Source: an optimization exercise on an open RTL-to-GDS flow (aim: small area). Production flows keep margins and buffers that such runs may drop.
The RTL was checked by simulation tests, not by an equivalence proof against the original design.
The series may have gaps, and a smaller design here may also do less where the tests do not look.

`flow/run.sh`:
```
#!/bin/bash
# synth_recipe.tcl (not shown) runs the flow's synth.tcl, then flattens the netlist and writes it again
# the make line also repeats each setting of config.mk as NAME=value (left out here)
make -C /OpenROAD-flow-scripts/flow DESIGN_CONFIG=/design/flow/config.mk WORK_HOME=/design/flow/orfs CLKGATE_MAP_FILE= SYNTH_SCRIPT=/design/flow/synth_recipe.tcl finish
```
`flow/config.mk`:
```
export PLATFORM = sky130hd
export DESIGN_NAME = cordic
export DESIGN_NICKNAME = cordic
export VERILOG_FILES = /design/flow/design.v
export SDC_FILE = /design/flow/constraint.sdc
export NUM_CORES = 4
export LEC_CHECK = 0
export CAP_MARGIN = 20
export CORE_MARGIN = 2
export CORE_UTILIZATION = 40
export SLEW_MARGIN = 20
```
`flow/constraint.sdc`:
```
create_clock -name core_clock -period 10.0 [get_ports {clk}]
set_input_delay 2.0000 -clock core_clock [delete_from_list [all_inputs] [get_ports {clk}]]
set_output_delay 2.0000 -clock core_clock [all_outputs]
set_load 0.01 [all_outputs]
```
`flow/design.v`:
```
`timescale 1ns / 1ps
module cordic(input clk ,
              input signed [7:0] x_in ,
              input signed [7:0] y_in ,
              output signed [31:0] r ,
              output signed [31:0] phi , 
              output signed [31:0] dummy1,
              output signed [31:0] dummy2,
              output signed [31:0] dummy3);
    wire signed [31:0] xc [15:0];
    wire signed [31:0] yc [15:0];
    wire signed [31:0] zc [15:0];
    wire signed [31:0] x_sh ,y_sh;
    wire signed [31:0] x_s,z_s;
    reg signed [7:0] x,y;
    wire signed [31:0] x_rot,y_rot,z_rot;          
    wire signed [31:0] atan0, atan1, atan2, atan3, atan4, atan5, atan6, atan7;
    wire signed [31:0] atan8, atan9, atan10, atan11, atan12, atan13, atan14, atan15;
      assign atan0 = 32'd450000;
	  assign atan1 = 32'd265650;
	  assign atan2 = 32'd140362;
	  assign atan3 = 32'd71250;
	  assign atan4 = 32'd35763;
	  assign atan5 = 32'd17899;
	  assign atan6 = 32'd8951;
	  assign atan7 = 32'd4476;
	  assign atan8 = 32'd2238;
	  assign atan9 = 32'd1119;
	  assign atan10 = 32'd559;
	  assign atan11 = 32'd279;
	  assign atan12 = 32'd140;
	  assign atan13 = 32'd70;
	  assign atan14 = 32'd35;
	  assign atan15 = 32'd17;
	always @(posedge clk)
	   begin
	       x <= x_in;
	       y <= y_in;
	   end
    reg signed [7:0] x_d [16:0];
    reg signed [7:0] y_d [16:0];
    integer k;
    always @(posedge clk)
	   begin
	       x_d[0] <= x;
	       y_d[0] <= y;
	       for (k = 1; k < 17; k = k + 1)
	           begin
	               x_d[k] <= x_d[k-1];
	               y_d[k] <= y_d[k-1];
	           end
	   end
	cordic_rotate rotation(.clk(clk), .x(x), .y(y), .x_rot(x_rot), .y_rot(y_rot), .z_rot(z_rot));   
	cordic_update  cordic0(.clk(clk), .i(5'd0), .x(x_rot), .y(y_rot), .z(z_rot), .atan(atan0), .x_next(xc[0]), .y_next(yc[0]), .z_next(zc[0]));
	cordic_update  cordic1(.clk(clk), .i(5'd1), .x(xc[0]), .y(yc[0]), .z(zc[0]), .atan(atan1), .x_next(xc[1]), .y_next(yc[1]), .z_next(zc[1]));
	cordic_update  cordic2(.clk(clk), .i(5'd2), .x(xc[1]), .y(yc[1]), .z(zc[1]), .atan(atan2), .x_next(xc[2]), .y_next(yc[2]), .z_next(zc[2]));
	cordic_update  cordic3(.clk(clk), .i(5'd3), .x(xc[2]), .y(yc[2]), .z(zc[2]), .atan(atan3), .x_next(xc[3]), .y_next(yc[3]), .z_next(zc[3]));
	cordic_update  cordic4(.clk(clk), .i(5'd4), .x(xc[3]), .y(yc[3]), .z(zc[3]), .atan(atan4), .x_next(xc[4]), .y_next(yc[4]), .z_next(zc[4]));
	cordic_update  cordic5(.clk(clk), .i(5'd5), .x(xc[4]), .y(yc[4]), .z(zc[4]), .atan(atan5), .x_next(xc[5]), .y_next(yc[5]), .z_next(zc[5]));
	cordic_update  cordic6(.clk(clk), .i(5'd6), .x(xc[5]), .y(yc[5]), .z(zc[5]), .atan(atan6), .x_next(xc[6]), .y_next(yc[6]), .z_next(zc[6]));
	cordic_update  cordic7(.clk(clk), .i(5'd7), .x(xc[6]), .y(yc[6]), .z(zc[6]), .atan(atan7), .x_next(xc[7]), .y_next(yc[7]), .z_next(zc[7]));
	cordic_update  cordic8(.clk(clk), .i(5'd8), .x(xc[7]), .y(yc[7]), .z(zc[7]), .atan(atan8), .x_next(xc[8]), .y_next(yc[8]), .z_next(zc[8]));
	cordic_update  cordic9(.clk(clk), .i(5'd9), .x(xc[8]), .y(yc[8]), .z(zc[8]), .atan(atan9), .x_next(xc[9]), .y_next(yc[9]), .z_next(zc[9]));
	cordic_update  cordic10(.clk(clk), .i(5'd10), .x(xc[9]), .y(yc[9]), .z(zc[9]), .atan(atan10), .x_next(xc[10]), .y_next(yc[10]), .z_next(zc[10]));
	cordic_update  cordic11(.clk(clk), .i(5'd11), .x(xc[10]), .y(yc[10]), .z(zc[10]), .atan(atan11), .x_next(xc[11]), .y_next(yc[11]), .z_next(zc[11]));
	cordic_update  cordic12(.clk(clk), .i(5'd12), .x(xc[11]), .y(yc[11]), .z(zc[11]), .atan(atan12), .x_next(xc[12]), .y_next(yc[12]), .z_next(zc[12]));
	cordic_update  cordic13(.clk(clk), .i(5'd13), .x(xc[12]), .y(yc[12]), .z(zc[12]), .atan(atan13), .x_next(xc[13]), .y_next(yc[13]), .z_next(zc[13]));
	cordic_update  cordic14(.clk(clk), .i(5'd14), .x(xc[13]), .y(yc[13]), .z(zc[13]), .atan(atan14), .x_next(xc[14]), .y_next(yc[14]), .z_next(zc[14]));
    cordic_update  cordic15(.clk(clk), .i(5'd15), .x(xc[14]), .y(yc[14]), .z(zc[14]), .atan(atan15), .x_next(xc[15]), .y_next(yc[15]), .z_next(zc[15]));
    multiplier m1(.clk(clk), .x(xc[15]), .x_s(x_s));
    angle_adder a1(.clk(clk), .x(x_d[16]), .y(y_d[16]), .z(zc[15]), .z_s(z_s));
    assign dummy1 = xc[15];
    assign dummy2 = yc[15];
    assign dummy3 = zc[15];
    assign r = x_s;
	assign phi = z_s;
endmodule
module cordic_rotate(input clk ,
                     input signed [7:0] x,
                     input signed [7:0] y,
                     output reg signed [31:0] x_rot,
                     output reg signed [31:0] y_rot,
                     output reg signed [31:0] z_rot);
    always @(posedge clk)
        begin
            if( x < 0 && y >= 0 )
                begin
                    x_rot <= y*10000;
                    y_rot <= -x*10000;
                    z_rot <= -900000;
                end
            else if( x < 0 && y < 0 )
                begin
                    x_rot <= -y*10000;
                    y_rot <= x*10000;
                    z_rot <= 900000;                    
                end
            else
                begin
                    x_rot <= x*10000;
                    y_rot <= y*10000;
                    z_rot <= 0;                                        
                end
        end
endmodule
module cordic_update(input clk ,
                     input signed [4:0] i,
                     input signed [31:0] x,
                     input signed [31:0] y,
                     input signed [31:0] z,
                     input signed [31:0] atan,
                     output reg signed [31:0] x_next,
                     output reg signed [31:0] y_next,
                     output reg signed [31:0] z_next);
    always @(posedge clk)
        begin
            x_next <= x +{ y > 0 ? (y >>> i) : -(y >>> i)};
            y_next <= y +{ y > 0 ? -(x >>> i) : (x >>> i)};
            z_next <= z +{ y > 0 ? atan : -atan};
        end
endmodule
module multiplier(input clk,
                  input signed [31:0] x, 
                  output reg signed [31:0] x_s);
    always @(*) 
        begin
            x_s = {x[31],x[31:1]} + {{3{x[31]}},x[31:3]} - {{6{x[31]}},x[31:6]} - {{9{x[31]}},x[31:9]};
        end
endmodule
module angle_adder(input clk ,
             input signed [7:0] x,
             input signed [7:0] y,
             input signed [31:0] z,
             output reg signed [31:0] z_s);
    always @(*)
        begin
            if( x < 0 && y >= 0 )
                begin
                    z_s = z+1800000;
                end
            else if( x < 0 && y < 0 )
                begin
                    z_s = z-1800000;                    
                end
            else
                begin
                    z_s = z;                                        
                end
        end
endmodule
```
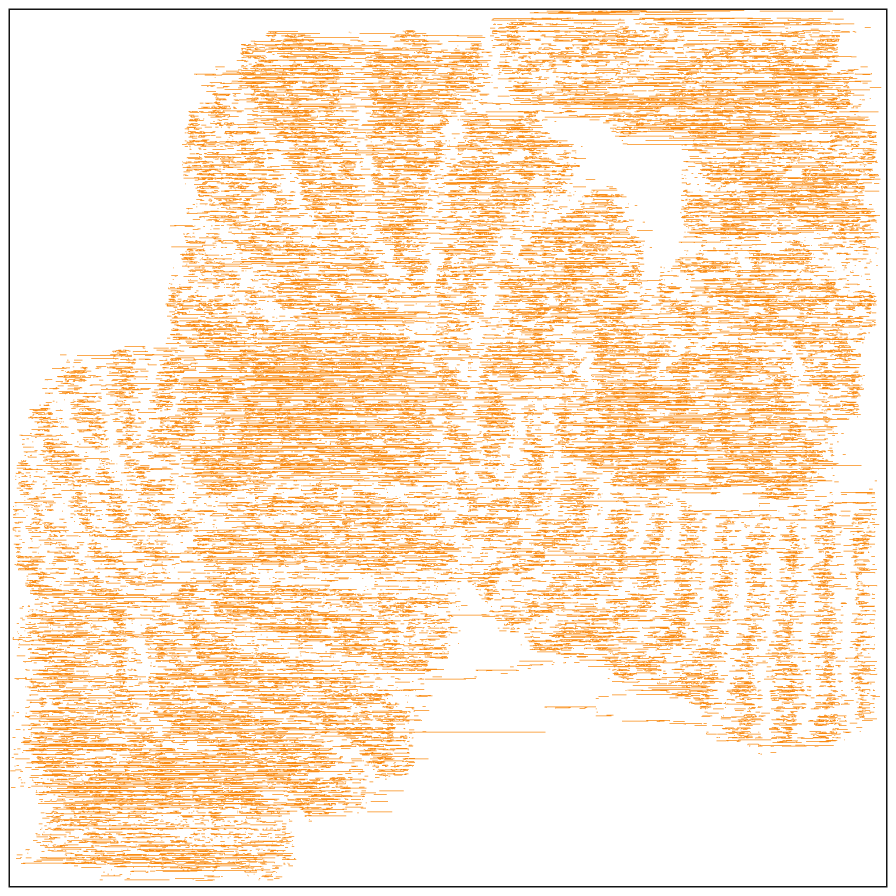
run_1/met1.png
share of all routed wire: 47%
wire length on this layer: 157 mm
main direction: horizontal
Routed WL: 335 mm
vias post-DR: 104000
M1 GR Usage: 0.268

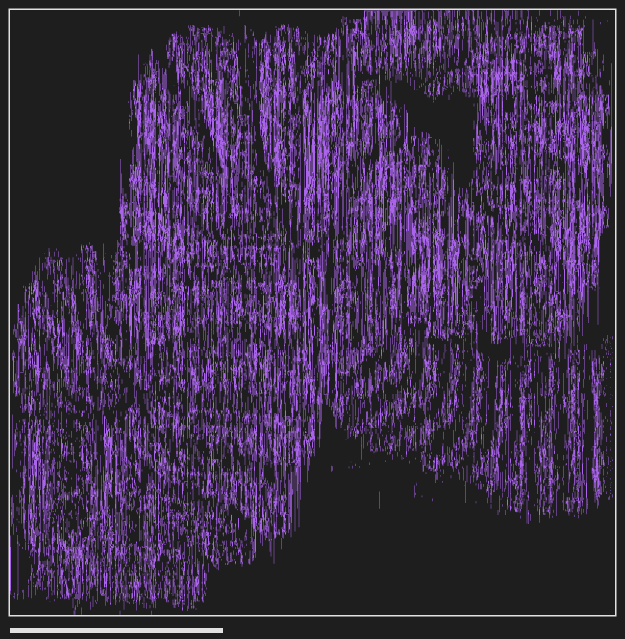
run_1/met2.png
The bar under the picture is 200 um long.
longest straight run: 105 um
wire length on this layer: 156 mm
nets with wire on the layer: 13876
main direction: vertical
met2 Use GR: 0.349

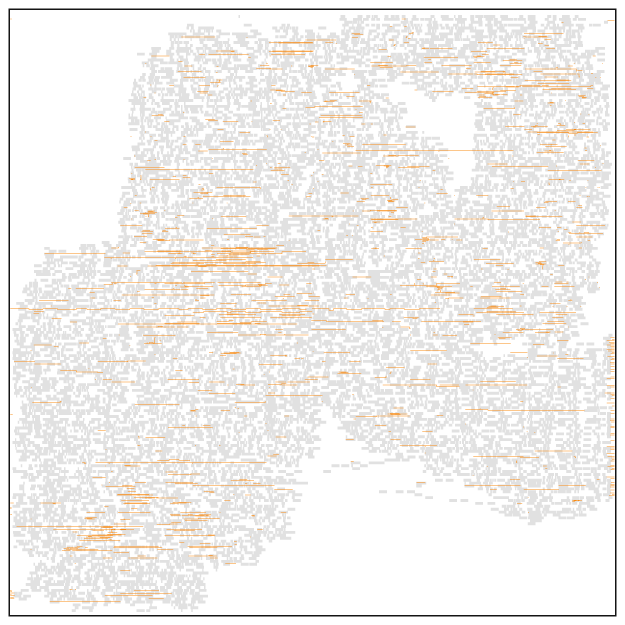
run_1/met3.png
wire length on this layer: 13700 um
share of all routed wire: 4.1%
nets with wire on the layer: 780
main direction: horizontal
longest straight run: 168 um
met3 Use GR: 0.0197

==> impl_metrics.ini, run 1 <==
[outcome]
status = timing/DRC/antenna clean

[drt]
drt_iter0_markers = 6423
ant_nets = 0
wl_per_cell_um = 17.4
drc_errors = 0
drt-pass1-iter-count = 6

[min_path]
min_path_type = register to register
min_from = y_d[7][7]
min_path_cells = 0
holdPathEnd = y_d[8][7]

[grt]
grtUsageTotal = 0.202
grt_pass1_wl_mm = 539
grt_start_max_net_pins = 64
antenna_found_initial = 14

[final_layout]
final_common_cell = ha_1
seq-cell-share = 0.228
buffers_excl_clock = 211
seq_area_mm2 = 0.0320
drive_gt1_frac = 0.0362
antenna_cells = 5
multi_input_area_share = 0.651
fill_cells = 31200
inv_count = 802
nNetsFinal = 17000
layout.nonclk_buf_frac = 0.0144
area.growth.synth_to_final_pct = 10.6

[die]
core_area_mm2 = 0.315
dieArea_mm2 = 0.322
ios = 177
num_rows = 206
tapCellCount = 4160
die_x_um = 568
dieHeight_um = 568

[flow_run]
maxCapViolations = 0

[timing]
setup_viol = 0
max_slew.worst_pin.slew_ps = 1130
slew_violations = 0
rsz0062_at_grt = false
post-route-period-util = 0.822
finalCriticalPeriod_ps = 8220
finalHoldViolCount = 0
finClkSkew_ps = 88.8
relSlewSlack = 0.242
fmax_ghz = 0.122

[clock_network]
htreeDepth = 4
cts_root_buf = clkbuf_16
cts_resized = 0
cts_buffer_depth = 4
cts.sinks = 1600
clock_latency_ps = 900
clk_pin_slew_ps = 60
cts_setup_buffers = 0
cts_inserted_buffers = 196
tritoncts = built

[worst_setup_path]
cp_max_fo = 4
end_kind = output port
crit_path_start = cordic15.x_next[9]
crit_end = r[31]
crit_chain = inv_1, fa_1, inv_1, fa_1, inv_1, ha_1, a21o_1, a21oi_1, o21bai_1, a2111oi_1, nor4_1, o41ai_1, o21ai_0, a41o_1, nor2_1, o21ai_0, a21oi_1, clkdlybuf4s50_1
critPathSlowestCell = a2111oi_1
start_kind = register
reg2reg_depth = 26
critPathBufInv = 4
worstSetupPathType = register to output port
r2r_slack_ps = 2480
worstReg2RegStart = y[0]
r2r_end = rotation.x_rot[30]
required_ps = 8000
worst_path_largest_cell_delay_ps = 860
cpMostUsedCell = inv_1
crit_family = compound AO/OA/AOI/OAI gates
crit_cells = 18

[yosys]
synth.avg_cell_area_um2 = 8.64
synth_flop_cell = dfxtp_1
synth.top_cell.area_share = 0.252
synth_area_mm2 = 0.127
yosys-top-cells-area = dfxtp_1, ha_1, xnor2_1
synth_edf_count = 0
ys_seq_area_frac = 0.252
ys_warn_count = 9
synth_cell_types = 99
ys_top_cells_by_count = ha_1, dfxtp_1, xnor2_1
ys_async_sr_fraction = 0
netlist_instances = 14700

[place]
dp_hpwl_mm = 273
place_congestion = 0.924
io_buffers = 174
## run 1: logic make-up (layout without fill, tap and decap cells)
family,Yosys count,count (layout),synth area share
AND/OR/NAND/NOR,3635,3635,0.139
adder cells (fa/ha/maj),2033,2033,0.214
buffers and inverters,984,1367,0.0300
flip-flops,1600,1600,0.252
other,1,63,0.0000295
multiplexers,40,40,0.00338
XOR/XNOR,2134,2134,0.147
AO/OA/AOI/OAI,4286,4286,0.214
## run 1: routing by layer
layer  wire [um]  vias up  global-route usage
met1      157000    48400               0.268
met2      156000     1894               0.349
met4        8740        2              0.0551
li1            -    53300                   -
met5          45        -                   0
met3       13700      432              0.0197
## run 1: per-stage QoR
stage | area [um2] | hold slack [ps] | worst slack [ps] | cells | utilization
final | 141000 | 317 | 1780 | 19300 | 0.446
after detailed placement | 134000 | 312 | 2420 | 19000 | 0.424
after floorplan | 127000 | 310 | 3130 | 14800 | -
after CTS | 141000 | 318 | 1610 | 19300 | 0.446
after global placement | 134000 | 311 | 2400 | 19000 | 0.424
after global routing | 141000 | 326 | 1390 | 19300 | 0.446
--- run 2: outline of the changes from run 1 ---
flow/design.v: 150 -> 2923 lines; modules unchanged: 0
  cordic: edited, 76 -> 2923 lines
  removed: cordic_rotate, cordic_update, multiplier, angle_adder
--- a/flow/config.mk
+++ b/flow/config.mk
@@ -9,3 +9,4 @@
 export CORE_MARGIN = 2
 export CORE_UTILIZATION = 40
+export CTS_BUF_LIST = sky130_fd_sc_hd__clkbuf_2 sky130_fd_sc_hd__clkbuf_4 sky130_fd_sc_hd__clkbuf_8
 export SLEW_MARGIN = 20
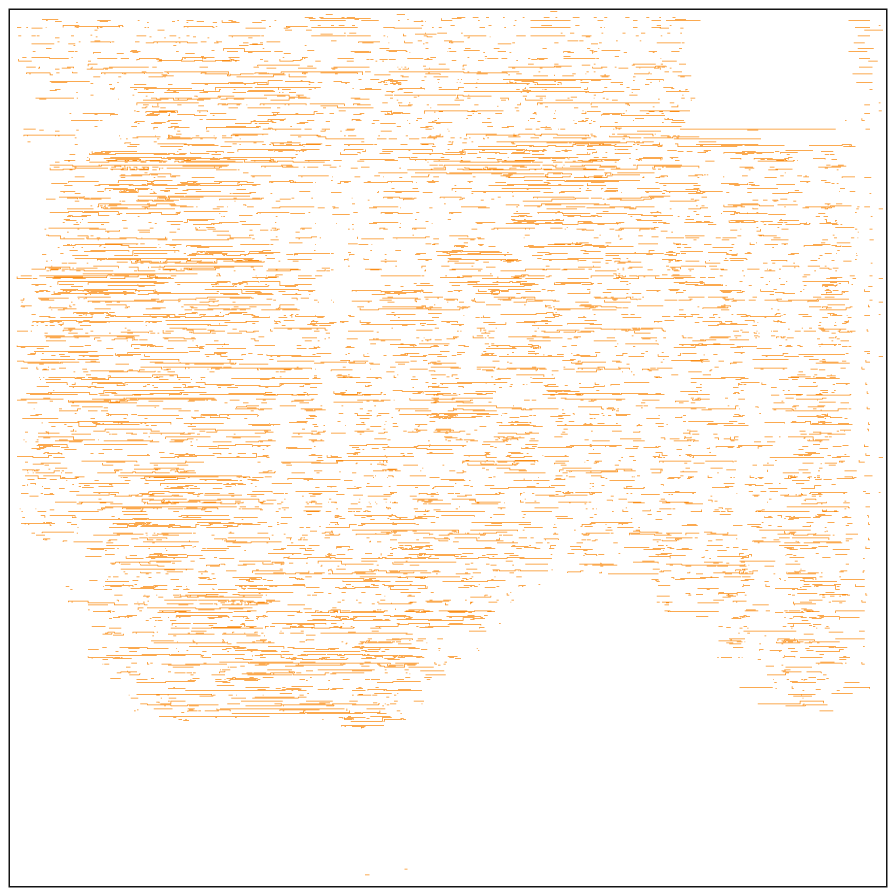
run_2/met1.png
Routed WL: 60.6 mm
vias post-DR: 17700
M1 GR Usage: 0.157

==> impl_metrics.ini, run 2 <==
[outcome]
status = timing/DRC/antenna clean

[drt]
dr_wl_met2_mm = 32.1
drt-pass1-iter-count = 4
wl_met1_mm = 24.7
top_layer = met4
drt_iter0_markers = 556

[timing]
post-route-period-util = 0.884
setup_viol = 0
slew_violations = 0
finalCriticalPeriod_ps = 8840
fin_ws_ps = 1160
finalHoldViolCount = 0
finClkSkew_ps = 46.5

[grt]
grtUsageTotal = 0.137
grt_pass1_wl_mm = 101

[worst_setup_path]
start_kind = register
worstReg2RegStart = n321_s3
required_ps = 10640

[die]
die_x_um = 307
num_rows = 111
dieArea_mm2 = 0.0941
ios = 177
core_area_mm2 = 0.0912

[final_layout]
seq-cell-share = 0.388
inv_count = 636
antenna_cells = 1
nNetsFinal = 3740
final_core_util = 0.452
multi_input_area_share = 0.412
drive_gt1_frac = 0.0841

[yosys]
synth.top_cell.area_share = 0.437
synthMuxAreaShare = 0.00713
ys_warn_count = 1
synth_area_mm2 = 0.0367
synthAdderAreaFrac = 0.328

[clock_network]
cts_buffer_depth = 3

[min_path]
min_from = n1514_s10

[place]
place_inst = 4090
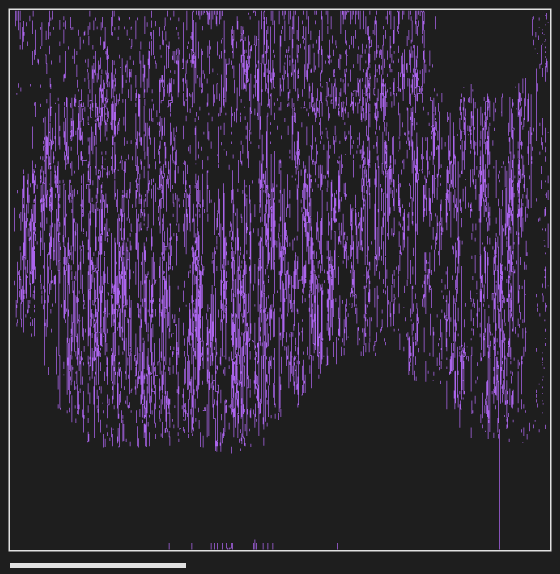
run_2/met2.png
The bar under the picture is 100 um long.
nets with wire on the layer: 3155
longest straight run: 69.7 um
wire length on this layer: 32.1 mm
share of all routed wire: 53%
met2 Use GR: 0.249

[run 2: worst max-delay path: stages, from the launching register on]
cell and delay (ps):
dfxtp_1 300, buf_4 310, fa_1 470, inv_1 80, fa_1 430, fa_1 570
inv_1 80, fa_1 430, fa_1 400, fa_1 400, fa_1 390, fa_1 390
fa_1 460, or4_1 490, nor3_1 200, a31o_2 370, xor2_1 140, fa_1 420
fa_1 390, fa_1 380, fa_1 380, fa_1 380, fa_1 370, inv_1 70
fa_1 390
[run 2: through the flow]
step                      hold slack (ps)  area [um2]
after global placement                310       38500
after floorplan                       310       36800
final                                 304       41200
after detailed placement              312       38500
after global routing                  317       41200
after CTS                             299       41200
[run 2: cell families after synthesis]
group                    after synthesis
multiplexers                          25
AND/OR/NAND/NOR                      131
buffers and inverters                832
XOR/XNOR                             403
AO/OA/AOI/OAI                         33
adder cells (fa/ha/maj)              684
flip-flops                           800
other                                  1
[run 2: worst paths after layout]
path / cells after the start / to / slack (ps)
hold reg to reg: 0 / n1514_s11 / 300
setup reg to reg: 24 / n871_s4 / 1160
setup / recovery: 24 / n871_s4 / 1160
hold / removal: 0 / n1514_s11 / 300
==> inputs of run 3 (changes only) <==
--- a/flow/config.mk
+++ b/flow/config.mk
@@ -10,3 +10,2 @@
 export CORE_UTILIZATION = 40
-export CTS_BUF_LIST = sky130_fd_sc_hd__clkbuf_2 sky130_fd_sc_hd__clkbuf_4 sky130_fd_sc_hd__clkbuf_8
 export SLEW_MARGIN = 20
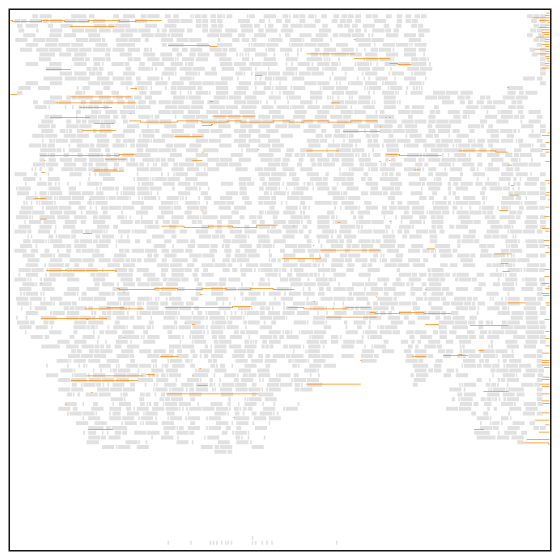
run_3/met3.png
main direction: horizontal
share of all routed wire: 3.2%
wire length on this layer: 1900 um
nets with wire on the layer: 110
longest straight run: 52.0 um
Routed WL: 59.9 mm
vias post-DR: 17400

==> impl_metrics.ini, run 3 <==
[worst_setup_path]
cp_max_fo = 22
worstReg2RegStart = n321_s3
critPathSlowestCell = fa_1
worstSetupPathType = register to register
r2r_slack_ps = 1190
crit_cells = 24
crit_end = n871_s4
crit_family = adder cells
end_kind = register
required_ps = 10520
reg2reg_depth = 24
cpMostUsedCell = fa_1
r2r_end = n871_s4
start_kind = register
worst_path_largest_cell_delay_ps = 570

[yosys]
synth_flop_cell = dfxtp_1
netlist_instances = 2909
ys_top_cells_by_count = dfxtp_1, inv_1, fa_1
ys_seq_area_frac = 0.437
synth_edf_count = 0
synth.top_cell.area_share = 0.437
synth.avg_cell_area_um2 = 12.6
synth_cell_types = 52
yosys-top-cells-area = dfxtp_1, fa_1, ha_1

[timing]
finalCriticalPeriod_ps = 8810
post-route-period-util = 0.881
setup_viol = 0
max_slew.worst_pin.slew_ps = 977
slew_violations = 0
whs_ps = 322
fmax_ghz = 0.114
relSlewSlack = 0.349
finClkSkew_ps = 27.6

[min_path]
min_path_type = register to register
holdPathEnd = n149_s8
min_path_cells = 0
min_from = n149_s7

[clock_network]
cts_inserted_buffers = 82
clk_pin_slew_ps = 60
clock_latency_ps = 640
tritoncts = built
cts_buffer_depth = 3
cts_resized = 0
htreeDepth = 3
cts.sinks = 800
cts_setup_buffers = 0

[outcome]
status = timing/DRC/antenna clean

[place]
place_congestion = 0.808
dpl_worst_slack_ps = 951
place_inst = 4090
io_buffers = 153
place_area_mm2 = 0.0385

[final_layout]
final_core_util = 0.454
final_common_cell = dfxtp_1
fill_cells = 8343
area.growth.synth_to_final_pct = 13.0
finalNonFillerCells = 4240
antenna_cells = 0

[drt]
ant_nets = 0
drt-pass1-iter-count = 4
drt_iter0_markers = 549
wl_per_cell_um = 14.1
drc_errors = 0

[grt]
grt_pass1_wl_mm = 99.3
grt_start_max_net_pins = 26
grtUsageTotal = 0.134
antenna_found_initial = 0

[die]
ios = 177
num_rows = 111
die_x_um = 307
core_area_mm2 = 0.0912
dieArea_mm2 = 0.0941

[flow_run]
maxCapViolations = 0
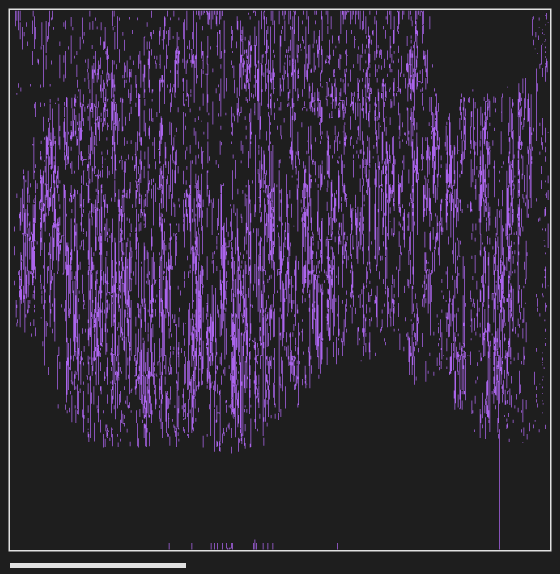
run_3/met2.png
The bar under the picture is 100 um long.
nets with wire on the layer: 3101
longest straight run: 69.7 um
met2 Use GR: 0.246

-- run 3: cell counts after synthesis --
No cell type changed its count.
-- run 3: kinds of logic (layout without fill, tap and decap cells) --
family	Yosys count	count (layout)	synth area share
other	1	23	0.000102
adder cells (fa/ha/maj)	684	684	0.328
XOR/XNOR	403	403	0.0981
AO/OA/AOI/OAI	33	33	0.00611
flip-flops	800	800	0.437
AND/OR/NAND/NOR	131	131	0.0209
multiplexers	25	25	0.00713
buffers and inverters	832	955	0.103
-- run 3: final cells by class --
class / count / area (um2) / area share
flip-flops and latches: 800 / 16000 / 0.387
multi-input cells: 1299 / 17000 / 0.410
well taps: 1186 / 1480 / 0.0358
repair buffers: 169 / 1650 / 0.0399
clock buffers: 116 / 2330 / 0.0562
inverters: 636 / 2390 / 0.0576
clock inverters: 34 / 564 / 0.0136
-- run 3: per-layer routing --
metal	track usage	share of wire	routed length, um	vias up
li1	-	-	-	8567
met1	0.159	0.42	24900	8512
met2	0.246	0.53	31600	221
met3	0.0249	0.032	1900	93
met4	0.0393	0.025	1500	0
met5	0	0	0	-
==> inputs of run 4 (changes only) <==
--- a/flow/config.mk
+++ b/flow/config.mk
@@ -10,2 +10,3 @@
 export CORE_UTILIZATION = 40
+export CTS_BUF_LIST = sky130_fd_sc_hd__clkbuf_4
 export SLEW_MARGIN = 20
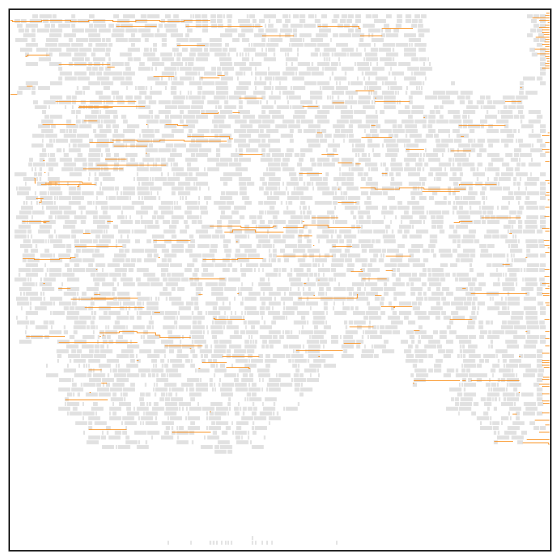
run_4/met3.png
vias post-DR: 18100
met3 Use GR: 0.0305
Routed WL: 60.7 mm

==> impl_metrics.ini, run 4 <==
[outcome]
status = timing/DRC/antenna clean

[timing]
fmax_ghz = 0.114
setup_viol = 0
finClkSkew_ps = 69.2
slew_violations = 0
finalHoldViolCount = 0
finalCriticalPeriod_ps = 8800
whs_ps = 300
relSlewSlack = 0.344
fin_setup_tns_ps = 0
rsz0062_at_grt = false
post-route-period-util = 0.880
max_slew.worst_pin.slew_ps = 983
fin_ws_ps = 1200

[worst_setup_path]
cpMostUsedCell = fa_1
worst_path_largest_cell_delay_ps = 570
arrival_ps = 9750
r2r_slack_ps = 1200
end_kind = register
critPathBufInv = 4
cp_max_fo = 22
start_kind = register
crit_chain = buf_4, fa_1, inv_1, fa_1, fa_1, inv_1, fa_1, fa_1, fa_1, fa_1, fa_1, fa_1, or4_1, nor3_1, a31o_2, xor2_1, fa_1, fa_1, fa_1, fa_1, fa_1, fa_1, inv_1, fa_1
required_ps = 10950
crit_family = adder cells
worstSetupPathType = register to register
critPathSlowestCell = fa_1

[die]
num_rows = 111
die_x_um = 307
dieArea_mm2 = 0.0941
initial_core_util = 0.402
dieHeight_um = 307
ios = 177
core_area_mm2 = 0.0912

[clock_network]
cts_setup_buffers = 0
tritoncts = built
cts_inserted_buffers = 197
cts_buffer_depth = 3
cts_resized = 0
cts_root_buf = clkbuf_4
cts_hold_buf = 0
htreeDepth = 4
clk_pin_slew_ps = 60
cts.sinks = 800
clock_latency_ps = 1070

[place]
dp_hpwl_mm = 48.7
io_buffers = 153
place_inst = 4090
dpl_worst_slack_ps = 951
place_area_mm2 = 0.0385
place_congestion = 0.808

[yosys]
yosys.area.top_type = dfxtp_1
synthMuxAreaShare = 0.00713
ys_seq_elements = 800
synth_top_family_by_area = adder cells
synth.avg_cell_area_um2 = 12.6
synth.top_cell.area_share = 0.437
netlist_instances = 2909
synth_flop_cell = dfxtp_1
synthAdderAreaFrac = 0.328
synth_area_mm2 = 0.0367
ys_seq_area_frac = 0.437
ys_async_sr_fraction = 0
synth_compound_area_frac = 0.00611
synth_edf_count = 0
ys_warn_count = 1
ys_top_cells_by_count = dfxtp_1, inv_1, fa_1
yosys-top-cells-area = dfxtp_1, fa_1, ha_1
synthMostInstantiatedCell = dfxtp_1
synth_xor_area_frac = 0.0981
synth_cell_types = 52
yosys.area_share.simple = 0.0209

[drt]
drt-pass1-iter-count = 4
drt_iter0_markers = 453
ant_nets = 0
drc_errors = 0
wl_per_cell_um = 13.7
via_per_inst = 4.09

[final_layout]
final_common_cell = dfxtp_1
fill_cells = 8493
nNetsFinal = 3804
area.growth.synth_to_final_pct = 12.1
layout_common_cells = dfxtp_1, inv_1, fa_1, clkbuf_4, ha_1
drive_gt1_frac = 0.108
final_core_util = 0.450
finalNonFillerCells = 4434
design_area_mm2 = 0.0411

[grt]
grt_start_max_net_pins = 26
grt_pass1_wl_mm = 101
grt_pass1_vias = 20100
antenna_found_initial = 2
grtUsageTotal = 0.137
grt-ovfl-total = 0

[min_path]
min_path_type = register to register

[flow_run]
maxCapViolations = 0
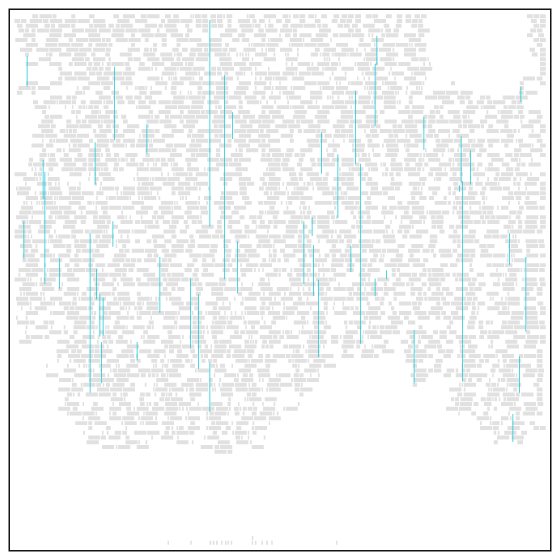
run_4/met4.png
share of all routed wire: 2.6%
longest straight run: 117 um
nets with wire on the layer: 25
main direction: vertical
wire length on this layer: 1550 um

[run 4: metal layers]
layer	global-route usage	part of all wire	routed length (um)
met1	0.155	0.40	24500
met3	0.0305	0.039	2370
met4	0.0624	0.026	1550
met5	0	0	0
met2	0.247	0.53	32200
[run 4: cell type report]
cell class                 instances  area, um2  share of cell area
inverter                         636       2390              0.0581
timing repair buffer             169       1650              0.0402
antenna                            2       5.00            0.000122
tap                             1186       1480              0.0361
multi-input combinational       1299      17000               0.413
clock inverter                    58        440              0.0107
sequential                       800      16000               0.390
clock buffer                     284       2130              0.0519
[run 4: path summary, 6_finish.rpt]
kind / start / end / cells after the start
setup / recovery: n321_s3 / n871_s4 / 24
hold reg to reg: n1514_s10 / n1514_s11 / 0
hold / removal: n1514_s10 / n1514_s11 / 0
setup reg to reg: n321_s3 / n871_s4 / 24
==> run 5: too many edits to list; what changed since run 4 <==
flow/design.v: 2923 -> 2842 lines; modules unchanged: 0
  cordic: edited, 2923 -> 2842 lines
--- a/flow/config.mk
+++ b/flow/config.mk
@@ -9,4 +9,6 @@
 export CORE_MARGIN = 2
 export CORE_UTILIZATION = 40
-export CTS_BUF_LIST = sky130_fd_sc_hd__clkbuf_4
+export CTS_BUF_LIST = sky130_fd_sc_hd__clkbuf_8
+export CTS_CLUSTER_DIAMETER = 60
+export CTS_CLUSTER_SIZE = 20
 export SLEW_MARGIN = 20
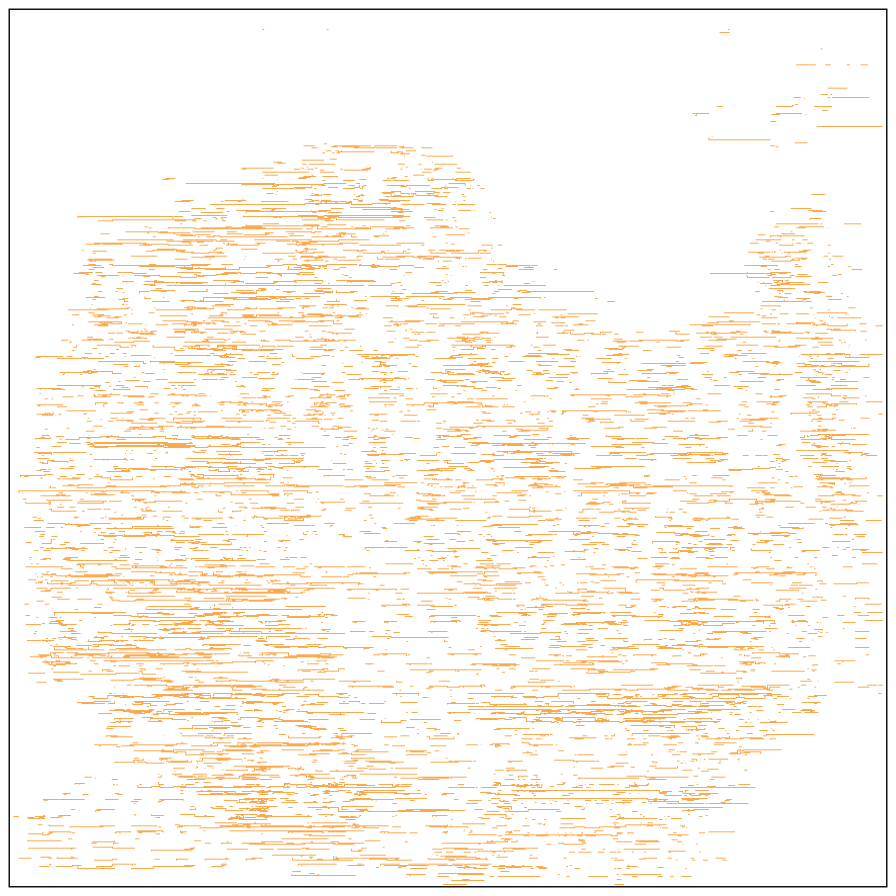
run_5/met1.png
Routed WL: 56.8 mm
M1 GR Usage: 0.162
vias post-DR: 16500

==> impl_metrics.ini, run 5 <==
[outcome]
status = timing/DRC/antenna clean

[final_layout]
multiInputGateArea_mm2 = 0.0169
clk_share = 0.0357
drive_gt1_frac = 0.0474
final_common_cell = inv_1
nNetsFinal = 3556
seq_area_mm2 = 0.0130
nClkBuffers = 56
layout.nonclk_buf_frac = 0.0440
antenna_cells = 1
num-multi-input-gates = 1259
seq-cell-share = 0.354

[grt]
grtUsageTotal = 0.139
grt-ovfl-total = 0

[timing]
finalHoldViolCount = 0
finClkSkew_ps = 45.3
fmax_ghz = 0.105
setup_viol = 0
rsz0062_at_grt = false
fin_setup_tns_ps = 0
whs_ps = 313

[yosys]
synth_flop_cell = dfxtp_1
yosys.area.top_type = dfxtp_1
ys_seq_area_frac = 0.386
synth_edf_count = 0
synth.avg_cell_area_um2 = 12.2
ys_async_sr_fraction = 0
yosys-top-cells-area = dfxtp_1, fa_1, ha_1
synthMostInstantiatedCell = inv_1

[clock_network]
htreeDepth = 2
cts_buffer_depth = 3
tritoncts = built
cts_hold_buf = 0

[place]
place_congestion = 0.850
place_inst = 3833
place_area_mm2 = 0.0354

[drt]
ant_nets = 0
wl_met1_mm = 23.2
top_layer = met4
via_per_inst = 4.20
dr_wl_met2_mm = 30.1

[worst_setup_path]
required_ps = 8000
reg2reg_depth = 29
cp_max_fo = 12
critPathBufInv = 9

[die]
num_rows = 106
die_x_um = 294
tapCellCount = 1080
dieArea_mm2 = 0.0867
core_area_mm2 = 0.0836
initial_core_util = 0.404

[power]
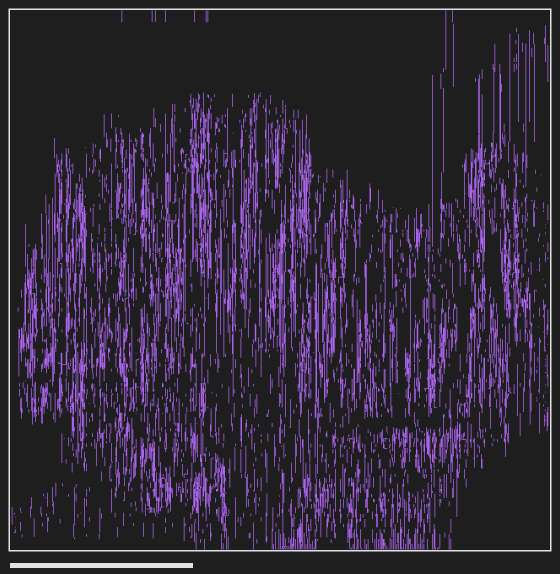
run_5/met2.png
The bar under the picture is 100 um long.
share of all routed wire: 53%
main direction: vertical
met2 Use GR: 0.261

run 5: cell types whose count changed in the layout (fill, tap and decap cells not counted), sizes merged, moves of 5 or more:
cell	delta
clkbuf	-228
dfxtp	-149
inv	+54
xor2	-50
ha	+47
clkinv	-32
and2	-17
and3	-14
nor4	+6
a21oi	+5
buf	-5
maj3	+5
run 5: final timing paths:
kind | start | end | slack [ps]
max | n40_r17 | dummy3[25] | 510
min | n16_r1 | n16_r2 | 310
max reg2reg | n40_r5 | n225_r6 | 670
min reg2reg | n16_r1 | n16_r2 | 310
run 5: kinds of logic after synthesis:
family | count (synthesis) | synth area share
flops | 651 | 0.386
buf+inv | 875 | 0.117
compound gates | 40 | 0.00842
simple gates | 90 | 0.0150
fa+ha+maj | 734 | 0.375
xor+xnor | 351 | 0.0918
other cells | 1 | 0.000111
mux | 21 | 0.00653
run 5: what timing repair did:
item / in CTS / in global routing
endpoints found under the hold margin: 0 / 0
gates resized for setup: 0 / 3
endpoints found under the setup margin: 0 / 25
==> inputs of run 6 (changes only) <==
--- a/flow/config.mk
+++ b/flow/config.mk
@@ -10,5 +10,3 @@
 export CORE_UTILIZATION = 40
-export CTS_BUF_LIST = sky130_fd_sc_hd__clkbuf_8
-export CTS_CLUSTER_DIAMETER = 60
-export CTS_CLUSTER_SIZE = 20
+export CTS_BUF_LIST = sky130_fd_sc_hd__clkbuf_4
 export SLEW_MARGIN = 20
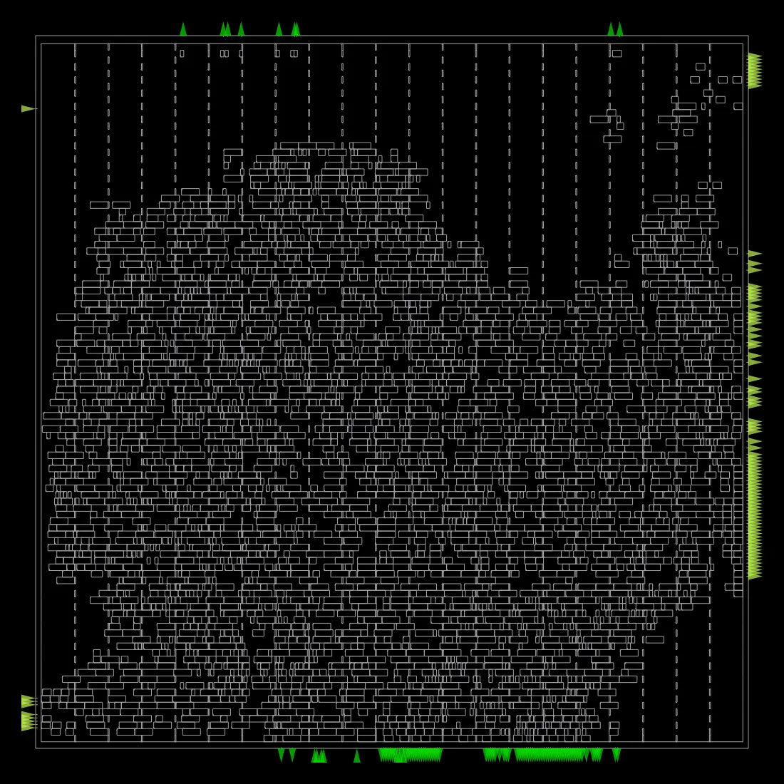
run_6/final_placement.png
# fillers: 7759
final core occ: 0.450
n_taps: 1080

==> impl_metrics.ini, run 6 <==
[drt]
via_per_inst = 4.18
drt_iter0_markers = 361
drt-pass1-iter-count = 4

[final_layout]
buffers_excl_clock = 165
largestClassByArea = multi-input combinational cells
nClkBuffers = 235
multiInputGateArea_mm2 = 0.0169
seq_cell_count = 651
drive_gt1_frac = 0.0991
antenna_cells = 4

[yosys]
ys_warn_count = 1
synthMostInstantiatedCell = inv_1
ys_seq_elements = 651
netlist_instances = 2763
yosys-top-cells-area = dfxtp_1, fa_1, ha_1
synth.avg_cell_area_um2 = 12.2
yosys.area.top_type = dfxtp_1

[place]
place_congestion = 0.850
dp_hpwl_mm = 48.0
io_buffers = 153

[worst_setup_path]
crit_end = r[19]
critPathSlowestCell = fa_1
r2r_slack_ps = 680
cp_max_fo = 2
crit_family = adder cells
end_kind = output port
r2r_end = n225_r6

[clock_network]
cts.sinks = 651
clk_pin_slew_ps = 60
cts_buffer_depth = 3
cts_hold_buf = 0
clock_latency_ps = 1020

[flow_run]
maxCapViolations = 0

[outcome]
status = timing/DRC/antenna clean

[timing]
finalHoldViolCount = 0
whs_ps = 313
slew_violations = 0
fin_setup_tns_ps = 0
post-route-period-util = 0.965
fmax_ghz = 0.104
finalCriticalPeriod_ps = 9650

[min_path]
min_path_type = register to register
holdPathEnd = n239_r15

[die]
dieHeight_um = 294
initial_core_util = 0.404

[grt]
grtUsageTotal = 0.145
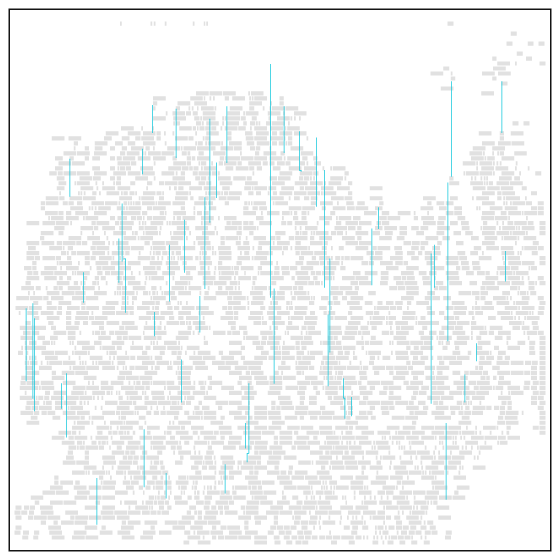
run_6/met4.png
vias post-DR: 17200
Routed WL: 58.2 mm

run 6: cell counts after synthesis:
No cell type changed its count.
run 6: per-layer routing:
layer	vias up	part of all wire	track usage
met5	-	0	0
met4	0	0.028	0.0602
met3	119	0.043	0.0347
met2	315	0.53	0.263
met1	8450	0.40	0.160
li1	8364	-	-
run 6: repair_timing:
action,in CTS,in global routing
endpoints found under the setup margin,25,25
gates resized for setup,3,5
setup buffers,0,1
run 6: cells by family after synthesis:
| logic type | count (synthesis) | synth area share |
|---|---|---|
| adders and majority gates | 734 | 0.375 |
| xor gates and xnor gates | 351 | 0.0918 |
| buffers and inverters | 875 | 0.117 |
| DFF | 651 | 0.386 |
| and+or+nand+nor | 90 | 0.0150 |
| AOI/OAI and AO/OA | 40 | 0.00842 |
| other | 1 | 0.000111 |
| muxes | 21 | 0.00653 |
run 6: stage by stage:
stage / std cells / setup slack (ps)
6_report: 4122 / 349
5_1_grt: 4121 / -12.0
4_1_cts: 4117 / 6.60
3_5_place_dp: 3833 / 424
3_3_place_gp: 3833 / 783
2_1_floorplan: 2785 / 1130
==> inputs of run 7 (changes only) <==
--- a/flow/config.mk
+++ b/flow/config.mk
@@ -10,3 +10,5 @@
 export CORE_UTILIZATION = 40
-export CTS_BUF_LIST = sky130_fd_sc_hd__clkbuf_4
+export CTS_BUF_LIST = sky130_fd_sc_hd__clkbuf_16
+export CTS_CLUSTER_DIAMETER = 80
+export CTS_CLUSTER_SIZE = 30
 export SLEW_MARGIN = 20
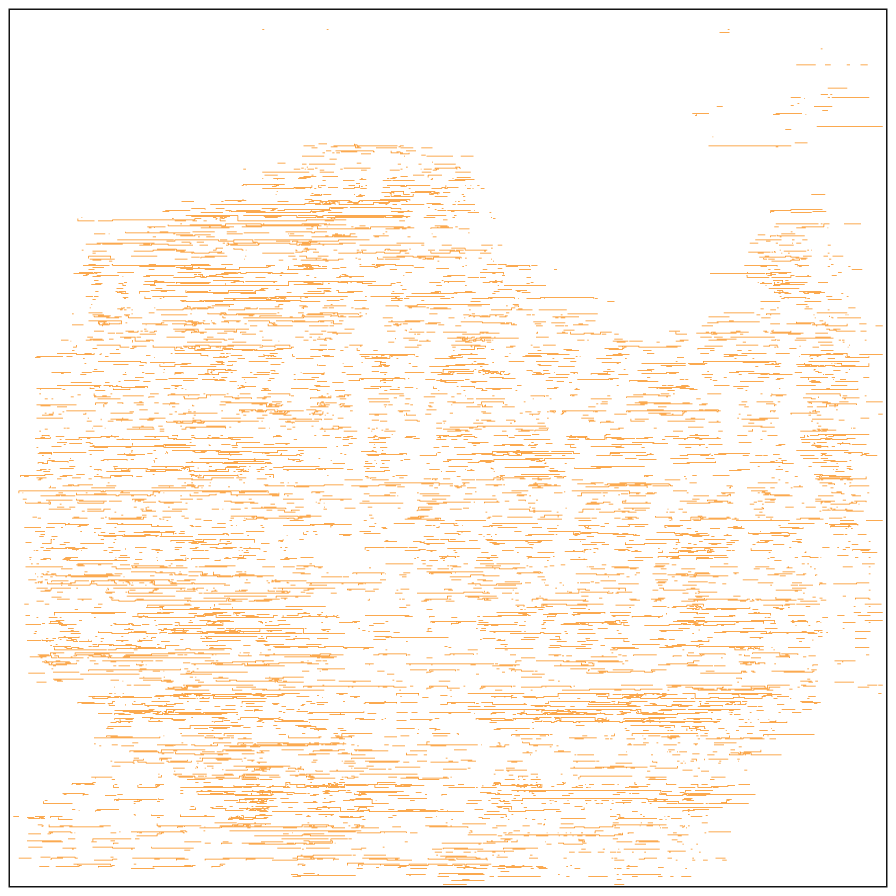
run_7/met1.png
M1 GR Usage: 0.162
vias post-DR: 16400
Routed WL: 56.3 mm

==> impl_metrics.ini, run 7 <==
[worst_setup_path]
worstSetupPathType = register to output port
critPathBufInv = 5
cpMostUsedCell = fa_1
crit_end = r[20]
critPathSlowestCell = fa_1
required_ps = 8000
r2r_slack_ps = 660
worst_path_largest_cell_delay_ps = 550
crit_family = adder cells

[clock_network]
cts_buffer_depth = 3
cts_hold_buf = 0
cts.sinks = 651
htreeDepth = 2

[min_path]
min_path_type = register to register

[timing]
post-route-period-util = 0.958
rsz0062_at_grt = false
finClkSkew_ps = 42.7
setup_viol = 0
max_slew.worst_pin.slew_ps = 1040

[place]
dp_hpwl_mm = 48.0
place_congestion = 0.850

[outcome]
status = timing/DRC/antenna clean

[drt]
drt-pass1-iter-count = 4

[yosys]
ys_seq_elements = 651
netlist_instances = 2763
synth_edf_count = 0
synth_cell_types = 51
ys_top_cells_by_count = inv_1, dfxtp_1, fa_1
synthMostInstantiatedCell = inv_1
synth_flop_cell = dfxtp_1

[final_layout]
design_area_mm2 = 0.0368
nNetsFinal = 3538
drive_gt1_frac = 0.0355

[die]
die_x_um = 294

[grt]
grt-ovfl-total = 0
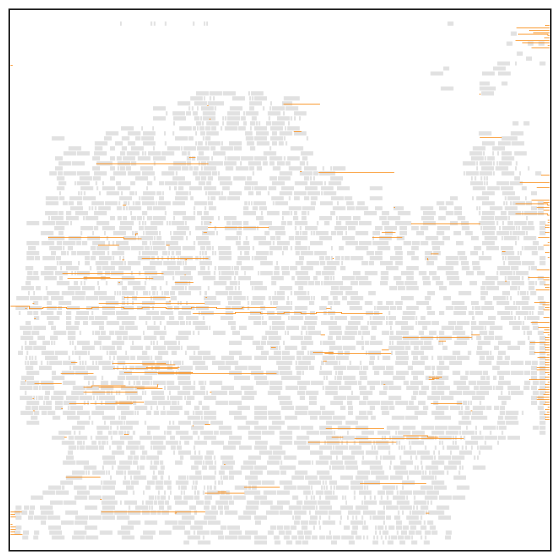
run_7/met3.png
met3 Use GR: 0.0195

-- run 7: worst reg2reg max path: cells and delay by family (launching register included) --
kind            cells  cell delay, ps
fa+ha+maj          14            5810
compound gates      6            1320
flops               1             630
buf+inv             4             590
xor+xnor            2             350
simple gates        2             290
mux                 1             280
-- run 7: cell families (layout without fill, tap and decap cells) --
| logic type | after synthesis | after routing | share of synthesized area |
|---|---|---|---|
| muxes | 21 | 21 | 0.00653 |
| buffers and inverters | 875 | 907 | 0.117 |
| xor gates and xnor gates | 351 | 351 | 0.0918 |
| AOI/OAI and AO/OA | 40 | 40 | 0.00842 |
| DFF | 651 | 651 | 0.386 |
| other | 1 | 23 | 0.000111 |
| and+or+nand+nor | 90 | 90 | 0.0150 |
| adders and majority gates | 734 | 734 | 0.375 |
-- run 7: layout make-up --
class | count | area [um2]
multi-input combinational | 1259 | 16900
sequential | 651 | 13000
clock buffer | 37 | 926
fill | 7736 | 46800
tap | 1080 | 1350
clock inverter | 27 | 399
timing repair buffer | 164 | 1610
inverter | 679 | 2550
-- run 7: metal layers --
layer  vias to the layer above  share of wire
met1                      8111           0.41
li1                       7966              -
met4                         0          0.023
met2                       232           0.53
met5                         -              0
met3                        72          0.037
--- run 8: outline of the changes from run 7 ---
flow/design.v: 2842 -> 2842 lines; modules unchanged: 0
  cordic: edited, 2842 -> 2842 lines
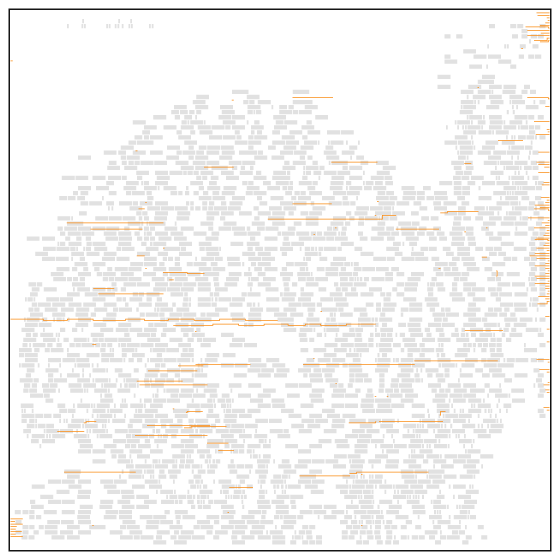
run_8/met3.png
main direction: horizontal
share of all routed wire: 2.9%
met3 Use GR: 0.0179
Routed WL: 55.0 mm

==> impl_metrics.ini, run 8 <==
[final_layout]
area.growth.synth_to_final_pct = 9.03
multiInputGateArea_mm2 = 0.0169
antenna_cells = 0
buffers_excl_clock = 166
layout.nonclk_buf_frac = 0.0456
nNetsFinal = 3303

[worst_setup_path]
cpMostUsedCell = fa_1
cp_max_fo = 11
crit_family = adder cells
worst_path_largest_cell_delay_ps = 630
worstReg2RegStart = n2044_r16
end_kind = output port
start_kind = register

[clock_network]
cts_inserted_buffers = 34
cts.sinks = 651
cts_root_buf = clkbuf_16
cts_setup_buffers = 0

[grt]
antenna_found_initial = 1
grtUsageTotal = 0.137
grt_start_max_net_pins = 31

[drt]
top_layer = met4
wl_met1_mm = 22.8
drt-pass1-iter-count = 4
via_per_inst = 4.27
dr_wl_met2_mm = 29.4
met3WireLength_mm = 1.60

[outcome]
status = timing/DRC/antenna clean

[yosys]
synth_xor_area_frac = 0.0945
synthMuxAreaShare = 0.00672
ys_top_cells_by_count = dfxtp_1, fa_1, inv_1
synth.avg_cell_area_um2 = 13.0
synth.top_cell.area_share = 0.398
yosys.area.top_type = dfxtp_1
synth_top_family_by_area = adder cells
ys_warn_count = 1
synthMostInstantiatedCell = dfxtp_1

[min_path]
holdPathEnd = n15_r4
min_path_type = register to register

[place]
place_congestion = 0.850

[die]
initial_core_util = 0.405
die_x_um = 290
dieHeight_um = 290

[timing]
fin_setup_tns_ps = 0
rsz0062_at_grt = false
max_slew.worst_pin.slew_ps = 636
fmax_ghz = 0.107

[power]
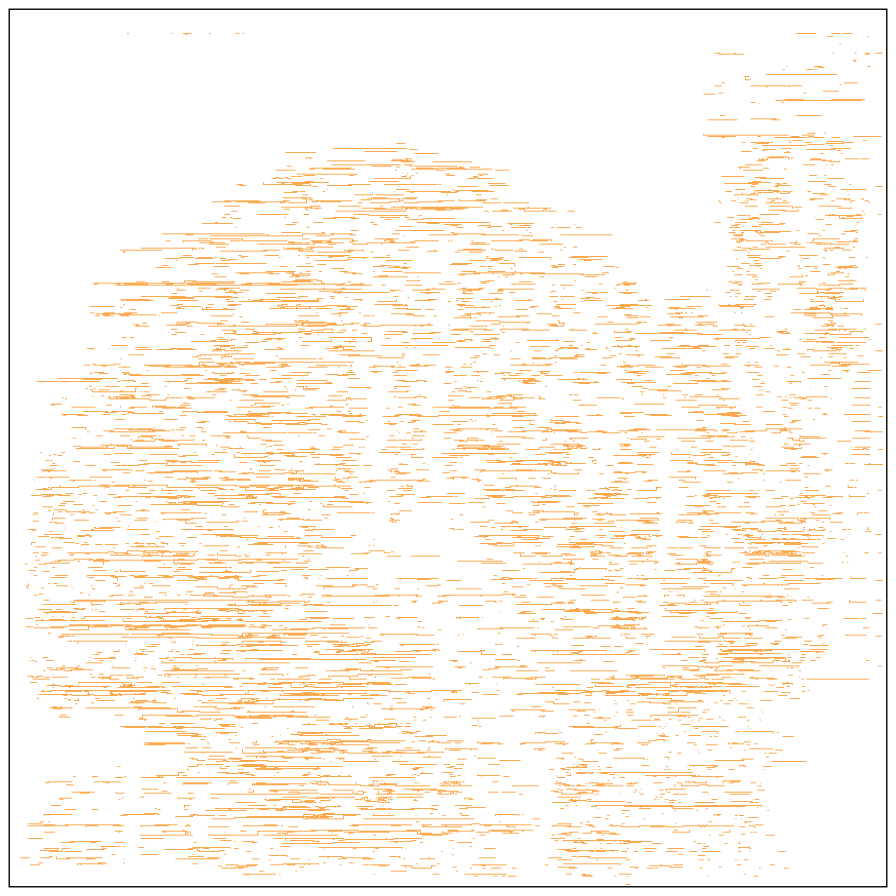
run_8/met1.png
vias post-DR: 15500
M1 GR Usage: 0.164

## run 8: repair_timing
action	4_1_cts	5_1_grt
hold buffers	0	0
gates resized for setup	0	2
setup endpoints to repair	0	11
## run 8: worst reg2reg max path, delay by kind of cell, from the launching register on
kind                       cells  cell delay [ps]
AOI/OAI and AO/OA              2              280
and+or+nand+nor                1              260
muxes                          1              280
xor gates and xnor gates       1              450
adders and majority gates     23             6910
DFF                            1              320
buffers and inverters          5              510
## run 8: how the worst max path moves through the flow
stage | from | to | slack [ps] | depth (start not counted)
2_1_floorplan | n2044_r16 | n2370_r17 | 1360 | 33
3_3_place_gp | n2044_r16 | n2370_r17 | 1040 | 33
3_5_place_dp | n2044_r16 | n2370_r17 | 850 | 33
4_1_cts | n40_r17 | phi[26] | 210 | 25
5_1_grt | n40_r17 | phi[29] | 100 | 25
6_report | n40_r17 | phi[30] | 640 | 25
==> inputs of run 9 (changes only) <==
==> flow/flow/run.sh (new file) <==
#!/bin/bash
set -euo pipefail
export BUFFER_PORTS_ARGS="-buffer_cell sky130_fd_sc_hd__buf_1"
bash standard.sh > standard_flow.log 2>&1
==> flow/standard.sh (new file) <==
#!/bin/bash
# synth_recipe.tcl (not shown) runs the flow's synth.tcl, then flattens the netlist and writes it again
# the make line also repeats each setting of config.mk as NAME=value (left out here)
make -C /OpenROAD-flow-scripts/flow DESIGN_CONFIG=/design/flow/config.mk WORK_HOME=/design/flow/orfs CLKGATE_MAP_FILE= SYNTH_SCRIPT=/design/flow/synth_recipe.tcl "${@:-finish}"
removed: flow/run.sh
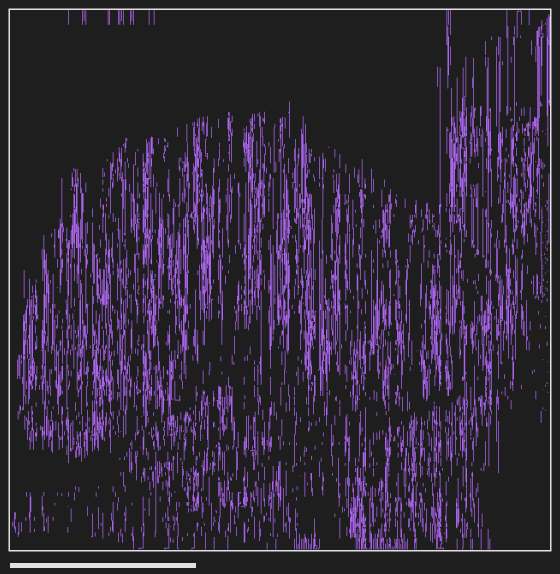
run_9/met2.png
The bar under the picture is 100 um long.
main direction: vertical
longest straight run: 91.1 um
Routed WL: 55.6 mm
met2 Use GR: 0.263
vias post-DR: 15600

==> impl_metrics.ini, run 9 <==
[clock_network]
clock_latency_ps = 590
cts_setup_buffers = 0
tritoncts = built
clk_pin_slew_ps = 100
cts_inserted_buffers = 35
cts_buffer_depth = 3
cts_root_buf = clkbuf_16
cts_hold_buf = 0
cts_resized = 0

[timing]
post-route-period-util = 0.919
rsz0062_at_grt = false
fin_ws_ps = 812
fin_setup_tns_ps = 0
slew_violations = 0
max_slew.worst_pin.slew_ps = 688
finalHoldViolCount = 0
finalCriticalPeriod_ps = 9190
whs_ps = 332
setup_viol = 0
fmax_ghz = 0.109

[worst_setup_path]
worstReg2RegStart = n2044_r16
required_ps = 8000
end_kind = output port
arrival_ps = 7190
cp_max_fo = 11
critPathSlowestCell = dfxtp_1
cpMostUsedCell = fa_1
reg2reg_depth = 33
start_kind = register
crit_family = adder cells
worstSetupPathType = register to output port
r2r_slack_ps = 850
worst_path_largest_cell_delay_ps = 610

[final_layout]
inv_count = 439
final_common_cell = dfxtp_1
drive_gt1_frac = 0.0388
multiInputGateArea_mm2 = 0.0169
buffers_excl_clock = 166
design_area_mm2 = 0.0349
largestClassByArea = multi-input combinational cells
area.growth.synth_to_final_pct = 6.40
layout.nonclk_buf_frac = 0.0193
nClkBuffers = 36
num-multi-input-gates = 1263
multi_input_area_share = 0.485
clk_share = 0.0368
seq_area_mm2 = 0.0130
antenna_cells = 0
nNetsFinal = 3304
layout_common_cells = dfxtp_1, fa_1, inv_1, ha_1, xnor2_1
finalNonFillerCells = 3640
final_core_util = 0.431

[die]
initial_core_util = 0.405
die_x_um = 290
ios = 177
dieArea_mm2 = 0.0842
dieHeight_um = 290
tapCellCount = 1060
core_area_mm2 = 0.0808

[yosys]
ys_warn_count = 1
ys_seq_area_frac = 0.398
ys_top_cells_by_count = dfxtp_1, fa_1, inv_1
synth_cell_types = 48
ys_seq_elements = 651
synth_flop_cell = dfxtp_1
yosys-top-cells-area = dfxtp_1, fa_1, ha_1
synthMostInstantiatedCell = dfxtp_1
yosys.area.top_type = dfxtp_1
synth.avg_cell_area_um2 = 13.0
ys_async_sr_fraction = 0
synth_edf_count = 0
synth.top_cell.area_share = 0.398
synth_area_mm2 = 0.0328

[min_path]
min_from = n22_r2
min_path_cells = 0
holdPathEnd = n22_r3
min_path_type = register to register

[drt]
wl_per_cell_um = 15.3
wl_met1_mm = 22.8
dr_wl_met2_mm = 29.9
top_layer = met4
via_per_inst = 4.28
met3WireLength_mm = 1.56
drt-pass1-iter-count = 4
drc_errors = 0
drt_iter0_markers = 471

[grt]
grt-ovfl-total = 0
grtUsageTotal = 0.139
grt_start_max_net_pins = 31
antenna_found_initial = 1
grt_pass1_vias = 18000
grt_pass1_wl_mm = 94.0

[place]
dp_hpwl_mm = 47.1
dpl_worst_slack_ps = 831
place_area_mm2 = 0.0336
io_buffers = 153
place_congestion = 0.841
place_inst = 3579

[outcome]
status = timing/DRC/antenna clean
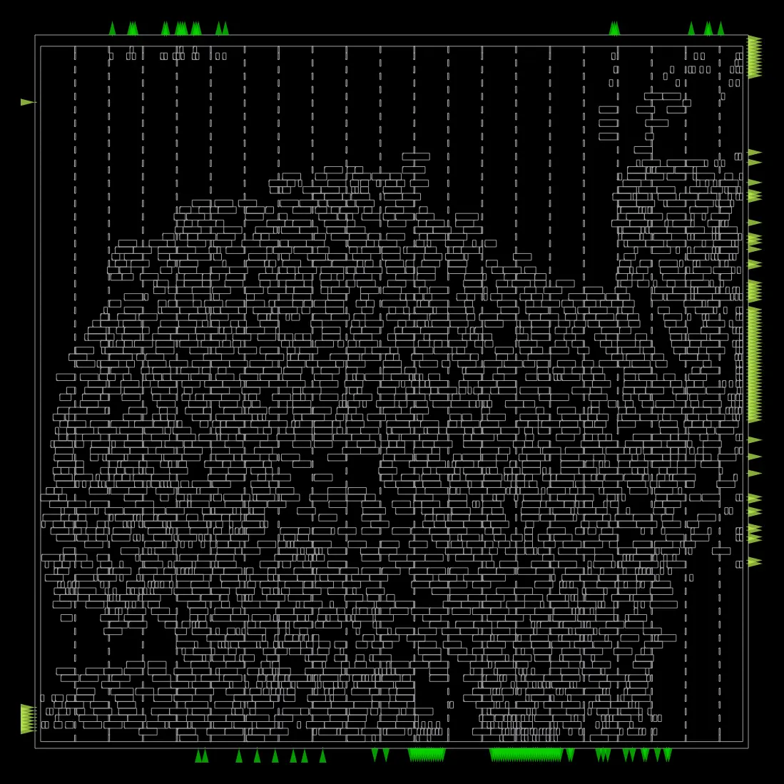
run_9/final_placement.png
fraction of area in registers: 0.374
Seq cells: 651
Cell Rows: 104
# fillers: 7440

## run 9: worst max-delay path by stage
| stage | cells after the start | slack [ps] | end | startpoint |
|---|---|---|---|---|
| floorplan | 33 | 1360 | n2370_r17 | n2044_r16 |
| global placement | 33 | 1060 | n2370_r17 | n2044_r16 |
| detailed placement | 33 | 830 | n2370_r17 | n2044_r16 |
| CTS | 25 | 630 | phi[22] | n40_r17 |
| global route | 25 | 140 | phi[22] | n40_r17 |
| finish | 25 | 810 | phi[22] | n40_r17 |
## run 9: logic make-up after synthesis
| kind of cell | synth area share |
|---|---|
| buf+inv | 0.0901 |
| simple gates | 0.0154 |
| mux | 0.00672 |
| flops | 0.398 |
| xor+xnor | 0.0945 |
| compound gates | 0.00875 |
| fa+ha+maj | 0.387 |
| other cells | 0.000114 |
## run 9: routing by layer
| metal | up-vias | global-route usage |
|---|---|---|
| li1 | 7485 | - |
| met1 | 7818 | 0.164 |
| met2 | 200 | 0.263 |
| met3 | 88 | 0.0188 |
| met4 | 0 | 0.0398 |
| met5 | - | 0 |
==> inputs of run 10 (changes only) <==
==> flow/flow/run.sh (replaced) <==
#!/bin/bash
set -euo pipefail
export BUFFER_PORTS_ARGS="-buffer_cell sky130_fd_sc_hd__buf_1"
export CTS_ARGS="-sink_clustering_enable -repair_clock_nets -dont_use_dummy_load -buf_list sky130_fd_sc_hd__clkbuf_16 -sink_clustering_size 30 -sink_clustering_max_diameter 80"
bash standard.sh > standard_flow.log 2>&1
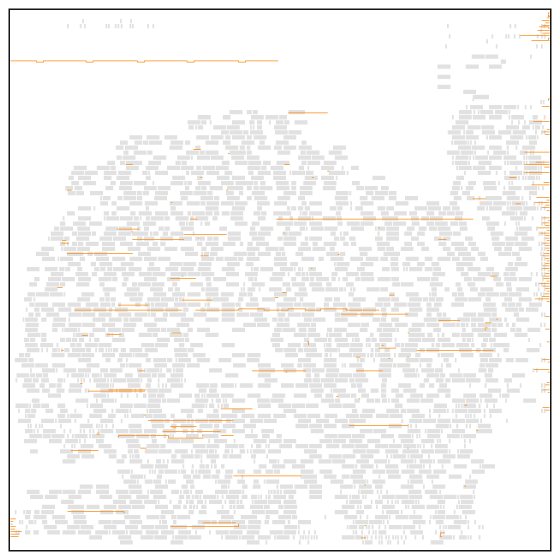
run_10/met3.png
nets with wire on the layer: 130
share of all routed wire: 2.7%
wire length on this layer: 1510 um
main direction: horizontal
longest straight run: 106 um
Routed WL: 55.4 mm
met3 Use GR: 0.0184
vias post-DR: 15500

==> impl_metrics.ini, run 10 <==
[worst_setup_path]
critPathBufInv = 8
critPathSlowestCell = dfxtp_1
worstReg2RegStart = n2044_r16
crit_path_start = n40_r17
reg2reg_depth = 33
worstSetupPathType = register to output port
crit_end = phi[22]
end_kind = output port
r2r_slack_ps = 860
crit_family = adder cells
r2r_end = n2370_r17
cpMostUsedCell = fa_1
worst_path_largest_cell_delay_ps = 610
crit_cells = 25

[grt]
antenna_found_initial = 1
met2_usage = 0.263
grt_pass1_vias = 18000
grt_start_max_net_pins = 31
grt-ovfl-total = 0
grt_most_used_layer = met2
grt_pass1_wl_mm = 93.6
grtUsageTotal = 0.139
grtUsageMet1 = 0.162

[final_layout]
seq_area_mm2 = 0.0130
nNetsFinal = 3304
antenna_cells = 0
design_area_mm2 = 0.0345
drive_gt1_frac = 0.0294
final_core_util = 0.426
area.growth.synth_to_final_pct = 5.16
finalNonFillerCells = 3614
fill_cells = 7474
multiInputGateArea_mm2 = 0.0169
layout_common_cells = dfxtp_1, fa_1, inv_1, ha_1, xnor2_1
final_common_cell = dfxtp_1

[die]
dieHeight_um = 290
initial_core_util = 0.405
core_area_mm2 = 0.0808
num_rows = 104
die_x_um = 290
dieArea_mm2 = 0.0842
ios = 177

[yosys]
synth_flop_cell = dfxtp_1
synth_edf_count = 0
yosys.area.top_type = dfxtp_1
netlist_instances = 2518
ys_async_sr_fraction = 0
synth_cell_types = 48
synth_area_mm2 = 0.0328
yosys-top-cells-area = dfxtp_1, fa_1, ha_1
synthMostInstantiatedCell = dfxtp_1
ys_warn_count = 1

[clock_network]
cts_hold_buf = 0
cts_setup_buffers = 0
cts_root_buf = clkbuf_16
htreeDepth = 2
tritoncts = built
cts_buffer_depth = 3
cts_resized = 0
cts.sinks = 651
clk_pin_slew_ps = 90
cts_inserted_buffers = 35

[timing]
post-route-period-util = 0.916
setup_viol = 0
finClkSkew_ps = 86.3
fin_ws_ps = 845
fmax_ghz = 0.109
fin_setup_tns_ps = 0
rsz0062_at_grt = false
whs_ps = 304

[place]
dpl_worst_slack_ps = 831
place_area_mm2 = 0.0336
dp_hpwl_mm = 47.1
place_inst = 3579
place_congestion = 0.841

[outcome]
status = timing/DRC/antenna clean

[flow_run]
maxCapViolations = 0

[drt]
dr_wl_met2_mm = 29.7
wl_met1_mm = 22.7
wl_per_cell_um = 15.3
drt-pass1-iter-count = 5
met3WireLength_mm = 1.51
drt_iter0_markers = 506
via_per_inst = 4.30

[min_path]
min_path_type = register to register
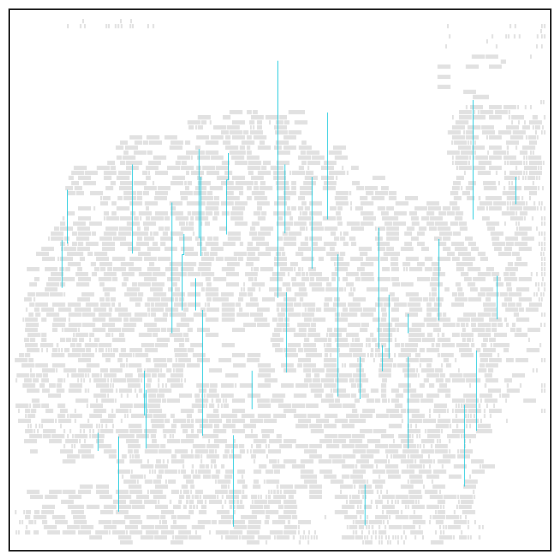
run_10/met4.png
wire length on this layer: 1440 um
share of all routed wire: 2.6%

-- run 10: cell counts after synthesis --
Identical to the previous run, type by type.
-- run 10: logic make-up after synthesis --
kind of cell | Yosys count | share of synthesized area
adders and majority gates | 736 | 0.387
buffers and inverters | 626 | 0.0901
other | 1 | 0.000114
muxes | 21 | 0.00672
DFF | 651 | 0.398
xor gates and xnor gates | 352 | 0.0945
and+or+nand+nor | 92 | 0.0154
AOI/OAI and AO/OA | 39 | 0.00875
-- run 10: worst min-delay path by stage --
stage / start / to / slack (ps)
2_1_floorplan: n1085_r11 / n1085_r12 / 310
3_3_place_gp: n239_r7 / n239_r8 / 310
3_5_place_dp: n149_r15 / n149_r16 / 310
4_1_cts: n12_r3 / n12_r4 / 310
5_1_grt: n12_r3 / n12_r4 / 310
6_report: n12_r3 / n12_r4 / 300
-- run 10: area by class of cell --
type                            count  area share
Multi-Input combinational cell   1263       0.490
Sequential cell                   651       0.378
Inverter                          439      0.0480
Tap cell                         1060      0.0385
Clock buffer                       35      0.0254
Timing Repair Buffer              166      0.0195
==> inputs of run 11 (changes only) <==
==> flow/flow/run.sh (replaced) <==
#!/bin/bash
set -euo pipefail
export BUFFER_PORTS_ARGS="-buffer_cell sky130_fd_sc_hd__buf_1"
export CTS_ARGS='-sink_clustering_enable -repair_clock_nets -dont_use_dummy_load -buf_list {sky130_fd_sc_hd__clkbuf_8 sky130_fd_sc_hd__clkbuf_16} -sink_clustering_size 20 -sink_clustering_max_diameter 60'
bash standard.sh > standard_flow.log 2>&1
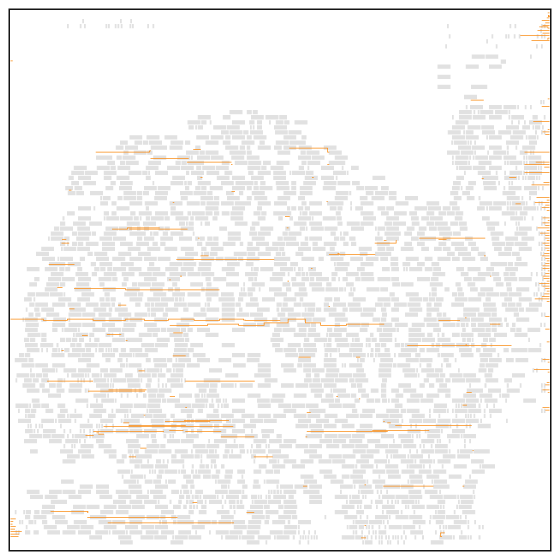
run_11/met3.png
Routed WL: 55.7 mm
vias post-DR: 15600
met3 Use GR: 0.0197

==> impl_metrics.ini, run 11 <==
[outcome]
status = timing/DRC/antenna clean

[place]
dp_hpwl_mm = 47.1
place_congestion = 0.841
place_inst = 3579
dpl_worst_slack_ps = 831

[yosys]
synthMostInstantiatedCell = dfxtp_1
ys_seq_area_frac = 0.398
synth.top_cell.area_share = 0.398
ys_seq_elements = 651
yosys.area.top_type = dfxtp_1
ys_top_cells_by_count = dfxtp_1, fa_1, inv_1
synth_edf_count = 0
netlist_instances = 2518
synth_cell_types = 48
synth_area_mm2 = 0.0328
yosys-top-cells-area = dfxtp_1, fa_1, ha_1
ys_async_sr_fraction = 0

[clock_network]
clock_latency_ps = 610
clk_pin_slew_ps = 70
htreeDepth = 2
cts.sinks = 651
tritoncts = built
cts_hold_buf = 0
cts_resized = 0
cts_root_buf = clkbuf_16
cts_buffer_depth = 3

[grt]
grt-ovfl-total = 0
antenna_found_initial = 1
grt_pass1_vias = 18200
grtUsageTotal = 0.140
grt_pass1_wl_mm = 94.4

[worst_setup_path]
cp_max_fo = 10
crit_family = adder cells
critPathSlowestCell = fa_1
cpMostUsedCell = ha_1
start_kind = register
critPathBufInv = 5
r2r_end = n2370_r17
arrival_ps = 9620
worstSetupPathType = register to register
worstReg2RegStart = n2044_r16
reg2reg_depth = 33

[final_layout]
nClkBuffers = 52
seq_cell_count = 651
clk_share = 0.0373
layout.nonclk_buf_frac = 0.0193
multi_input_area_share = 0.484
drive_gt1_frac = 0.0358
area.growth.synth_to_final_pct = 6.46
nNetsFinal = 3321
seq-cell-share = 0.374
fill_cells = 7436
num-multi-input-gates = 1263
layout_common_cells = dfxtp_1, fa_1, inv_1, ha_1, xnor2_1
largestClassByArea = multi-input combinational cells
multiInputGateArea_mm2 = 0.0169
seq_area_mm2 = 0.0130
finalNonFillerCells = 3631
buffers_excl_clock = 166
antenna_cells = 0

[die]
num_rows = 104
dieHeight_um = 290
initial_core_util = 0.405
die_x_um = 290
ios = 177
core_area_mm2 = 0.0808
tapCellCount = 1060

[min_path]
min_path_cells = 0
min_from = n40_r6
min_path_type = register to register
holdPathEnd = n40_r7

[timing]
max_slew.worst_pin.slew_ps = 685
slew_violations = 0
fmax_ghz = 0.109
rsz0062_at_grt = false
post-route-period-util = 0.918
fin_setup_tns_ps = 0
finalHoldViolCount = 0
setup_viol = 0
finalCriticalPeriod_ps = 9180
fin_ws_ps = 817

[drt]
via_per_inst = 4.30
ant_nets = 0
wl_per_cell_um = 15.3
drt-pass1-iter-count = 4
drt_iter0_markers = 504

[power]
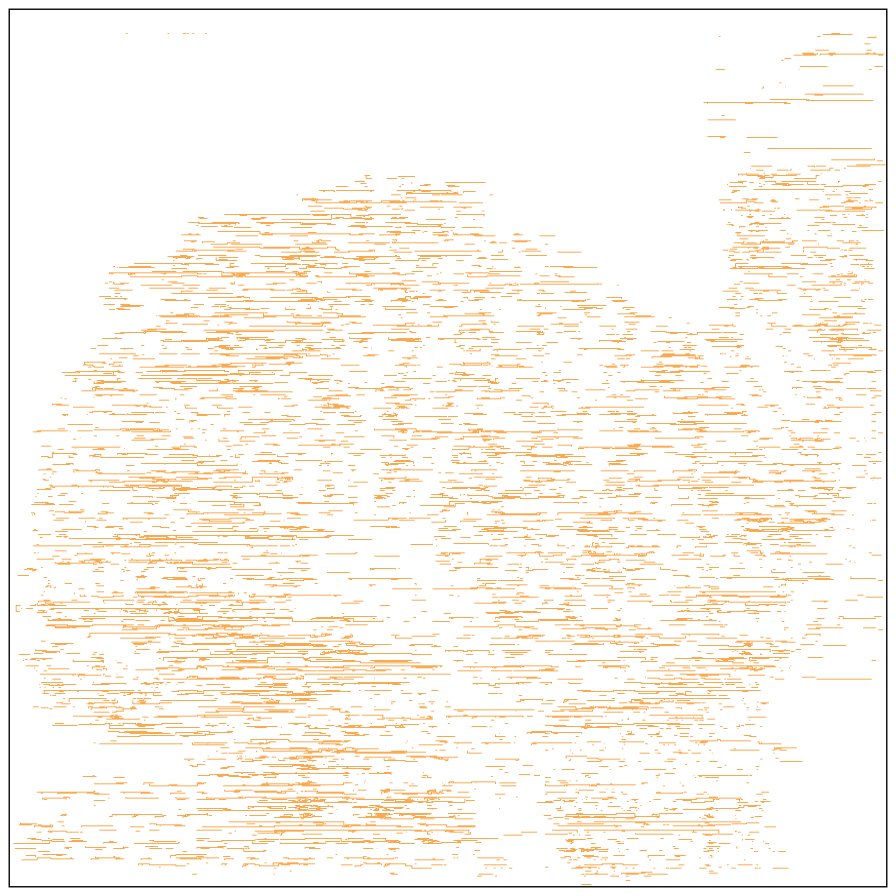
run_11/met1.png
longest straight run: 50.6 um
share of all routed wire: 41%
M1 GR Usage: 0.163

==> run 11: cell counts after synthesis <==
No cell type changed its count.
==> run 11: per-layer routing <==
metal  track usage  vias to the layer above  part of all wire
met5             0                        -                 0
met4        0.0433                        0             0.026
met3        0.0197                       88             0.032
met2         0.264                      233              0.54
met1         0.163                     7783              0.41
li1              -                     7494                 -
==> run 11: cells by family (layout without fill, tap and decap cells) <==
| family | Yosys count | in the layout | share of synthesized area |
|---|---|---|---|
| other | 1 | 23 | 0.000114 |
| buffers and inverters | 626 | 657 | 0.0901 |
| AND/OR/NAND/NOR | 92 | 92 | 0.0154 |
| XOR/XNOR | 352 | 352 | 0.0945 |
| AO/OA/AOI/OAI | 39 | 39 | 0.00875 |
| multiplexers | 21 | 21 | 0.00672 |
| adder cells (fa/ha/maj) | 736 | 736 | 0.387 |
| flip-flops | 651 | 651 | 0.398 |
==> run 11: through the flow <==
step,hold slack [ps],util,cell area (um2)
final,279,0.432,34900
after detailed placement,312,0.416,33600
after floorplan,310,-,32800
after global routing,270,0.432,34900
after global placement,310,0.416,33600
after CTS,275,0.432,34900
==> run 12: too many edits to list; what changed since run 11 <==
flow/design.v: 2842 -> 2824 lines; modules unchanged: 0
  cordic: edited, 2842 -> 2824 lines
==> flow/flow/run.sh (replaced) <==
#!/bin/bash
set -euo pipefail
export BUFFER_PORTS_ARGS="-buffer_cell sky130_fd_sc_hd__buf_1"
export CTS_ARGS="-sink_clustering_enable -repair_clock_nets -dont_use_dummy_load -buf_list sky130_fd_sc_hd__clkbuf_16 -sink_clustering_size 30 -sink_clustering_max_diameter 80"
bash standard.sh > standard_flow.log 2>&1
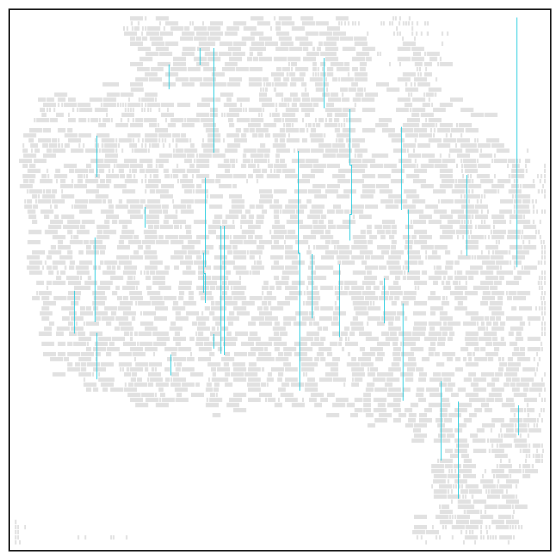
run_12/met4.png
nets with wire on the layer: 18
wire length on this layer: 1180 um
Routed WL: 56.0 mm
vias post-DR: 15300

==> impl_metrics.ini, run 12 <==
[worst_setup_path]
critPathBufInv = 0
worst_path_largest_cell_delay_ps = 600
arrival_ps = 9920
critPathSlowestCell = dfxtp_1

[clock_network]
clk_pin_slew_ps = 100
cts_inserted_buffers = 34
cts_buffer_depth = 3
clock_latency_ps = 590
cts_setup_buffers = 0
cts_root_buf = clkbuf_16
cts_hold_buf = 0
cts_resized = 0

[final_layout]
fill_cells = 7454
buffers_excl_clock = 167
layout_common_cells = dfxtp_1, fa_1, inv_1, ha_1, xnor2_1
inv_count = 452
drive_gt1_frac = 0.0296
clk_share = 0.0249
nClkBuffers = 34
seq-cell-share = 0.371
seq_cell_count = 632
finalNonFillerCells = 3592
antenna_cells = 0
final_core_util = 0.424

[grt]
grt_most_used_layer = met2
grtUsageMet1 = 0.174
grt_pass1_wl_mm = 92.1
grt_pass1_vias = 17700

[yosys]
synth_flop_cell = dfxtp_1
synth_cell_types = 50
synth_edf_count = 0
synth_xor_area_frac = 0.0968
synthMuxAreaShare = 0.00949
ys_async_sr_fraction = 0
ys_top_cells_by_count = dfxtp_1, fa_1, inv_1
synth_area_mm2 = 0.0324
ys_seq_area_frac = 0.390
yosys.area.top_type = dfxtp_1
synth.avg_cell_area_um2 = 13.0
synthAdderAreaFrac = 0.392

[place]
place_area_mm2 = 0.0333
io_buffers = 153
dp_hpwl_mm = 47.9
place_inst = 3558

[timing]
max_slew.worst_pin.slew_ps = 808
fmax_ghz = 0.106
rsz0062_at_grt = false
fin_setup_tns_ps = 0
slew_violations = 0

[die]
dieArea_mm2 = 0.0833
die_x_um = 289
initial_core_util = 0.403

[drt]
ant_nets = 0
drt_iter0_markers = 406
drt-pass1-iter-count = 4

[outcome]
status = timing/DRC/antenna clean

[flow_run]
maxCapViolations = 0
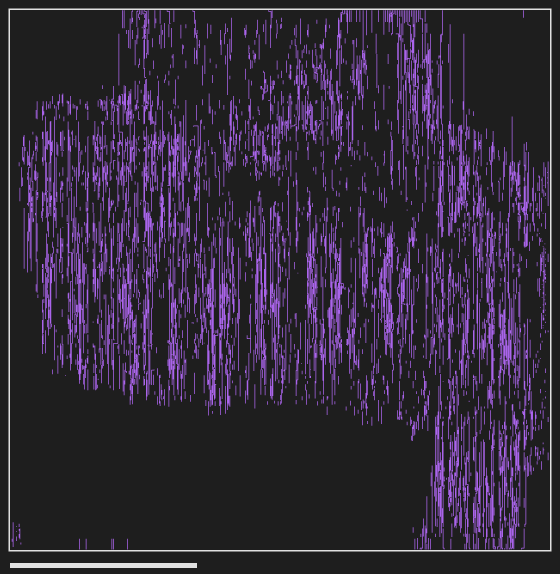
run_12/met2.png
The bar under the picture is 100 um long.
share of all routed wire: 52%
longest straight run: 67.3 um
main direction: vertical
wire length on this layer: 28.9 mm
nets with wire on the layer: 2848
met2 Use GR: 0.256

## run 12: changes by cell type in the layout (fill, tap and decap cells not counted), moves of 6 or more
cell	delta
nor2_1	-12
inv_2	-11
mux2_2	+6
inv_1	+24
clkbuf_16	-18
a21oi_1	-11
dfxtp_1	-19
## run 12: cells by family after synthesis
logic type               after synthesis
flip-flops                           632
XOR/XNOR                             352
other                                  1
multiplexers                          29
AND/OR/NAND/NOR                       79
AO/OA/AOI/OAI                         26
adder cells (fa/ha/maj)              738
buffers and inverters                633
## run 12: final timing paths
| kind | slack (ps) | to | start | cells after the start |
|---|---|---|---|---|
| setup / recovery | 550 | n1861_r15 | n1639_r14 | 23 |
| hold / removal | 260 | n14_r1 | n14_r0 | 0 |
| hold reg to reg | 260 | n14_r1 | n14_r0 | 0 |
| setup reg to reg | 550 | n1861_r15 | n1639_r14 | 23 |
## run 12: per-layer routing
layer  routed length, um  vias to the layer above
met5                   0                        -
met4                1180                        0
met3                1700                       70
met2               28900                      196
met1               24200                     7667
li1                    -                     7368
## Run 13: large edit since run 12, in outline
flow/design.v: 2824 -> 2798 lines; modules unchanged: 0
  cordic: edited, 2824 -> 2798 lines
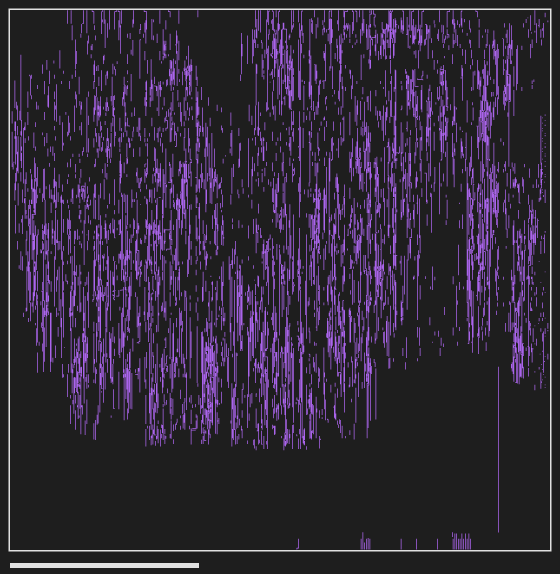
run_13/met2.png
The bar under the picture is 100 um long.
share of all routed wire: 50%
nets with wire on the layer: 2798
main direction: vertical
Routed WL: 53.4 mm
vias post-DR: 15100
met2 Use GR: 0.239

==> impl_metrics.ini, run 13 <==
[yosys]
ys_seq_elements = 629
yosys-top-cells-area = dfxtp_1, fa_1, ha_1
synth_xor_area_frac = 0.0980
yosys.area.top_type = dfxtp_1
ys_top_cells_by_count = dfxtp_1, fa_1, inv_1
ys_seq_area_frac = 0.396
synth_top_family_by_area = adder cells
synthMuxAreaShare = 0.0117
synthMostInstantiatedCell = dfxtp_1
ys_async_sr_fraction = 0
yosys.area_share.simple = 0.0137
synth_cell_types = 45
synth_area_mm2 = 0.0318
synthAdderAreaFrac = 0.384

[drt]
drt_iter0_markers = 443
drt-pass1-iter-count = 4
wl_per_cell_um = 15.1
drc_errors = 0

[worst_setup_path]
end_kind = register
critPathBufInv = 5
crit_cells = 35
worstReg2RegStart = n1962_r16
required_ps = 10520
arrival_ps = 10020
r2r_end = n2373_r17
reg2reg_depth = 35

[timing]
max_slew.worst_pin.slew_ps = 885
rsz0062_at_grt = false
setup_viol = 0
fin_setup_tns_ps = 0
slew_violations = 0
finClkSkew_ps = 60.0
post-route-period-util = 0.950

[final_layout]
finalNonFillerCells = 3529
area.growth.synth_to_final_pct = 5.10

[grt]
grt-ovfl-total = 0
grtUsageTotal = 0.136
grt_pass1_wl_mm = 89.2
grt_start_max_net_pins = 31

[clock_network]
clk_pin_slew_ps = 100
tritoncts = built
cts_inserted_buffers = 31
cts_resized = 0
cts_hold_buf = 0

[place]
io_buffers = 153
dp_hpwl_mm = 46.1
place_congestion = 0.854

[min_path]
min_from = n40_r7
min_path_type = register to register

[die]
dieArea_mm2 = 0.0819
num_rows = 103
dieHeight_um = 286

[outcome]
status = timing/DRC/antenna clean
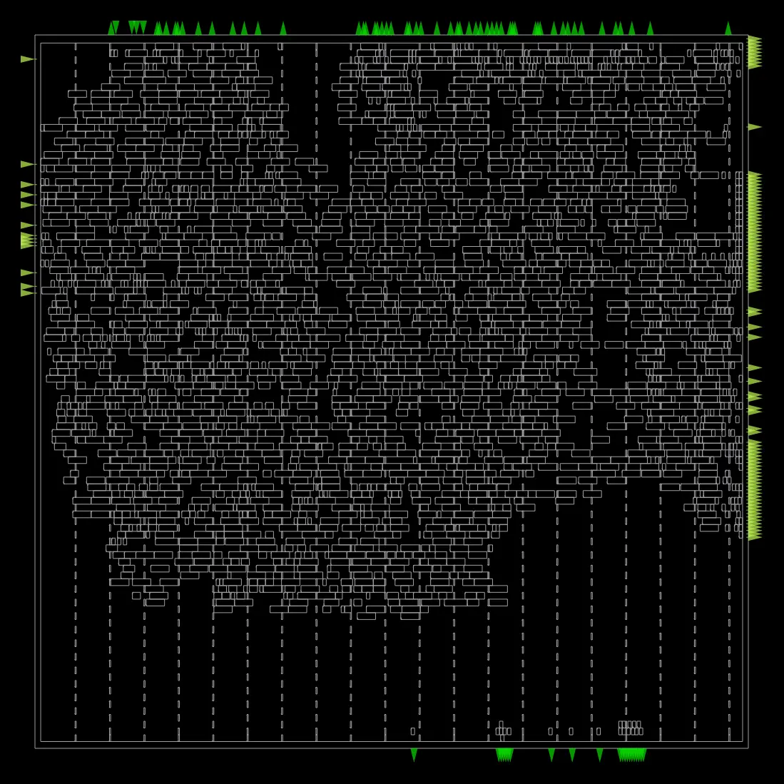
run_13/final_placement.png
fraction of area in registers: 0.376
# fillers: 7286

==> run 13: changes by cell type after synthesis, sizes merged, moves of 3 or more <==
cell / before / now
a21boi: 4 / 1
a21oi: 6 / 11
dfxtp: 632 / 629
fa: 463 / 444
ha: 270 / 267
inv: 451 / 427
maj3: 5 / 0
mux2: 14 / 18
nor2: 6 / 10
nor3: 8 / 2
xnor2: 193 / 190
==> run 13: layout make-up <==
cell class	count	area (um2)
Fill cell	7286	45400
Clock buffer	31	776
Tap cell	1050	1310
Sequential cell	629	12600
Inverter	427	1600
Multi-Input combinational cell	1224	16500
Timing Repair Buffer	168	687
==> run 13: per-stage QoR <==
| step | utilization | setup slack, ps | cell area [um2] | hold WS, ps |
|---|---|---|---|---|
| final | 0.424 | 504 | 33500 | 312 |
| after global routing | 0.424 | 50.3 | 33500 | 311 |
| after CTS | 0.424 | 462 | 33500 | 312 |
| after detailed placement | 0.414 | 499 | 32700 | 312 |
| after global placement | 0.414 | 624 | 32700 | 310 |
| after floorplan | - | 870 | 31900 | 310 |
==> run 13: routing by layer <==
metal,track usage,wire length [um],vias to the layer above
met5,0,0,-
met4,0.0310,1240,0
met3,0.0154,1570,67
met2,0.239,26600,205
met1,0.179,23900,7592
li1,-,-,7236

==> gallery <==
Met4 routing.
shot_01.png
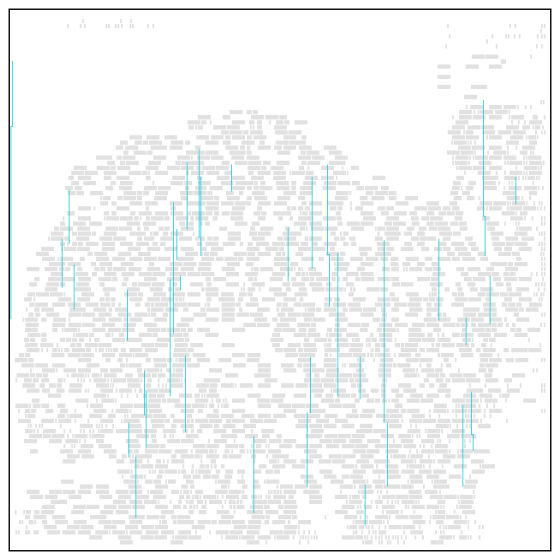
shot_02.png
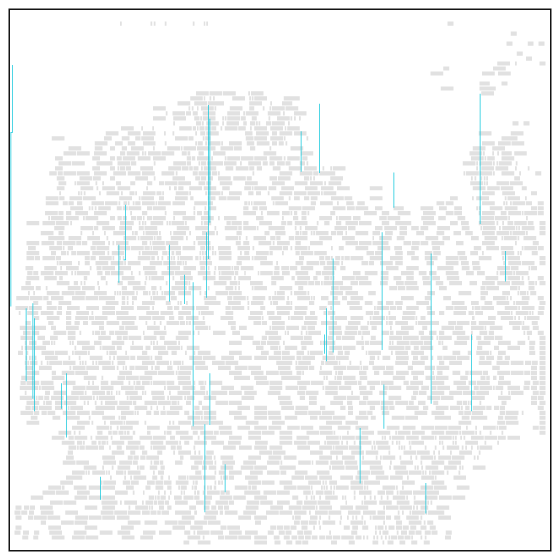
shot_03.png
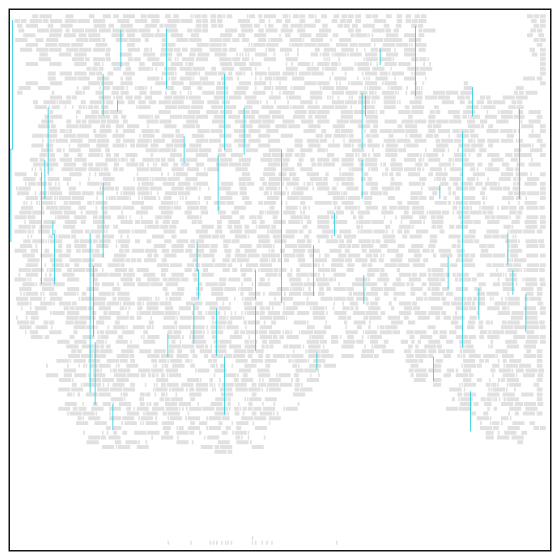
shot_04.png
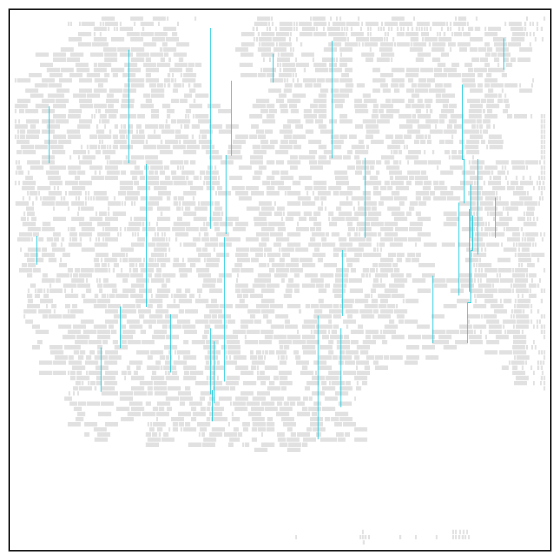
shot_05.png
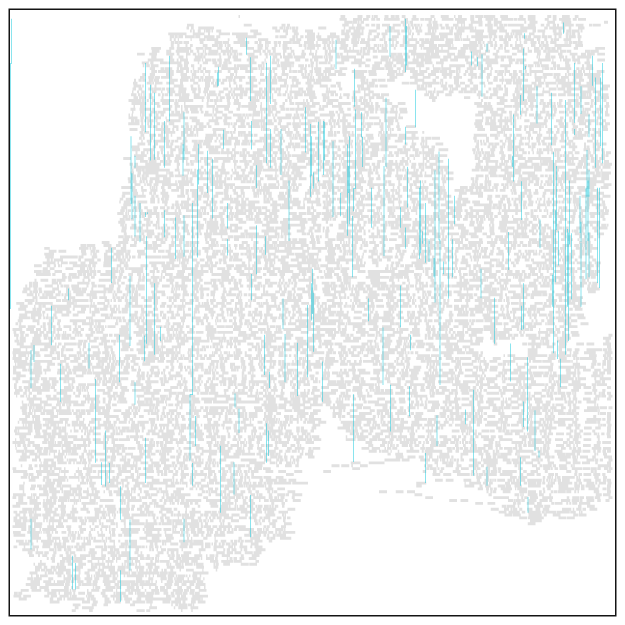
shot_01.png comes from run 11.
shot_03.png comes from run 2.
shot_02.png comes from run 7.
shot_04.png comes from run 13.
shot_05.png comes from run 1.

Key to shot_02.png:
main direction: vertical
wire length on this layer: 1290 um
share of all routed wire: 2.3%


==> notes/layouts.md <==
Pictures saved along the way, in no particular order.

Placed standard cells.
picture 1
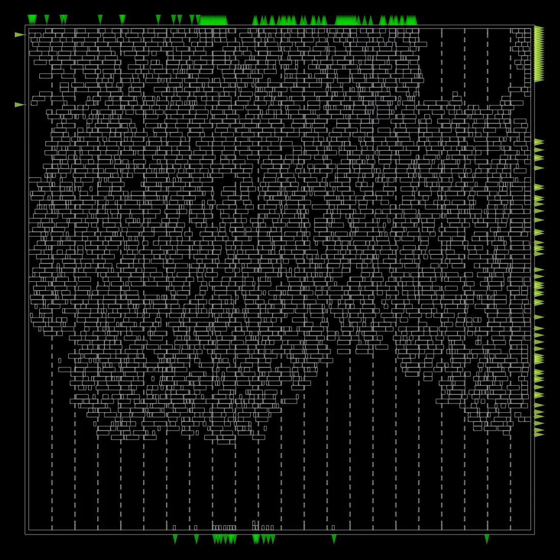
picture 2
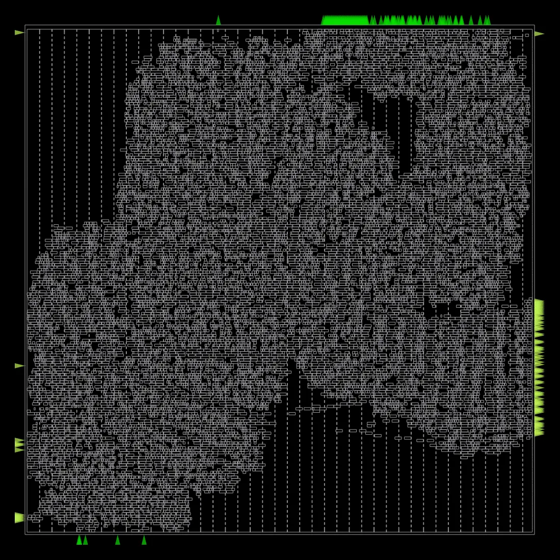
picture 3
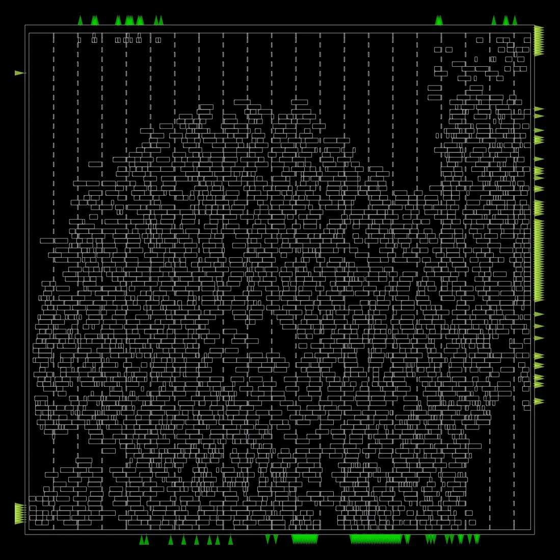
Of these, most sequential cells: picture 2
| picture | from |
|---|---|
| picture 1 | run 2 |
| picture 2 | run 1 |
| picture 3 | run 8 |

==> separate check: timing with driven ports <==
No port has a modelled driver above. Below, the same layouts with a new extraction and two added sets of constraints. Step 1 sets driving cells, clkbuf_16 on the clock port and buf_2 on the other inputs (assumed; they add their load-dependent delay and slew). Step 2 times the ports against the registers' clock, not the clock port: input delays grow and output delays shrink by t, the midpoint of the rising clock arrivals with the driver on. Slacks: no drivers / after step 1 / after step 2; pairs: no drivers / after step 1.
run | t (ns) | slack for setup (ns) | worst setup path at the end | latest minus earliest clock arrival (ns) | cell pins on the clock port's net
run 1 | 0.966 | 1.782 / 1.685 / 2.477 | register to register | 0.109 / 0.108 | 1
run 2 | 0.818 | 1.161 / 1.161 / 1.161 | register to register | 0.047 / 0.048 | 1
run 3 | 0.701 | 1.190 / 1.190 / 1.190 | register to register | 0.039 / 0.039 | 1
run 4 | 1.098 | 1.196 / 1.196 / 1.196 | register to register | 0.076 / 0.076 | 1
run 5 | 0.742 | 0.509 / 0.452 / 0.672 | register to register | 0.047 / 0.047 | 1
run 6 | 1.048 | 0.349 / 0.287 / 0.682 | register to register | 0.065 / 0.065 | 1
run 7 | 0.635 | 0.417 / 0.357 / 0.659 | register to register | 0.056 / 0.056 | 1
run 8 | 0.619 | 0.644 / 0.585 / 0.886 | register to register | 0.037 / 0.037 | 1
run 9 | 0.638 | 0.812 / 0.748 / 0.852 | register to register | 0.036 / 0.036 | 1
run 10 | 0.607 | 0.845 / 0.783 / 0.858 | register to register | 0.089 / 0.089 | 1
run 11 | 0.633 | 0.817 / 0.774 / 0.817 | register to register | 0.088 / 0.088 | 1
run 12 | 0.604 | 0.554 / 0.554 / 0.554 | register to register | 0.104 / 0.104 | 1
run 13 | 0.649 | 0.504 / 0.504 / 0.504 | register to register | 0.061 / 0.061 | 1
After both steps setup and hold are still met in every run listed.
